This design comes from an exercise in tuning for small area on the open sky130 flow, not from production work. Only simulation tests tie the RTL to the original design; equivalence was not proved. The series may have gaps, and a smaller design here may also do less where the tests do not look. Power is estimated from default activity; no workload was simulated.

### flow/constraint.sdc
create_clock -name core_clock -period 10.0 [get_ports {clk}]
set_input_delay 2.0000 -clock core_clock [delete_from_list [all_inputs] [get_ports {clk}]]
set_output_delay 2.0000 -clock core_clock [all_outputs]
set_load 0.01 [all_outputs]
### flow/design.v
module F_pipe_reg (
    input  wire        clk_i,
    input  wire        F_stall_i,
    input  wire        F_bubble_i,
    input  wire [63:0] f_predPC_i,
    output reg  [63:0] F_predPC_o
);
always @(posedge clk_i) begin
    if (F_bubble_i) F_predPC_o <= 64'b0;
    else if (~F_stall_i) F_predPC_o <= f_predPC_i;
end 
endmodule
module fetch_D_pipe_reg(
    input wire        clk_i,
    input wire        D_bubble_i,
    input wire        D_stall_i,
    input wire [63:0] f_PC_i,
    input wire [ 2:0] f_stat_i,
    input wire [ 3:0] f_icode_i,
    input wire [ 3:0] f_ifun_i,
    input wire [ 3:0] f_rA_i,
    input wire [ 3:0] f_rB_i,
    input wire [63:0] f_valC_i,
    input wire [63:0] f_valP_i,
    input wire        f_branch_taken_i,
    output reg [63:0] D_PC_o,
    output reg [ 2:0] D_stat_o,
    output reg [ 3:0] D_icode_o,
    output reg [ 3:0] D_ifun_o,
    output reg [ 3:0] D_rA_o,
    output reg [ 3:0] D_rB_o,
    output reg [63:0] D_valC_o,
    output reg [63:0] D_valP_o,
    output reg        D_branch_taken_o
);
always @(posedge clk_i) begin
    if (D_bubble_i) begin
        D_PC_o    <= 64'b0;
        D_stat_o  <= 3'b0;
        D_icode_o <= 4'H1; 
        D_ifun_o  <= 4'H0;
        D_rA_o    <= 4'b0;
        D_rB_o    <= 4'b0;
        D_valC_o  <= 64'b0;
        D_valP_o  <= 64'b0;
        D_branch_taken_o <= 1'b0;
    end
    else if (~D_stall_i) begin
        D_PC_o    <= f_PC_i;
        D_stat_o  <= f_stat_i;
        D_icode_o <= f_icode_i;
        D_ifun_o  <= f_ifun_i;
        D_rA_o    <= f_rA_i;
        D_rB_o    <= f_rB_i;
        D_valC_o  <= f_valC_i;
        D_valP_o  <= f_valP_i;
        D_branch_taken_o <= f_branch_taken_i;
    end
end
endmodule
module decode_E_pipe_reg (
    input  wire        clk_i,
    input  wire        E_stall_i,
    input  wire        E_bubble_i,
    input  wire [63:0] D_PC_i,
    input  wire [ 2:0] D_stat_i,
    input  wire [ 3:0] D_icode_i,
    input  wire [ 3:0] D_ifun_i,
    input  wire        D_branch_taken_i,
    input  wire [63:0] D_valC_i,
    input  wire [63:0] d_valA_i,
    input  wire [63:0] d_valB_i,
    input  wire [ 3:0] d_dstE_i,
    input  wire [ 3:0] d_dstM_i,
    input  wire [ 3:0] d_srcA_i,
    input  wire [ 3:0] d_srcB_i,
    output reg  [63:0] E_PC_o,
    output reg  [ 2:0] E_stat_o,
    output reg  [ 3:0] E_icode_o,
    output reg  [ 3:0] E_ifun_o,
    output reg         E_branch_taken_o,
    output reg  [63:0] E_valC_o,
    output reg  [63:0] E_valA_o,
    output reg  [63:0] E_valB_o,
    output reg  [ 3:0] E_dstM_o,
    output reg  [ 3:0] E_dstE_o,
    output reg  [ 3:0] E_srcA_o,
    output reg  [ 3:0] E_srcB_o
);
always @(posedge clk_i) begin
    if (E_bubble_i) begin
        E_PC_o    <= 64'b0;
        E_stat_o  <= 3'b0;
        E_icode_o <= 4'H1;
        E_ifun_o  <= 4'b0;
        E_valC_o  <= 64'b0;
        E_valA_o  <= 64'b0;
        E_valB_o  <= 64'b0;
        E_dstM_o  <= 4'HF;
        E_dstE_o  <= 4'HF;
        E_srcA_o  <= 4'HF;
        E_srcB_o  <= 4'HF; 
        E_branch_taken_o <= 1'b0;
    end else if (~E_stall_i) begin
        E_PC_o    <= D_PC_i;
        E_stat_o  <= D_stat_i;
        E_icode_o <= D_icode_i;
        E_ifun_o  <= D_ifun_i;
        E_valC_o  <= D_valC_i;
        E_valA_o  <= d_valA_i;
        E_valB_o  <= d_valB_i;
        E_dstM_o  <= d_dstM_i;
        E_dstE_o  <= d_dstE_i;
        E_srcA_o  <= d_srcA_i;
        E_srcB_o  <= d_srcB_i;
        E_branch_taken_o <= D_branch_taken_i;
    end
end
endmodule
module execute_M_pipe_reg (
    input  wire        clk_i,
    input  wire        M_stall_i,
    input  wire        M_bubble_i,
    input  wire [ 2:0] E_stat_i,
    input  wire [ 3:0] E_icode_i,
    input  wire        E_branch_taken_i,
    input  wire        e_Cnd_i,
    input  wire [63:0] e_valE_i,
    input  wire [63:0] e_valA_i,
    input  wire [ 3:0] e_dstE_i,
    input  wire [ 3:0] E_dstM_i,
    output reg  [ 2:0] M_stat_o,
    output reg  [ 3:0] M_icode_o,
    output reg         M_branch_taken_o,
    output reg         M_Cnd_o,
    output reg  [63:0] M_valE_o,
    output reg  [63:0] M_valA_o,
    output reg  [ 3:0] M_dstE_o,
    output reg  [ 3:0] M_dstM_o
);
always @(posedge clk_i) begin
    if (M_bubble_i) begin
        M_stat_o   <= 3'b0;
        M_icode_o  <= 4'H1;
        M_Cnd_o    <= 1'b0;
        M_valE_o   <= 64'b0;
        M_valA_o   <= 64'b0;
        M_dstE_o   <= 4'HF;
        M_dstM_o   <= 4'HF;
        M_branch_taken_o <= 1'b0;
    end else if (~M_stall_i) begin
        M_stat_o   <= E_stat_i;
        M_icode_o  <= E_icode_i;
        M_Cnd_o    <= e_Cnd_i;
        M_valE_o   <= e_valE_i;
        M_valA_o   <= e_valA_i;
        M_dstE_o   <= e_dstE_i;
        M_dstM_o   <= E_dstM_i;
        M_branch_taken_o <= E_branch_taken_i;
    end
end
endmodule
module memory_W_pipe_reg(
  input wire        clk_i,
  input wire        W_stall_i,
  input wire        W_bubble_i,
  input wire [ 2:0] m_stat_i,
  input wire [ 3:0] M_icode_i,
  input wire [63:0] M_valE_i,
  input wire [63:0] m_valM_i,
  input wire [ 3:0] M_dstE_i,
  input wire [ 3:0] M_dstM_i,
  output reg [ 2:0] W_stat_o,
  output reg [ 3:0] W_icode_o,
  output reg [63:0] W_valE_o,
  output reg [63:0] W_valM_o,
  output reg [ 3:0] W_dstE_o,
  output reg [ 3:0] W_dstM_o 
);
always @(posedge clk_i) begin
  if (W_bubble_i) begin
     W_stat_o  <= 3'b0;
     W_icode_o <= 4'H1;
     W_valE_o  <= 64'b0;
     W_valM_o  <= 64'b0;
     W_dstE_o  <= 4'HF;
     W_dstM_o  <= 4'HF; 
  end
  else if (~W_stall_i) begin
     W_stat_o  <= m_stat_i;
     W_icode_o <= M_icode_i;
     W_valE_o  <= M_valE_i;
     W_valM_o  <= m_valM_i;
     W_dstE_o  <= M_dstE_i;
     W_dstM_o  <= M_dstM_i; 
  end
end
endmodule
module fetch(
  input   wire [63:0] f_PC_i,
  input   wire [79:0] f_instr_i,
  output  wire [3:0]  f_icode_o,
  output  wire [3:0]  f_ifun_o,
  output  wire [3:0]  f_rA_o,
  output  wire [3:0]  f_rB_o,
  output  wire [63:0] f_valC_o,
  output  wire [63:0] f_valP_o,
  output  wire [2:0]  f_stat_o
);
wire [79:0] instr;
wire        instr_valid;
wire        imem_error;
wire        need_regids;
wire        need_valC;
localparam MEM_MAX_SIZE = 2048;
assign instr = f_instr_i;
assign imem_error = (f_PC_i >= MEM_MAX_SIZE);
assign f_icode_o    = instr[7:4];
assign f_ifun_o     = instr[3:0];
assign instr_valid  = (f_icode_o < 4'hC);
assign need_regids  = (f_icode_o == 4'H2) || (f_icode_o == 4'H3) || 
    (f_icode_o == 4'H5) || (f_icode_o == 4'H6) || 
    (f_icode_o == 4'H4) || (f_icode_o == 4'HA) || (f_icode_o == 4'HB);
assign need_valC = (f_icode_o == 4'H3) || (f_icode_o == 4'H4) || 
    (f_icode_o == 4'H5) || (f_icode_o == 4'H7) || (f_icode_o == 4'H8);
assign f_rA_o = need_regids ? instr[15:12] : 4'hF;
assign f_rB_o = need_regids ? instr[11: 8] : 4'hF;    
assign f_valC_o = need_regids ? instr[79:16] : instr[71:8];
assign f_valP_o = f_PC_i + 1 + 8 * need_valC + need_regids;
assign f_stat_o = imem_error ? 3'H3 : 
    ~instr_valid ? 3'H2 : 
    f_icode_o == 4'H0 ? 3'H4 : 3'H1;
endmodule
module select_pc(
    input  wire [ 3:0] M_icode_i,
    input  wire        M_Cnd_i,
    input  wire [63:0] M_valA_i,
    input  wire [63:0] M_valE_i,
    input  wire        M_branch_taken_i,
    input  wire [ 3:0] W_icode_i,
    input  wire [63:0] W_valM_i,
    input  wire [63:0] F_predPC_i,
    output wire [63:0] f_PC_o
);
wire mispredict = M_Cnd_i ^ M_branch_taken_i;
assign f_PC_o = (M_icode_i == 4'H7 && mispredict) ? 
        (M_branch_taken_i ? M_valA_i : M_valE_i) : 
    (W_icode_i == 4'H9) ? W_valM_i : F_predPC_i;
endmodule
module predictor(
  input  wire        clk_i,
  input  wire        rst_n_i,
  input  wire [63:0] f_PC_i,
  input  wire [3:0]  f_icode_i,
  input  wire [63:0] f_valC_i,
  input  wire [63:0] f_valP_i,
  input  wire [63:0] E_PC_i,
  input  wire [3:0]  E_icode_i,
  input  wire        E_branch_taken_i,
  input  wire        e_Cnd_i,
  output wire [63:0] f_predPC_o,
  output wire        f_branch_taken_o
);
wire predict_taken;
wire predict_valid;
wire train_mispredicted;
wire train_valid;
wire train_taken;
assign predict_valid  = (f_icode_i == 4'H7);
assign train_mispredicted = train_valid & (e_Cnd_i ^ E_branch_taken_i);
assign train_valid    = (E_icode_i == 4'H7);
assign train_taken    = E_branch_taken_i ^ train_mispredicted;
assign f_branch_taken_o = predict_taken;
assign f_predPC_o = ((f_icode_i == 4'H7 && predict_taken) || f_icode_i == 4'H8) ? f_valC_i : f_valP_i;
pred_gshare gshare(
  .clk(clk_i),
  .reset(~rst_n_i),
  .predict_valid(predict_valid),
  .train_valid(train_valid),
  .train_taken(train_taken),
  .train_mispredicted(train_mispredicted),
  .f_PC(f_PC_i),
  .E_PC(E_PC_i),
  .predict_taken(predict_taken)
);
endmodule
module pred_gshare (
  input wire        clk,
  input wire        reset,
  input wire        predict_valid,
  input wire        train_valid,
  input wire        train_taken,
  input wire        train_mispredicted,
  input wire [63:0] E_PC,
  input wire [63:0] f_PC,
  output wire predict_taken
);
localparam INDEX_BITS = 7, PHT_SIZE = (1 << INDEX_BITS);
localparam SNT = 2'b00, WNT = 2'b01, WT = 2'b10, ST = 2'b11;
reg [2*PHT_SIZE-1:0] PHT;   
reg [INDEX_BITS-1:0] predict_history, train_history;
wire [INDEX_BITS-1:0] train_pc    = E_PC[0+:INDEX_BITS];
wire [INDEX_BITS-1:0] predict_pc  = f_PC[0+:INDEX_BITS];
always @(posedge clk) begin
  if (reset) begin
    predict_history <= {INDEX_BITS{1'b0}};
  end
  else if (train_valid & train_mispredicted)
    predict_history <= { train_history[INDEX_BITS-2:0], train_taken };
  else if (predict_valid)
    predict_history <= { predict_history[INDEX_BITS-2:0], predict_taken };
end
wire [INDEX_BITS-1:0] train_idx = train_pc ^ train_history;
wire [1:0] train_old = reset ? WNT : PHT[2*train_idx +: 2];
reg  [1:0] train_new;
always @(*) begin
  case (train_old)
    SNT: train_new = (train_valid & train_taken) ? WNT : SNT;
    WNT: train_new = train_valid ? train_taken ? WT : SNT : WNT;
    WT:  train_new = train_valid ? train_taken ? ST : WNT : WT;
    default: train_new = train_valid ? train_taken ? ST : WT : ST;
  endcase
end
integer i;
always @(posedge clk) begin
  for (i = 0; i < PHT_SIZE; i = i + 1)
    if (i == train_idx) PHT[2*i +: 2] <= train_new;
    else if (reset) PHT[2*i +: 2] <= WNT;
  if (reset)
    train_history <= {INDEX_BITS{1'b0}};
  else if (train_valid)
    train_history <= { train_history[INDEX_BITS-2:0], train_taken };
end
wire [INDEX_BITS-1:0] predict_idx = predict_pc ^ predict_history;
assign predict_taken = PHT[2*predict_idx + 1];
endmodule
module decode(
    input  wire        clk_i,
    input  wire [ 3:0] D_icode_i,
    input  wire [ 3:0] D_ifun_i,
    input  wire [ 3:0] D_rA_i,
    input  wire [ 3:0] D_rB_i,
    input  wire [63:0] D_valC_i,
    input  wire [63:0] D_valP_i,
    input  wire [ 3:0] e_dstE_i,
    input  wire [63:0] e_valE_i,
    input  wire [ 3:0] M_dstE_i,
    input  wire [63:0] M_valE_i,
    input  wire [ 3:0] M_dstM_i,
    input  wire [63:0] m_valM_i,
    input  wire [ 3:0] W_dstM_i,
    input  wire [63:0] W_valM_i,
    input  wire [ 3:0] W_dstE_i,
    input  wire [63:0] W_valE_i,
    output wire [63:0] d_valA_o,
    output wire [63:0] d_valB_o,
    output wire [ 3:0] d_dstE_o,
    output wire [ 3:0] d_dstM_o,
    output wire [ 3:0] d_srcA_o,
    output wire [ 3:0] d_srcB_o
);
wire [63:0] d_rvalA;
wire [63:0] d_rvalB;
register_file files(
    .clk_i(clk_i),
    .srcA_i(d_srcA_o),
    .srcB_i(d_srcB_o),
    .dstE_i(W_dstE_i),
    .valE_i(W_valE_i),
    .dstM_i(W_dstM_i),
    .valM_i(W_valM_i),
    .rvalA_o(d_rvalA),
    .rvalB_o(d_rvalB)
);
assign d_srcA_o = (D_icode_i == 4'H2 || D_icode_i == 4'H4 || 
    D_icode_i == 4'H6 || D_icode_i == 4'HA) ? D_rA_i :
    (D_icode_i == 4'H9 || D_icode_i == 4'HB) ? 4'H4 : 4'HF;
assign d_srcB_o = (D_icode_i == 4'H4 || 
        D_icode_i == 4'H6 || D_icode_i == 4'H5) ? D_rB_i :
    (D_icode_i == 4'H8 || D_icode_i == 4'H9 || 
        D_icode_i == 4'HA || D_icode_i == 4'HB) ? 4'H4 : 4'HF;
assign d_dstE_o = (D_icode_i == 4'H6 ||
        D_icode_i == 4'H2 || D_icode_i == 4'H3) ? D_rB_i :
    (D_icode_i == 4'HA || D_icode_i == 4'HB ||
        D_icode_i == 4'H8 || D_icode_i == 4'H9) ? 4'H4 : 4'HF;
assign d_dstM_o = (D_icode_i == 4'H5 || D_icode_i == 4'HB) ? D_rA_i : 4'HF;
assign d_valA_o = (D_icode_i == 4'H8 || D_icode_i == 4'H7) ? D_valP_i :
                d_srcA_o == e_dstE_i ? e_valE_i :
                d_srcA_o == M_dstM_i ? m_valM_i :
                d_srcA_o == M_dstE_i ? M_valE_i :
                d_srcA_o == W_dstM_i ? W_valM_i :
                d_srcA_o == W_dstE_i ? W_valE_i : d_rvalA;
assign d_valB_o = d_srcB_o == e_dstE_i ? e_valE_i :
                d_srcB_o == M_dstM_i ? m_valM_i :
                d_srcB_o == M_dstE_i ? M_valE_i :
                d_srcB_o == W_dstM_i ? W_valM_i :
                d_srcB_o == W_dstE_i ? W_valE_i : d_rvalB;
endmodule
module register_file (
    input  wire         clk_i,
    input  wire [3:0]   srcA_i,
    input  wire [3:0]   srcB_i,
    input  wire [3:0]   dstE_i,
    input  wire [3:0]   dstM_i,
    input  wire [63:0]  valE_i,
    input  wire [63:0]  valM_i,
    output wire [63:0]  rvalA_o,
    output wire [63:0]  rvalB_o
);
reg [63:0] regs[14:0];
assign rvalA_o = srcA_i != 4'HF ? regs[srcA_i] : 64'b0;
assign rvalB_o = srcB_i != 4'HF ? regs[srcB_i] : 64'b0;
always @(posedge clk_i) begin
    if (dstE_i != 4'HF) regs[dstE_i] <= valE_i;
    if (dstM_i != 4'HF) regs[dstM_i] <= valM_i;
end
endmodule
module execute (
  input  wire        clk_i,
  input  wire        rst_n_i,
  input  wire [ 3:0] E_icode_i,
  input  wire [ 3:0] E_ifun_i,
  input  wire [63:0] E_valC_i,
  input  wire [63:0] E_valA_i,
  input  wire [63:0] E_valB_i,
  input  wire [ 3:0] E_dstE_i,
  input  wire [ 3:0] E_dstM_i,
  input  wire [ 3:0] E_srcA_i,
  input  wire [ 3:0] M_dstM_i,
  input  wire [63:0] m_valM_i,
  input  wire [ 2:0] m_stat_i,
  input  wire [ 2:0] W_stat_i,
  output wire        e_Cnd_o,
  output wire [63:0] e_valA_o,
  output wire [63:0] e_valE_o,
  output wire [ 3:0] e_dstE_o,
  output wire [ 3:0] e_dstM_o
);
wire [63:0] aluA, aluB;
wire [3:0]  alu_fun;
wire set_cc;
wire zf, sf, of;
reg [2:0] new_cc, cc;
assign aluA = (E_icode_i == 4'H2 || E_icode_i == 4'H6) ? E_valA_i :
  (E_icode_i == 4'H3 || E_icode_i == 4'H4 ||
      E_icode_i == 4'H5 || E_icode_i == 4'H7)          ? E_valC_i :
  (E_icode_i == 4'H8   || E_icode_i == 4'HA)           ? -8   :
  (E_icode_i == 4'H9    || E_icode_i == 4'HB)            ? 8    : 64'd0;
assign aluB = (E_icode_i == 4'H4 || E_icode_i == 4'H5 ||
  E_icode_i == 4'H6   || E_icode_i == 4'H8 ||
  E_icode_i == 4'HA || E_icode_i == 4'H9  ||
  E_icode_i == 4'HB) ? E_valB_i : 64'd0;
assign alu_fun = (E_icode_i == 4'H6) ? E_ifun_i : 4'H0;
assign e_valA_o = (E_icode_i == 4'H4 || E_icode_i == 4'HA) &&
  E_srcA_i == M_dstM_i ? m_valM_i : E_valA_i;
assign e_valE_o = (alu_fun == 4'H1) ? aluB - aluA :
  (alu_fun == 4'H2) ? aluB & aluA :
  (alu_fun == 4'H3) ? aluB ^ aluA : aluB + aluA;
assign {zf, sf, of} = cc;
assign set_cc = E_icode_i == 4'H6 &&
  ~(m_stat_i == 3'H3 || m_stat_i == 3'H2 || m_stat_i == 3'H4) &&
  ~(W_stat_i == 3'H3 || W_stat_i == 3'H2 || W_stat_i == 3'H4);
always @(*) begin
  new_cc[2] = (e_valE_o == 0) ? 1 : 0;
  new_cc[1] = e_valE_o[63];
  new_cc[0] = (alu_fun == 4'H0) ?
    ~(aluA[63] ^ aluB[63]) & (aluB[63] ^ e_valE_o[63]) :
    (alu_fun == 4'H1) ?
    (aluA[63] ^ aluB[63]) & (aluB[63] ^ e_valE_o[63]) : 0;
end
always @(posedge clk_i) begin
  cc <= ~rst_n_i ? 3'b100 :
        set_cc   ? new_cc : cc;
end
assign e_Cnd_o = (E_ifun_i == 4'H0) ||                  
              (E_ifun_i == 4'H1  && ((sf ^ of) | zf)) ||  
              (E_ifun_i == 4'H2   && (sf ^ of)) ||         
              (E_ifun_i == 4'H3   && zf) ||                
              (E_ifun_i == 4'H4  && ~zf) ||               
              (E_ifun_i == 4'H5  && ~(sf ^ of)) ||        
              (E_ifun_i == 4'H6   && (~(sf ^ of) & ~zf));  
assign e_dstM_o = E_dstM_i;
assign e_dstE_o = ((E_icode_i == 4'H2) && ~e_Cnd_o) ? 4'HF : E_dstE_i;
endmodule
module memory(
  input  wire        clk_i,
  input  wire [ 2:0] M_stat_i,
  input  wire [ 3:0] M_icode_i,
  input  wire [63:0] M_valE_i,
  input  wire [63:0] M_valA_i,
  input  wire [ 3:0] M_dstE_i,
  input  wire [ 3:0] M_dstM_i,
  output wire [63:0] dmem_addr_o,
  output wire [63:0] dmem_wdata_o,
  output wire        dmem_we_o,
  input  wire [63:0] dmem_rdata_i,
  output wire [ 2:0] m_stat_o,
  output wire [63:0] m_valM_o
);
wire        mem_read;
wire        mem_write;
wire        dmem_error;
wire [63:0] addr;
assign mem_read = (M_icode_i == 4'H5) | (M_icode_i == 4'HB) | (M_icode_i == 4'H9);
assign mem_write = (M_icode_i == 4'H4) | (M_icode_i == 4'HA) | (M_icode_i == 4'H8);
assign addr =  (M_icode_i == 4'H4 || M_icode_i == 4'H5 || 
            M_icode_i == 4'HA || M_icode_i == 4'H8) ? M_valE_i : 
            (M_icode_i == 4'HB || M_icode_i == 4'H9) ? M_valA_i : 64'b0;
assign m_stat_o = dmem_error ? 3'H3 : M_stat_i;
localparam MAX_SIZE = 2048;
assign dmem_error = (addr >= MAX_SIZE) ? 1 : 0;
assign dmem_addr_o  = addr;
assign dmem_wdata_o = M_valA_i;
assign dmem_we_o    = mem_write & ~dmem_error;
assign m_valM_o     = (mem_read & ~dmem_error) ? dmem_rdata_i : 64'b0;
endmodule
module pipeline_control (
    input wire [3:0] D_icode_i,
    input wire [3:0] d_srcA_i,
    input wire [3:0] d_srcB_i,
    input wire [3:0] E_icode_i,
    input wire [3:0] E_dstM_i,
    input wire       E_branch_taken_i,
    input wire       e_Cnd_i,
    input wire [3:0] M_icode_i,
    input wire [2:0] m_stat_i,
    input wire [2:0] W_stat_i,
    output wire      F_stall_o,
    output wire      D_stall_o,
    output wire      D_bubble_o,
    output wire      E_bubble_o,
    output wire      M_bubble_o,
    output wire      W_stall_o
);
wire h_load_use;
wire h_ret;
wire h_mispredict;
assign h_load_use = (E_icode_i == 4'H5 || E_icode_i == 4'HB) &&
    (E_dstM_i == d_srcB_i || (E_dstM_i == d_srcA_i && 
    !(D_icode_i == 4'H4 || D_icode_i == 4'HA)));
assign h_ret = D_icode_i == 4'H9 || E_icode_i == 4'H9 || M_icode_i == 4'H9;
assign h_mispredict = (E_icode_i == 4'H7) & (e_Cnd_i ^ E_branch_taken_i);
assign F_stall_o = h_load_use | h_ret;
assign D_bubble_o = h_mispredict | (~h_load_use & h_ret);
assign D_stall_o = h_load_use;
assign E_bubble_o = h_load_use | h_mispredict;
assign M_bubble_o = (m_stat_i == 3'H3 || m_stat_i == 3'H2 || m_stat_i == 3'H4) ||
    (W_stat_i == 3'H3 || W_stat_i == 3'H2 || W_stat_i == 3'H4);
assign W_stall_o = (W_stat_i == 3'H3 || W_stat_i == 3'H2 || W_stat_i == 3'H4);
endmodule
module y86_cpu (
    input  wire        clk,
    input  wire        rst_n,
    output wire [63:0] imem_addr,
    input  wire [79:0] imem_data,
    output wire [63:0] dmem_addr,
    input  wire [63:0] dmem_rdata,
    output wire [63:0] dmem_wdata,
    output wire        dmem_we,
    output wire [ 2:0] stat
);
wire F_bubble, F_stall;
wire D_bubble, D_stall;
wire E_bubble, E_stall;
wire M_bubble, M_stall;
wire W_stall;
wire [63:0] F_predPC;
wire [63:0] f_PC;
wire [ 3:0] f_icode;
wire [ 3:0] f_ifun;
wire [ 3:0] f_rA;
wire [ 3:0] f_rB;
wire [63:0] f_valC;
wire [63:0] f_valP;
wire [63:0] f_predPC;
wire [ 2:0] f_stat;
wire        f_branch_taken;
wire [63:0] D_PC;
wire [ 3:0] D_icode;
wire [ 3:0] D_ifun;
wire [ 3:0] D_rA;
wire [ 3:0] D_rB;
wire [63:0] D_valC;
wire [63:0] D_valP;
wire [63:0] D_predPC;
wire [ 2:0] D_stat;
wire        D_branch_taken;
wire [63:0] d_valA;
wire [63:0] d_valB;
wire [ 3:0] d_dstE;
wire [ 3:0] d_dstM;
wire [ 3:0] d_srcA;
wire [ 3:0] d_srcB;
wire [63:0] E_PC;
wire [ 2:0] E_stat;
wire [ 3:0] E_icode;
wire [ 3:0] E_ifun;
wire        E_branch_taken;
wire [63:0] E_valC;
wire [63:0] E_valA;
wire [63:0] E_valB;
wire [ 3:0] E_dstM;
wire [ 3:0] E_dstE;
wire [ 3:0] E_srcA;
wire [ 3:0] E_srcB;
wire [ 3:0] e_dstE;
wire [63:0] e_valE;
wire        e_Cnd;
wire [63:0] e_valA;
wire [3:0]  M_dstE;
wire [63:0] M_valE;
wire [ 3:0] M_dstM;
wire [ 2:0] M_stat;
wire [ 3:0] M_icode;
wire        M_Cnd;
wire        M_branch_taken;
wire [63:0] M_valA;
wire [63:0] m_valM;
wire [ 2:0] m_stat;
wire [ 3:0] W_dstM;
wire [63:0] W_valM;
wire [ 3:0] W_dstE;
wire [63:0] W_valE;
wire [ 2:0] W_stat;
wire [ 3:0] W_icode;
wire W_bubble = 1'b0;
F_pipe_reg F_preg(
    .clk_i(clk),
    .F_stall_i(F_stall),
    .F_bubble_i(~rst_n),
    .f_predPC_i(f_predPC),
    .F_predPC_o(F_predPC)
);
select_pc Select_PC(
    .F_predPC_i(F_predPC),
    .M_icode_i(M_icode),
    .M_Cnd_i(M_Cnd),
    .M_valA_i(M_valA),
    .M_valE_i(M_valE),
    .M_branch_taken_i(M_branch_taken),
    .W_icode_i(W_icode),
    .W_valM_i(W_valM),
    .f_PC_o(f_PC)
);
predictor PredictPC(
    .clk_i(clk),
    .rst_n_i(rst_n),
    .f_PC_i(f_PC),
    .f_icode_i(f_icode),
    .f_valC_i(f_valC),
    .f_valP_i(f_valP),
    .E_PC_i(E_PC),
    .E_icode_i(E_icode),
    .E_branch_taken_i(E_branch_taken),
    .e_Cnd_i(e_Cnd),
    .f_predPC_o(f_predPC),
    .f_branch_taken_o(f_branch_taken)
);
fetch Fetch(
    .f_PC_i(f_PC),
    .f_instr_i(imem_data),
    .f_icode_o(f_icode),
    .f_ifun_o(f_ifun),
    .f_rA_o(f_rA),
    .f_rB_o(f_rB),
    .f_valC_o(f_valC),
    .f_valP_o(f_valP),
    .f_stat_o(f_stat)
);
fetch_D_pipe_reg D_preg(
    .clk_i(clk),
    .D_stall_i(D_stall),
    .D_bubble_i(~rst_n || D_bubble),
    .f_PC_i(f_PC),
    .f_stat_i(f_stat),
    .f_icode_i(f_icode),
    .f_ifun_i(f_ifun),
    .f_rA_i(f_rA),
    .f_rB_i(f_rB),
    .f_valC_i(f_valC),
    .f_valP_i(f_valP),
    .f_branch_taken_i(f_branch_taken),
    .D_PC_o(D_PC),
    .D_stat_o(D_stat),
    .D_icode_o(D_icode),
    .D_ifun_o(D_ifun),
    .D_rA_o(D_rA),
    .D_rB_o(D_rB),
    .D_valC_o(D_valC),
    .D_valP_o(D_valP),
    .D_branch_taken_o(D_branch_taken)
);
decode Decode(
    .clk_i(clk),
    .D_icode_i(D_icode),
    .D_ifun_i(D_ifun),
    .D_rA_i(D_rA),
    .D_rB_i(D_rB),
    .D_valC_i(D_valC),
    .D_valP_i(D_valP),
    .e_dstE_i(e_dstE),
    .e_valE_i(e_valE),
    .M_dstE_i(M_dstE),
    .M_valE_i(M_valE),
    .m_valM_i(m_valM),
    .M_dstM_i(M_dstM),
    .W_dstM_i(W_dstM),
    .W_valM_i(W_valM),
    .W_dstE_i(W_dstE),
    .W_valE_i(W_valE),
    .d_valA_o(d_valA),
    .d_valB_o(d_valB),
    .d_dstE_o(d_dstE),
    .d_dstM_o(d_dstM),
    .d_srcA_o(d_srcA),
    .d_srcB_o(d_srcB)
);
decode_E_pipe_reg E_preg(
    .clk_i(clk),
    .E_stall_i(1'b0),
    .E_bubble_i(~rst_n || E_bubble),
    .D_PC_i(D_PC),
    .D_stat_i(D_stat),
    .D_icode_i(D_icode),
    .D_ifun_i(D_ifun),
    .D_valC_i(D_valC),
    .D_branch_taken_i(D_branch_taken),
    .d_valA_i(d_valA),
    .d_valB_i(d_valB),
    .d_dstE_i(d_dstE),
    .d_dstM_i(d_dstM),
    .d_srcA_i(d_srcA),
    .d_srcB_i(d_srcB),
    .E_PC_o(E_PC),
    .E_stat_o(E_stat),
    .E_icode_o(E_icode),
    .E_ifun_o(E_ifun),
    .E_valC_o(E_valC),
    .E_valA_o(E_valA),
    .E_valB_o(E_valB),
    .E_dstE_o(E_dstE),
    .E_dstM_o(E_dstM),
    .E_srcA_o(E_srcA),
    .E_srcB_o(E_srcB),
    .E_branch_taken_o(E_branch_taken)
);
execute Execute(
    .clk_i(clk),
    .rst_n_i(rst_n),
    .E_icode_i(E_icode),
    .E_ifun_i(E_ifun),
    .E_valC_i(E_valC),
    .E_valA_i(E_valA),
    .E_valB_i(E_valB),
    .E_dstE_i(E_dstE),
    .E_dstM_i(E_dstM),
    .E_srcA_i(E_srcA),
    .M_dstM_i(M_dstM),
    .m_valM_i(m_valM),
    .m_stat_i(m_stat),
    .W_stat_i(W_stat),
    .e_Cnd_o(e_Cnd),
    .e_valA_o(e_valA),
    .e_valE_o(e_valE),
    .e_dstE_o(e_dstE),
    .e_dstM_o()
);
execute_M_pipe_reg M_preg(
    .clk_i(clk),
    .M_bubble_i(~rst_n || M_bubble),
    .M_stall_i(1'b0),
    .E_stat_i(E_stat),
    .E_icode_i(E_icode),
    .E_branch_taken_i(E_branch_taken),
    .e_Cnd_i(e_Cnd),
    .e_valE_i(e_valE),
    .e_valA_i(e_valA),
    .e_dstE_i(e_dstE),
    .E_dstM_i(E_dstM),
    .M_stat_o(M_stat),
    .M_icode_o(M_icode),
    .M_Cnd_o(M_Cnd),
    .M_valE_o(M_valE),
    .M_valA_o(M_valA),
    .M_dstE_o(M_dstE),
    .M_dstM_o(M_dstM),
    .M_branch_taken_o(M_branch_taken)
);
memory Memory(
    .clk_i(clk),
    .M_stat_i(M_stat),
    .M_icode_i(M_icode),
    .M_valE_i(M_valE),
    .M_valA_i(M_valA),
    .M_dstE_i(M_dstE),
    .M_dstM_i(M_dstM),
    .dmem_addr_o(dmem_addr),
    .dmem_wdata_o(dmem_wdata),
    .dmem_we_o(dmem_we),
    .dmem_rdata_i(dmem_rdata),
    .m_stat_o(m_stat),
    .m_valM_o(m_valM)
);
memory_W_pipe_reg W_preg(
    .clk_i(clk),
    .W_stall_i(W_stall),
    .W_bubble_i(~rst_n || W_bubble),
    .m_stat_i(m_stat),
    .M_icode_i(M_icode),
    .M_valE_i(M_valE),
    .m_valM_i(m_valM),
    .M_dstE_i(M_dstE),
    .M_dstM_i(M_dstM),
    .W_stat_o(W_stat),
    .W_icode_o(W_icode),
    .W_valE_o(W_valE),
    .W_valM_o(W_valM),
    .W_dstE_o(W_dstE),
    .W_dstM_o(W_dstM)
);
pipeline_control Pipeline_Control(
    .D_icode_i(D_icode),
    .d_srcA_i(d_srcA),
    .d_srcB_i(d_srcB),
    .E_icode_i(E_icode),
    .E_dstM_i(E_dstM),
    .E_branch_taken_i(E_branch_taken),
    .e_Cnd_i(e_Cnd),
    .M_icode_i(M_icode),
    .m_stat_i(m_stat),
    .W_stat_i(W_stat),
    .F_stall_o(F_stall),
    .D_stall_o(D_stall),
    .D_bubble_o(D_bubble),
    .E_bubble_o(E_bubble),
    .M_bubble_o(M_bubble),
    .W_stall_o(W_stall)
);
assign imem_addr = f_PC;
assign stat = W_stall ? W_stat : 3'H1;
endmodule
### flow/config.mk
export PLATFORM = sky130hd
export DESIGN_NAME = y86_cpu
export DESIGN_NICKNAME = y86_cpu
export VERILOG_FILES = /design/flow/design.v
export SDC_FILE = /design/flow/constraint.sdc
export NUM_CORES = 4
export LEC_CHECK = 0
export CAP_MARGIN = 20
export CORE_MARGIN = 2
export CORE_UTILIZATION = 40
export SLEW_MARGIN = 20
### flow/run.sh
#!/bin/bash
# synth_recipe.tcl (not shown) runs the flow's synth.tcl, then flattens the netlist and writes it again
# the make line also repeats each setting of config.mk as NAME=value (left out here)
make -C /OpenROAD-flow-scripts/flow DESIGN_CONFIG=/design/flow/config.mk WORK_HOME=/design/flow/orfs CLKGATE_MAP_FILE= SYNTH_SCRIPT=/design/flow/synth_recipe.tcl finish
run_1/ff_map.png
Scale: 1 px per um.
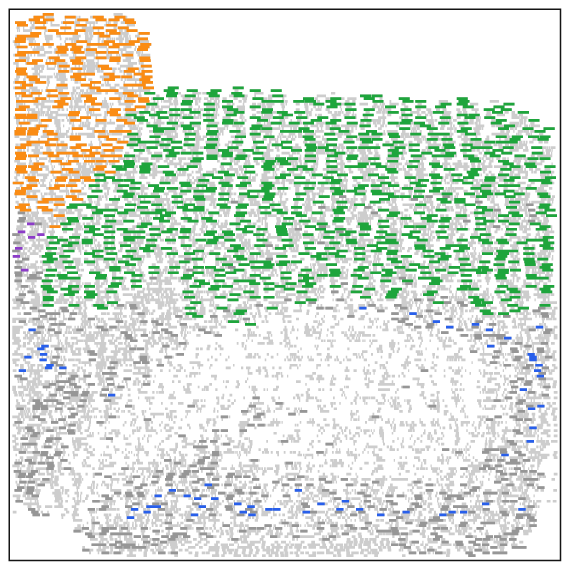
| color | netlist name | flops |
|---|---|---|
| green | Decode.files.regs | 960 |
| blue | M_preg.M_valA_o | 64 |
| orange | PredictPC.gshare.PHT | 256 |
| purple | PredictPC.gshare.predict_history | 7 |
Power Sequential: 10.4 mW
post-layout util: 45.2%
register area: 51500 um^2
sequential fraction of total cell area: 38.4%

run_1/clock_nets.png
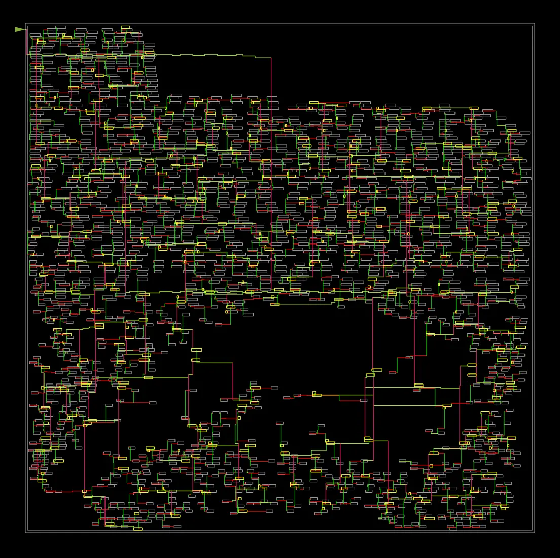
clock-net power: 8.73 mW
Clock Skew: 0.0901 ns
TritonCTS Buffers: 225

==> out/metrics.csv, run 1 <==
metric,value,unit
run_status,"complete, no violations",
yosys.area_share.simple,15.6,%
slew_headroom,9.35,%
design.seq.count,1963,
power,31.6,mW
clock_latency,0.98,ns
wl_met2,264000,um
via_count,113000,
use_met3,10.5,%
num_rows,200,
finalSetupTns,0,ns
multi_input_area,62800,um^2
path_depth,8,
dp_hpwl,423000,um
seqPwrFrac,33.0,%
grtUsageMet1,51.5,%
syn-num-nets,12800,
worstSetupPathType,reg -> out,
yosysWarnings,8,
power_frac_comb,39.4,%
fin_nets,12400,
r2r-start,E_preg.E_icode_o[0]$_SDFF_PP1_,
critPathMostFrequentCell,nand4_1,
hold_depth,2,
synth_top_area_cell,edfxtp_1,
p_int,17.9,mW
n_all_inverters,196,
synth_top_family_by_area,compound AO/OA/AOI/OAI gates,
clkbuf_count,280,
via_per_inst,6.92,
switching_share,43.2,%
ys_top_cells_by_count,"nand2_1, edfxtp_1, clkbuf_1",
io_pins,342,
htree_levels,4,
synth_fa_ha_area_share,1.41,%
multi_input_area_share,46.8,%
drcViolationCount,0,
synth.most_common_cell,nand2_1,
grt_pass1_vias,107000,
hold_path.class,reg -> reg,
worst_setup_path_start_kind,flop,
hold_viol,0,
reg_top3,"Decode.files.regs x960, PredictPC.gshare.PHT x256",
drtIter0Drc,18000,
p_sw,13.6,mW
timing.final.crit_share,82.8,%
cts_tree,done,
synthCells,12600,
fin_ws,1.72,ns
syn_to_final_growth,12.6,%
reg2reg_to,Execute.cc[2]$_SDFFE_PN1P_,
drv_slew,0,
wl_met1,236000,um
ys_top_cells_by_area,"edfxtp_1, dfxtp_1, mux2_2",
num-nonclk-buffers,719,
post-place-ws,2.26,ns
cp-endpoint,dmem_we,
required,8.00,ns
buffer_area_share,4.92,%
dieArea,302000,um^2
ys_async_sr_fraction,0,%
synth_mux_area_share,16.3,%
fill_cells,28000,
clock_sinks,1963,
fp.dieW,550,um
topRoutingLayerUsed,met5,
hold_start,E_preg.E_stat_o[1]$_SDFF_PP0_,
diodes,35,
gp_congestion,1.05,
crit_chain,buf_4 -> mux2i_1 -> a2bb2oi_1 -> nand4_1 -> nor4_1 -> nand4_1 -> nor3_1 -> clkdlybuf4s50_1,
cts_setup_buffers,0,
power_frac_clock,27.7,%
cts_root_buf,clkbuf_16,
maxPowerGroup,combinational logic,
use_met2,58.7,%
cpMaxStageDelayCell,a2bb2oi_1,
cp_top_family,simple AND/OR/NAND/NOR gates,
power_density,235,nW/um^2
run_1/util_map.png
The die is cut into 27 by 27 equal tiles; dark blue is low, red is high, 0 to 100% covered.
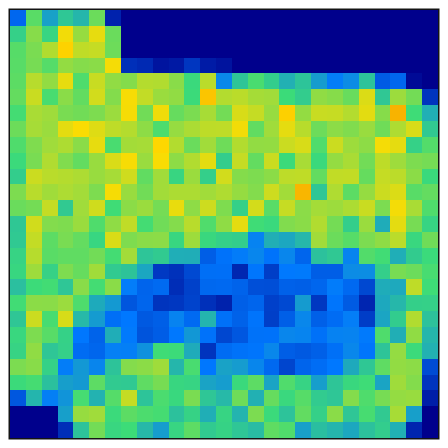
mean over tiles: 43%
tiles over 75% full: 0.80%
nearly empty tiles: 11%
emptiest ninth of the die: north-east
fullest tile: 80%

run_1/port_trees.png
Scale: 1 px per um.
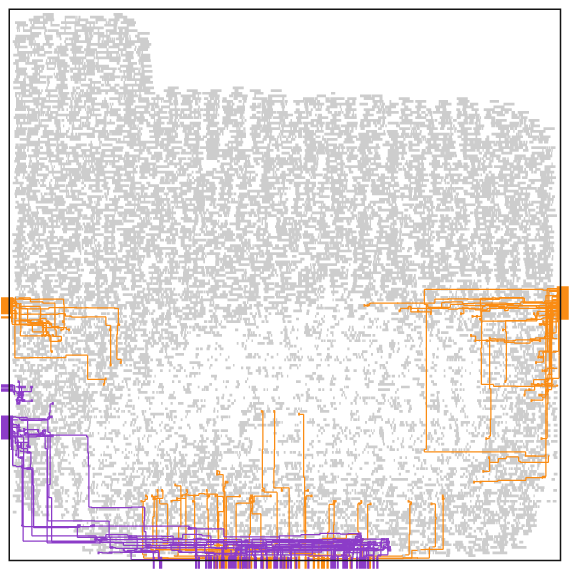
| color | port | direction | edge | end cells | buffers | wire |
|---|---|---|---|---|---|---|
| orange | dmem_rdata | input | 27 south, 24 east, 13 west | 125 | 64 | 8470 um |
| purple | imem_data | input | 59 south, 21 west | 90 | 80 | 7160 um |

[run 1: through the flow]
stage               cell area (um^2)  instances  util, %
CTS                           134000      16300     45.2
global route                  134000      16300     45.2
floorplan                     119000      12600        -
detailed placement            126000      15900     42.6
global placement              126000      15800     42.6
finish                        134000      16300     45.2
[run 1: cells in the final DEF, fill, tap and decap left out, drive strengths merged, types with 41 or more instances in the layout]
master         synthesis  routed
and3                  48      48
clkdlybuf4s50          0     340
o22ai                106     106
mux2                 974     974
a311oi                44      44
nand2               1679    1679
edfxtp              1216    1216
dfxtp                747     747
nand2b                41      41
a211oi               446     446
o31ai                 45      45
a31oi                188     188
clkinv                 1      94
mux4                 213     213
nor2                1084    1084
inv                  195     204
clkbuf              1158     281
o211ai                96      96
xor2                  44      44
buf                  201     378
mux2i                364     364
xnor2                117     117
ha                   130     130
o21ai                408     408
nor2b                156     156
and2                  98      98
a21oi                670     670
nand4                 65      65
a221o                 60      60
a221oi               320     320
nor4                  72      72
a22o                  90      90
nand3                554     554
a22oi                112     112
nor3                 310     310
--- run 2 (changed files replaced; the others as in run 1) ---
==> flow/design.v <==
module y86_cpu (
    input  wire        clk,
    input  wire        rst_n,
    output wire [63:0] imem_addr,
    input  wire [79:0] imem_data,
    output wire [63:0] dmem_addr,
    input  wire [63:0] dmem_rdata,
    output wire [63:0] dmem_wdata,
    output wire        dmem_we,
    output wire [ 2:0] stat
);
localparam [3:0] RNONE = 4'hF, RRSP = 4'h4;
reg         F_rst;                  
reg  [ 3:0] D_icode;
reg         D_adr;                  
reg  [ 3:0] D_ifun, D_rA, D_rB;
reg  [ 3:0] D_srcA, D_srcB;          
reg  [63:0] D_valC, D_valP;
reg         D_selC;                 
reg  [ 6:0] D_PC;
reg         D_bt;
reg  [ 3:0] E_icode;
reg         E_adr;
reg  [ 3:0] E_rA, E_rB;
reg         E_Cnd;                  
reg  [63:0] E_valE, E_valA;
reg         E_ofa, E_b63;           
reg         E_fwdA;                 
reg  [ 6:0] E_PC;
reg         E_bt;
reg  [ 3:0] M_icode;
reg         M_adr;
reg  [ 3:0] M_dstE, M_dstM;
reg  [63:0] M_valE, M_valA;
reg         M_bt, M_mp;
reg         M_hi;                   
reg  [ 1:0] W_st;                   
reg         W_ret;
reg  [63:0] W_val;
reg  [ 2:0] cc;
wire D_halt  = D_icode == 4'H0;
wire D_rrm   = D_icode == 4'H2;
wire D_irm   = D_icode == 4'H3;
wire D_rmm   = D_icode == 4'H4;
wire D_mrm   = D_icode == 4'H5;
wire D_opq   = D_icode == 4'H6;
wire D_jxx   = D_icode == 4'H7;
wire D_call  = D_icode == 4'H8;
wire D_ret   = D_icode == 4'H9;
wire D_push  = D_icode == 4'HA;
wire D_pop   = D_icode == 4'HB;
wire E_rrm   = E_icode == 4'H2;
wire E_irm   = E_icode == 4'H3;
wire E_mrm   = E_icode == 4'H5;
wire E_opq   = E_icode == 4'H6;
wire E_jxx   = E_icode == 4'H7;
wire E_call  = E_icode == 4'H8;
wire E_ret   = E_icode == 4'H9;
wire E_push  = E_icode == 4'HA;
wire E_pop   = E_icode == 4'HB;
wire M_rmm   = M_icode == 4'H4;
wire M_mrm   = M_icode == 4'H5;
wire M_jxx   = M_icode == 4'H7;
wire M_call  = M_icode == 4'H8;
wire M_ret   = M_icode == 4'H9;
wire M_push  = M_icode == 4'HA;
wire M_pop   = M_icode == 4'HB;
wire        mem_read  = M_mrm | M_pop | M_ret;
wire        mem_write = M_rmm | M_push | M_call;
wire        M_selA    = M_pop | M_ret | (M_jxx & M_bt);
wire        M_mem     = mem_read | mem_write;
assign dmem_addr      = ({64{M_mem & M_selA}} & M_valA) | ({64{M_mem & ~M_selA}} & M_valE);
wire        dmem_error = M_mem & M_hi;
assign dmem_we        = mem_write & ~dmem_error;
assign dmem_wdata     = M_valA;
wire        m_rd      = mem_read & ~dmem_error;    
wire [63:0] m_valM    = {64{m_rd}} & dmem_rdata;
wire        m_adr     = M_adr | dmem_error;
wire        m_ins     = M_icode[3] & M_icode[2];
wire        m_hlt     = M_icode == 4'H0;
wire        m_exc     = m_adr | m_ins | m_hlt;
wire        W_exc     = W_st != 2'd0;
wire        e_Cnd = E_Cnd;
wire [2:0]  cc_next;
wire zf = cc_next[2], sf = cc_next[1], of = cc_next[0];
reg  d_Cnd;
always @(*) begin
  case (D_ifun)
    4'H0: d_Cnd = 1'b1;
    4'H1:  d_Cnd = (sf ^ of) | zf;
    4'H2:   d_Cnd = sf ^ of;
    4'H3:   d_Cnd = zf;
    4'H4:  d_Cnd = ~zf;
    4'H5:  d_Cnd = ~(sf ^ of);
    4'H6:   d_Cnd = ~(sf ^ of) & ~zf;
    default: d_Cnd = 1'b0;
  endcase
end
wire [3:0]  E_dstE_raw = (E_opq | E_rrm | E_irm) ? E_rB :
                         (E_push | E_pop | E_call | E_ret) ? RRSP : RNONE;
wire [3:0]  e_dstE  = (E_rrm & ~e_Cnd) ? RNONE : E_dstE_raw;
wire        E_load  = E_mrm | E_pop;
wire [3:0]  E_dstM  = E_load ? E_rA : RNONE;
wire [63:0] e_valA  = ({64{E_fwdA & m_rd}} & dmem_rdata) | ({64{~E_fwdA}} & E_valA);
wire        e_mp    = E_jxx & (e_Cnd ^ E_bt);
wire        set_cc  = E_opq & ~m_exc & ~W_exc;
assign cc_next = ~rst_n ? 3'b100 :
                 set_cc ? {E_valE == 64'd0, E_valE[63], E_ofa & (E_b63 ^ E_valE[63])} : cc;
wire [3:0] d_srcA = D_srcA;
wire [3:0] d_srcB = D_srcB;
reg  [63:0] rf [0:14];
wire [63:0] rfA = (d_srcA == RNONE) ? W_val : rf[d_srcA];
wire [63:0] rfB = (d_srcB == RNONE) ? W_val : rf[d_srcB];
wire E_nz = (E_icode != 4'H0) & (E_icode != 4'H1) & ~(E_icode[3] & E_icode[2]);
wire aP  = D_call | D_jxx;
wire aE  = d_srcA == e_dstE;
wire aMm = d_srcA == M_dstM;
wire aMe = d_srcA == M_dstE;
wire bE  = d_srcB == e_dstE;
wire bMm = d_srcB == M_dstM;
wire bMe = d_srcB == M_dstE;
wire sAP  = aP;
wire sAMm = ~aP & aMm;
wire sAMe = ~aP & ~aMm & aMe;
wire sAR  = ~aP & ~aMm & ~aMe;
wire sAE  = ~aP & aE;
wire sBMm = bMm;
wire sBMe = ~bMm & bMe;
wire sBR  = ~bMm & ~bMe;
wire [63:0] d_valA_o = ({64{sAP}} & D_valP) | ({64{sAMm & m_rd}} & dmem_rdata) |
                       ({64{sAMe}} & M_valE) | ({64{sAR}} & rfA);
wire [63:0] d_valB_o = ({64{sBMm & m_rd}} & dmem_rdata) | ({64{sBMe}} & M_valE) | ({64{sBR}} & rfB);
wire [63:0] E_valEz  = {64{E_nz}} & E_valE;
wire [63:0] d_valA = sAE ? E_valEz : d_valA_o;
wire [63:0] d_valB = bE  ? E_valEz : d_valB_o;
wire        alu_sub = (D_opq & (D_ifun == 4'H1)) | D_call | D_push;
wire        alu_and = D_opq & (D_ifun == 4'H2);
wire        alu_xor = D_opq & (D_ifun == 4'H3);
wire [63:0] aluA = (D_rrm | D_opq) ? d_valA :
                   (D_irm | D_rmm | D_mrm | D_jxx) ? D_valC :
                   (D_call | D_push | D_ret | D_pop) ? 64'd8 : 64'd0;
wire [63:0] aluB = (D_rmm | D_mrm | D_opq | D_call | D_push | D_ret | D_pop) ? d_valB : 64'd0;
wire [63:0] aluAx = aluA ^ {64{alu_sub}};
wire [63:0] alu_p = aluAx ^ aluB;
wire [63:0] alu_g = aluAx & aluB;
reg  [63:0] cg, cp, cgn, cpn;
integer ci, cd;
always @(*) begin
  cg = alu_g; cp = alu_p;
  cg[0] = alu_g[0] | (alu_p[0] & alu_sub);
  for (cd = 1; cd < 64; cd = cd * 2) begin
    cgn = cg; cpn = cp;
    for (ci = 0; ci < 64; ci = ci + 1)
      if ((ci / cd) % 2 == 1) begin
        cgn[ci] = cg[ci] | (cp[ci] & cg[(ci / cd) * cd - 1]);
        cpn[ci] = cp[ci] & cp[(ci / cd) * cd - 1];
      end
    cg = cgn; cp = cpn;
  end
end
wire [63:0] alu_sum = alu_p ^ {cg[62:0], alu_sub};
wire [63:0] d_valE  = alu_and ? alu_g : alu_xor ? alu_p : alu_sum;
wire        d_ofa = (D_ifun[3:1] == 3'd0) & ~(aluAx[63] ^ aluB[63]);
wire h_load_use = E_load & ((E_rA == d_srcB) | ((E_rA == d_srcA) & ~(D_rmm | D_push)));
wire h_ret      = D_ret | E_ret | M_ret;
wire F_stall    = h_load_use | h_ret;
wire D_stall    = h_load_use;
wire D_bubble   = ~rst_n | e_mp | (~h_load_use & h_ret);
wire E_bubble   = ~rst_n | h_load_use | e_mp;
wire M_bubble   = ~rst_n | m_exc | W_exc;
wire W_stall    = W_exc;
wire [63:0] f_PC = ({64{~M_mp & ~F_rst & D_selC}} & D_valC) |
                   ({64{~M_mp & ~F_rst & ~D_selC}} & D_valP) |
                   ({64{M_mp & M_selA}} & M_valA) | ({64{M_mp & ~M_selA}} & M_valE);
assign imem_addr = f_PC;
wire [3:0]  f_icode = imem_data[7:4];
wire [3:0]  f_ifun  = imem_data[3:0];
wire        f_adr   = |f_PC[63:11];
wire        need_regids = (f_icode == 4'H2) || (f_icode == 4'H3) ||
    (f_icode == 4'H5) || (f_icode == 4'H6) ||
    (f_icode == 4'H4) || (f_icode == 4'HA) || (f_icode == 4'HB);
wire        need_valC = (f_icode == 4'H3) || (f_icode == 4'H4) ||
    (f_icode == 4'H5) || (f_icode == 4'H7) || (f_icode == 4'H8);
wire [3:0]  f_srcA = ((f_icode == 4'H2) || (f_icode == 4'H4) || (f_icode == 4'H6) ||
                      (f_icode == 4'HA)) ? imem_data[15:12] :
                     ((f_icode == 4'H9) || (f_icode == 4'HB)) ? RRSP : RNONE;
wire [3:0]  f_srcB = ((f_icode == 4'H4) || (f_icode == 4'H6) || (f_icode == 4'H5)) ? imem_data[11:8] :
                     ((f_icode == 4'H8) || (f_icode == 4'H9) || (f_icode == 4'HA) ||
                      (f_icode == 4'HB)) ? RRSP : RNONE;
wire [63:0] f_valC = need_regids ? imem_data[79:16] : imem_data[71:8];
wire [63:0] f_valP = f_PC + {60'd0, need_valC, 2'b00, 1'b1} + {63'd0, need_regids};
reg  [127:0] PHT1, PHT0;
reg          pht_pend;
reg  [6:0]   predict_history, train_history;
wire       train_valid = E_jxx;
wire       train_mp    = e_mp;
wire       train_taken = E_bt ^ train_mp;
wire [6:0] train_idx   = E_PC ^ train_history;
wire [6:0] predict_idx   = f_PC[6:0] ^ predict_history;
wire       predict_taken = (pht_pend & (predict_idx == train_idx)) ? E_bt : PHT1[predict_idx];
wire       predict_valid = f_icode == 4'H7;
wire       f_selC = (predict_valid & predict_taken) | (f_icode == 4'H8);
wire       t1 = PHT1[train_idx], t0 = PHT0[train_idx];
wire       tn1 = (t1 & t0) | (t1 & train_taken) | (t0 & train_taken);
wire       tn0 = (t1 & ~t0) | (t1 & train_taken) | (~t0 & train_taken);
wire       pw1 = rst_n & (pht_pend ? E_bt : tn1);
wire       pw0 = ~rst_n | (~pht_pend & tn0);
wire       pht_we = train_valid | pht_pend;
always @(posedge clk) begin
  if (~rst_n)
    predict_history <= 7'd0;
  else if (train_mp)
    predict_history <= {train_history[5:0], train_taken};
  else if (predict_valid)
    predict_history <= {predict_history[5:0], predict_taken};
  if (~rst_n)
    train_history <= 7'd0;
  else if (train_valid)
    train_history <= {train_history[5:0], train_taken};
  pht_pend <= ~rst_n & train_valid;
end
genvar gi;
generate
  for (gi = 0; gi < 128; gi = gi + 1) begin : g_pht
    wire hit = pht_we & (train_idx == gi);
    always @(posedge clk) begin
      if (hit | ~rst_n) begin
        PHT1[gi] <= pw1;
        PHT0[gi] <= pw0;
      end
    end
  end
endgenerate
always @(posedge clk) begin
  F_rst <= ~rst_n;
  if (D_bubble) begin
    D_icode <= 4'H1;
    D_adr   <= 1'b0;
    D_srcA  <= RNONE;
    D_srcB  <= RNONE;
  end else if (~D_stall) begin
    D_icode <= f_icode;
    D_adr   <= f_adr;
    D_srcA  <= f_srcA;
    D_srcB  <= f_srcB;
  end
  if (~F_stall) begin
    D_ifun <= f_ifun;
    D_rA   <= imem_data[15:12];
    D_rB   <= imem_data[11:8];
    D_PC   <= f_PC[6:0];
    D_bt   <= predict_taken;
  end
  if (M_ret) begin
    D_valP <= m_valM;
    D_selC <= 1'b0;
  end else if (~F_stall & ~(W_ret & W_exc)) begin
    D_valC <= f_valC;
    D_valP <= f_valP;
    D_selC <= f_selC;
  end
  if (E_bubble) begin
    E_icode <= 4'H1;
    E_adr   <= 1'b0;
  end else begin
    E_icode <= D_icode;
    E_adr   <= D_adr;
  end
  E_Cnd  <= d_Cnd;
  E_rA   <= D_rA;
  E_rB   <= D_rB;
  E_valE <= d_valE;
  E_valA <= d_valA;
  E_ofa  <= d_ofa;
  E_b63  <= aluB[63];
  E_fwdA <= (D_rmm | D_push) & (d_srcA == E_dstM);
  E_PC   <= ~rst_n ? train_idx : D_PC;
  E_bt   <= ~rst_n ? train_taken : D_bt;
  cc <= cc_next;
  if (M_bubble) begin
    M_icode <= 4'H1;
    M_adr   <= 1'b0;
    M_dstE  <= RNONE;
    M_dstM  <= RNONE;
    M_mp    <= 1'b0;
  end else begin
    M_icode <= E_icode;
    M_adr   <= E_adr;
    M_dstE  <= e_dstE;
    M_dstM  <= E_dstM;
    M_mp    <= e_mp;
  end
  M_valE <= E_valE;
  M_valA <= e_valA;
  M_bt   <= E_bt;
  M_hi   <= (E_pop | E_ret) ? (|E_valA[63:11]) : (|E_valE[63:11]);
  if (~rst_n) begin
    W_st  <= 2'd0;
    W_ret <= 1'b0;
  end else if (~W_stall) begin
    W_st  <= m_adr ? 2'd1 : m_ins ? 2'd2 : m_hlt ? 2'd3 : 2'd0;
    W_ret <= M_ret;
  end
  W_val <= ({64{(M_dstM == RNONE) & m_rd}} & dmem_rdata) |
           ({64{(M_dstM != RNONE) & (M_dstE == RNONE)}} & M_valE);
end
wire        rf_we  = rst_n;
wire [63:0] wbus   = ({64{(M_dstM != RNONE) & m_rd}} & dmem_rdata) | ({64{M_dstM == RNONE}} & M_valE);
wire [63:0] wrsp   = ({64{(M_dstM == RRSP) & m_rd}} & dmem_rdata) | ({64{M_dstM != RRSP}} & M_valE);
integer ri;
always @(posedge clk) begin
  for (ri = 0; ri < 15; ri = ri + 1) begin
    if (rf_we && (M_dstE == ri || M_dstM == ri)) begin
      if (ri == RRSP) rf[ri] <= wrsp;
      else            rf[ri] <= wbus;
    end
  end
end
assign stat = (W_st == 2'd1) ? 3'H3 :
              (W_st == 2'd2) ? 3'H2 :
              (W_st == 2'd3) ? 3'H4 : 3'H1;
endmodule
==> flow/config.mk <==
export PLATFORM = sky130hd
export DESIGN_NAME = y86_cpu
export DESIGN_NICKNAME = y86_cpu
export VERILOG_FILES = /design/flow/design.v
export SDC_FILE = /design/flow/constraint.sdc
export NUM_CORES = 4
export LEC_CHECK = 0
export CAP_MARGIN = 20
export CORE_MARGIN = 2
export CORE_UTILIZATION = 60
export CTS_BUF_LIST = sky130_fd_sc_hd__clkbuf_16
export CTS_CLUSTER_DIAMETER = 80
export CTS_CLUSTER_SIZE = 24
export SETUP_SLACK_MARGIN = 0.1
export SLEW_MARGIN = 20
==> out/metrics.csv, run 2 <==
metric,value,unit
drtIter0Drc,16100,
num_rows,137,
n_tap_cell,1876,
clkCellAreaFrac,3.02,%
synth_top_family_by_area,compound AO/OA/AOI/OAI gates,
power_frac_clock,20.6,%
core,139000,um^2
gp_congestion,1.07,
syn_to_final_growth,10.7,%
design.seq.count,1761,
max_cap_violations,1,
fin_cells,9154,
p_sw,7.25,mW
yosys.area_share.simple,8.84,%
dp_hpwl,227000,um
setup_viol,0,
htree_levels,3,
fin_nets,7422,
synthCells,7124,
crit_path_end_kind,flop,
cp_top_family,compound AO/OA/AOI/OAI gates,
syn-num-nets,7347,
multi_input_area,32600,um^2
ys_async_sr_fraction,0,%
crit_chain,or4_2 -> buf_4 -> nand2_4 -> a21oi_1 -> nand4_1 -> o21ai_0 -> a31oi_1 -> a22o_1 -> xor2_1 -> ha_1 -> o21ai_0 -> o31ai_1 -> a41o_1 -> a22oi_1 -> a2111oi_0 -> o21a_1 -> a21o_1 -> a21o_1 -> a41oi_1 -> or4_1 -> nand3_1,
power_frac_comb,26.9,%
placed_area,89700,um^2
ys.flop_type,edfxtp_1,
via_per_inst,7.91,
n_all_inverters,117,
seq_power,10.9,mW
synth.most_common_cell,edfxtp_1,
reg_top3,"rf x960, PHT0 x128, PHT1 x128",
slew_headroom,0.725,%
finalSetupTns,0,ns
so_faults,max-capacitance violations,
timing.final.crit_share,79.5,%
hold_viol,0,
power,20.8,mW
drcViolationCount,0,
grt_pass1_vias,66900,
maxPowerGroup,registers,
drv_slew,0,
required,10.69,ns
clock_sinks,1761,
power_density,224,nW/um^2
run_status,failed layout checks,
dp_cells,8981,
synth_top_area_cell,edfxtp_1,
dieArea,142000,um^2
worstSetupPathType,reg -> reg,
fill_cells,10400,
seq_share,52.8,%
postCtsHoldBufs,0,
final_common_cell,edfxtp_1,
cts_tree,done,
ys_top_cells_by_count,"edfxtp_1, a22oi_1, clkbuf_1",
fp.dieW,377,um
synth-seq-area-share,58.5,%
cts_root_buf,clkbuf_16,
worst_setup_path_start_kind,flop,
seq_area,48900,um^2
p_int,13.5,mW
via_count,72400,
buffer_area_share,5.88,%
hold_path.class,reg -> reg,
switching_share,34.9,%
post-place-ws,2.64,ns
cts_setup_buffers,0,
multi_input_area_share,35.2,%
cpMaxStageDelayCell,a2111oi_0,
io_pins,342,
finalInstanceArea,92600,um^2
synth_fa_ha_area_share,1.22,%
synth_mux_area_share,5.46,%
yosysWarnings,2,
seqPwrFrac,52.5,%
num-nonclk-buffers,583,
ys_top_cells_by_area,"edfxtp_1, dfxtp_1, a22oi_1",
fin_ws,2.05,ns
mostFrequentLayoutCells,"edfxtp_1, a22oi_1, o21ai_0",
start_util,60.2,%
netlist_area,83700,um^2
diodes,13,
[run 2: cell count changes in the layout (fill, tap and decap cells not counted), sizes merged, moves of 200 or more]
| cell | delta |
|---|---|
| mux2i | -200 |
| nor2 | -808 |
| mux2 | -897 |
| nand3 | -296 |
| dfxtp | -350 |
| a211oi | -370 |
| a221oi | -259 |
| a21oi | -223 |
| nand2 | -1254 |
| a22oi | +596 |
[run 2: final timing paths]
| kind | start | to | slack [ns] | depth (start not counted) |
|---|---|---|---|---|
| setup / recovery | D_srcA[0]$_SDFFE_PP1N_ | E_valE[44]$_DFF_P_ | 2.05 | 21 |
| hold / removal | D_rA[3]$_DFFE_PN_ | E_rA[3]$_DFF_P_ | 0.36 | 0 |
| setup reg to reg | D_srcA[0]$_SDFFE_PP1N_ | E_valE[44]$_DFF_P_ | 2.05 | 21 |
| hold reg to reg | D_rA[3]$_DFFE_PN_ | E_rA[3]$_DFF_P_ | 0.36 | 0 |
[run 2: per-layer routing]
layer,wire length (um),global-route usage (%)
met2,142000,66.4
met4,22900,24.1
met1,123000,64.1
met3,70700,25.2
met5,682,2.50
run_2/congestion_map.png
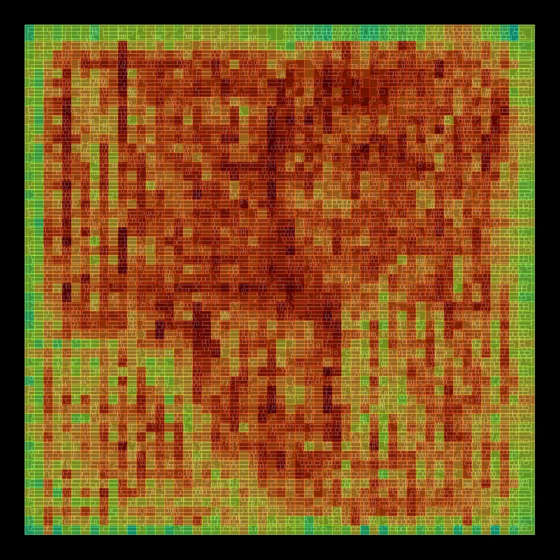
grt met2 use: 66.4%
post-layout util: 66.6%
GRT met1 Usage: 64.1%
GR Util All Layers: 49.0%
routed len/inst: 39.3 um

run_2/clock_nets.png
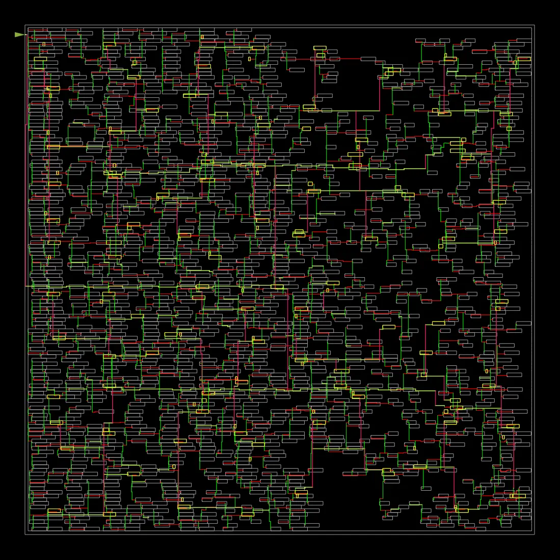
Clock Skew: 0.0443 ns
TritonCTS Buffers: 90
clock-net power: 4.28 mW
worst-skew pair later-pin latency: 0.79 ns
clkbuf count: 91

## Run 3: what changed since run 2
--- a/flow/config.mk
+++ b/flow/config.mk
@@ -5,11 +5,11 @@
 export SDC_FILE = /design/flow/constraint.sdc
 export NUM_CORES = 4
 export LEC_CHECK = 0
-export CAP_MARGIN = 20
+export CAP_MARGIN = 35
 export CORE_MARGIN = 2
 export CORE_UTILIZATION = 60
 export CTS_BUF_LIST = sky130_fd_sc_hd__clkbuf_16
 export CTS_CLUSTER_DIAMETER = 80
 export CTS_CLUSTER_SIZE = 24
 export SETUP_SLACK_MARGIN = 0.1
-export SLEW_MARGIN = 20
+export SLEW_MARGIN = 25
==> out/metrics.csv, run 3 <==
metric,value,unit
ys.flop_type,edfxtp_1,
wl_met3,69700,um
p_leak,30.8,nW
synth-seq-area-share,58.5,%
clkbuf_count,91,
crit_path_end_kind,flop,
p_int,13.6,mW
r2r_setup_slack,2.21,ns
p_sw,7.25,mW
num-nonclk-buffers,639,
synth_fa_ha_area_share,1.22,%
place.port_buffers,341,
synth_top_area_cell,edfxtp_1,
multi_input_area_share,35.1,%
power,20.8,mW
fill_cells,10400,
reg_top3,"rf x960, PHT0 x128, PHT1 x128",
hold_path.class,reg -> reg,
timing.final.crit_share,77.9,%
core,139000,um^2
drcViolationCount,0,
clock_sinks,1761,
drtIter0Drc,16800,
topRoutingLayerUsed,met5,
buffer_area_share,6.37,%
run_status,"complete, no violations",
syn-num-nets,7347,
placed_area,90000,um^2
drtPass1Iterations,11,
seq_area,48900,um^2
ys_top_cells_by_count,"edfxtp_1, a22oi_1, clkbuf_1",
cts_root_buf,clkbuf_16,
fp.dieW,377,um
ys_async_sr_fraction,0,%
worst_setup_path_start_kind,flop,
worstSetupPathType,reg -> reg,
power_density,223,nW/um^2
postCtsHoldBufs,0,
dp_hpwl,228000,um
diodes,15,
fin_nets,7478,
post-place-ws,2.66,ns
start_util,60.2,%
netlist_area,83700,um^2
final_common_cell,edfxtp_1,
finalSetupTns,0,ns
synth.most_common_cell,edfxtp_1,
dieArea,142000,um^2
crit_chain,or4_2 -> buf_4 -> nand2_4 -> buf_4 -> a21oi_1 -> nand4_1 -> o21ai_0 -> a31oi_1 -> a22oi_1 -> xnor2_1 -> ha_1 -> a21o_1 -> a21oi_1 -> o21ai_0 -> o311a_1 -> a311o_1 -> and3_1 -> a211o_1 -> a31o_2 -> a211oi_1 -> mux2i_1 -> a221o_1,
clkCellAreaFrac,3.00,%
skew,0.0376,ns
wl_met1,124000,um
n_tap_cell,1876,
numCtsBuffers,90,
yosys.area_share.simple,8.84,%
drive_gt1_share,10.0,%
via_count,72900,
mostFrequentLayoutCells,"edfxtp_1, a22oi_1, o21ai_0",
synthCells,7124,
cts_tree,done,
seq_share,52.5,%
power_frac_clock,20.5,%
synth-edff-count,1364,
cpMaxStageDelayCell,dfxtp_1,
hold_viol,0,
slew_headroom,24.5,%
power_frac_comb,27.2,%
cp_top_family,compound AO/OA/AOI/OAI gates,
synth_mux_area_share,5.46,%
design.seq.count,1761,
required,10.68,ns
n_all_inverters,117,
switching_share,34.8,%
io_pins,342,
gp_congestion,1.07,
htree_levels,3,
drv_slew,0,
ys_top_cells_by_area,"edfxtp_1, dfxtp_1, a22oi_1",
cts_setup_buffers,0,
via_per_inst,7.91,
finalInstanceArea,93100,um^2
syn_to_final_growth,11.3,%
yosysWarnings,2,
fin_ws,2.21,ns
fin_cells,9212,
num_rows,137,
synth_top_family_by_area,compound AO/OA/AOI/OAI gates,
wire_per_inst,39.0,um
wl_met2,142000,um
dp_cells,9004,
seqPwrFrac,52.3,%
multi_input_area,32600,um^2
setup_viol,0,
## run 3: cell counts after synthesis
Identical to the previous run, type by type.
## run 3: worst paths after layout
check                                       startpoint            endpoint  cells after the start
worst max-delay path            D_srcA[1]$_SDFFE_PP1N_  E_valE[62]$_DFF_P_                     22
worst min-delay path                 D_rB[0]$_DFFE_PN_     E_rB[0]$_DFF_P_                      0
worst max register to register  D_srcA[1]$_SDFFE_PP1N_  E_valE[62]$_DFF_P_                     22
worst min register to register       D_rB[0]$_DFFE_PN_     E_rB[0]$_DFF_P_                      0
## run 3: routing by layer
| layer | track usage [%] | up-vias |
|---|---|---|
| met2 | 66.2 | 7708 |
| met4 | 24.9 | 34 |
| li1 | - | 28700 |
| met1 | 64.7 | 34800 |
| met5 | 1.54 | - |
| met3 | 24.5 | 1613 |
## run 3: power groups by stage
stage / registers, mW / logic [mW] / clock network, mW
global route: 10.9 / 5.90 / 4.45
detailed placement: 10.9 / 5.34 / 0
finish: 10.9 / 5.65 / 4.27
CTS: 10.8 / 5.36 / 4.23
global placement: 10.9 / 5.23 / 0
floorplan: 10.4 / 3.20 / 0
run_3/pinout.png
Scale: 1 px per um. Pins as bars across the die edge, other pins in gray.
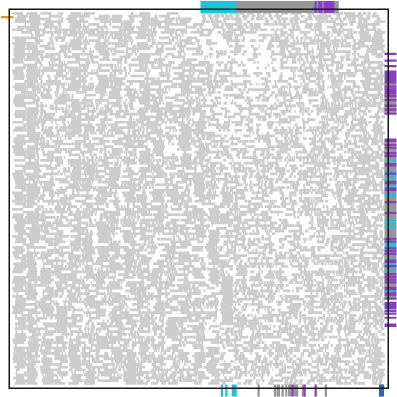
| color | port | pins | direction | edge |
|---|---|---|---|---|
| purple | imem_data | 80 | input | 64 east, 13 north, 3 south |
| cyan | dmem_rdata | 64 | input | 37 north, 21 east, 6 south |
| blue | stat | 3 | output | south |
| orange | clk | 1 | input | west |

run_3/congestion_map.png
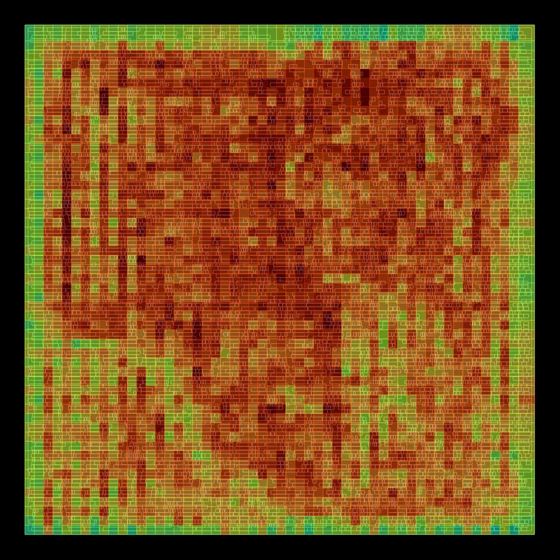
grt met2 use: 66.2%
GRT busiest layer: met2
GRT met1 Usage: 64.7%
GR Util All Layers: 49.1%
post-layout util: 67.0%

## afterwards: timing with drivers on the ports
How much do the figures lean on ideal ports? The routed layouts below were timed once more, with nothing changed but the port constraints. Step 1, drivers: a clkbuf_16 drives clk and a buf_2 each remaining input, both assumed. Step 2 also shifts input and output timing later by t, the mid clock arrival at the registers, as if the neighbouring blocks saw the same clock. a / b / c = no drivers / after step 1 / after step 2; a / b = the first two.
run | t (ns) | slack for setup (ns) | latest minus earliest clock arrival (ns)
run 1 | 1.047 | 1.724 / 1.613 / 1.967 | 0.092 / 0.092
run 2 | 0.845 | 2.052 / 2.052 / 2.052 | 0.044 / 0.044
run 3 | 0.862 | 2.213 / 2.213 / 2.213 | 0.041 / 0.042
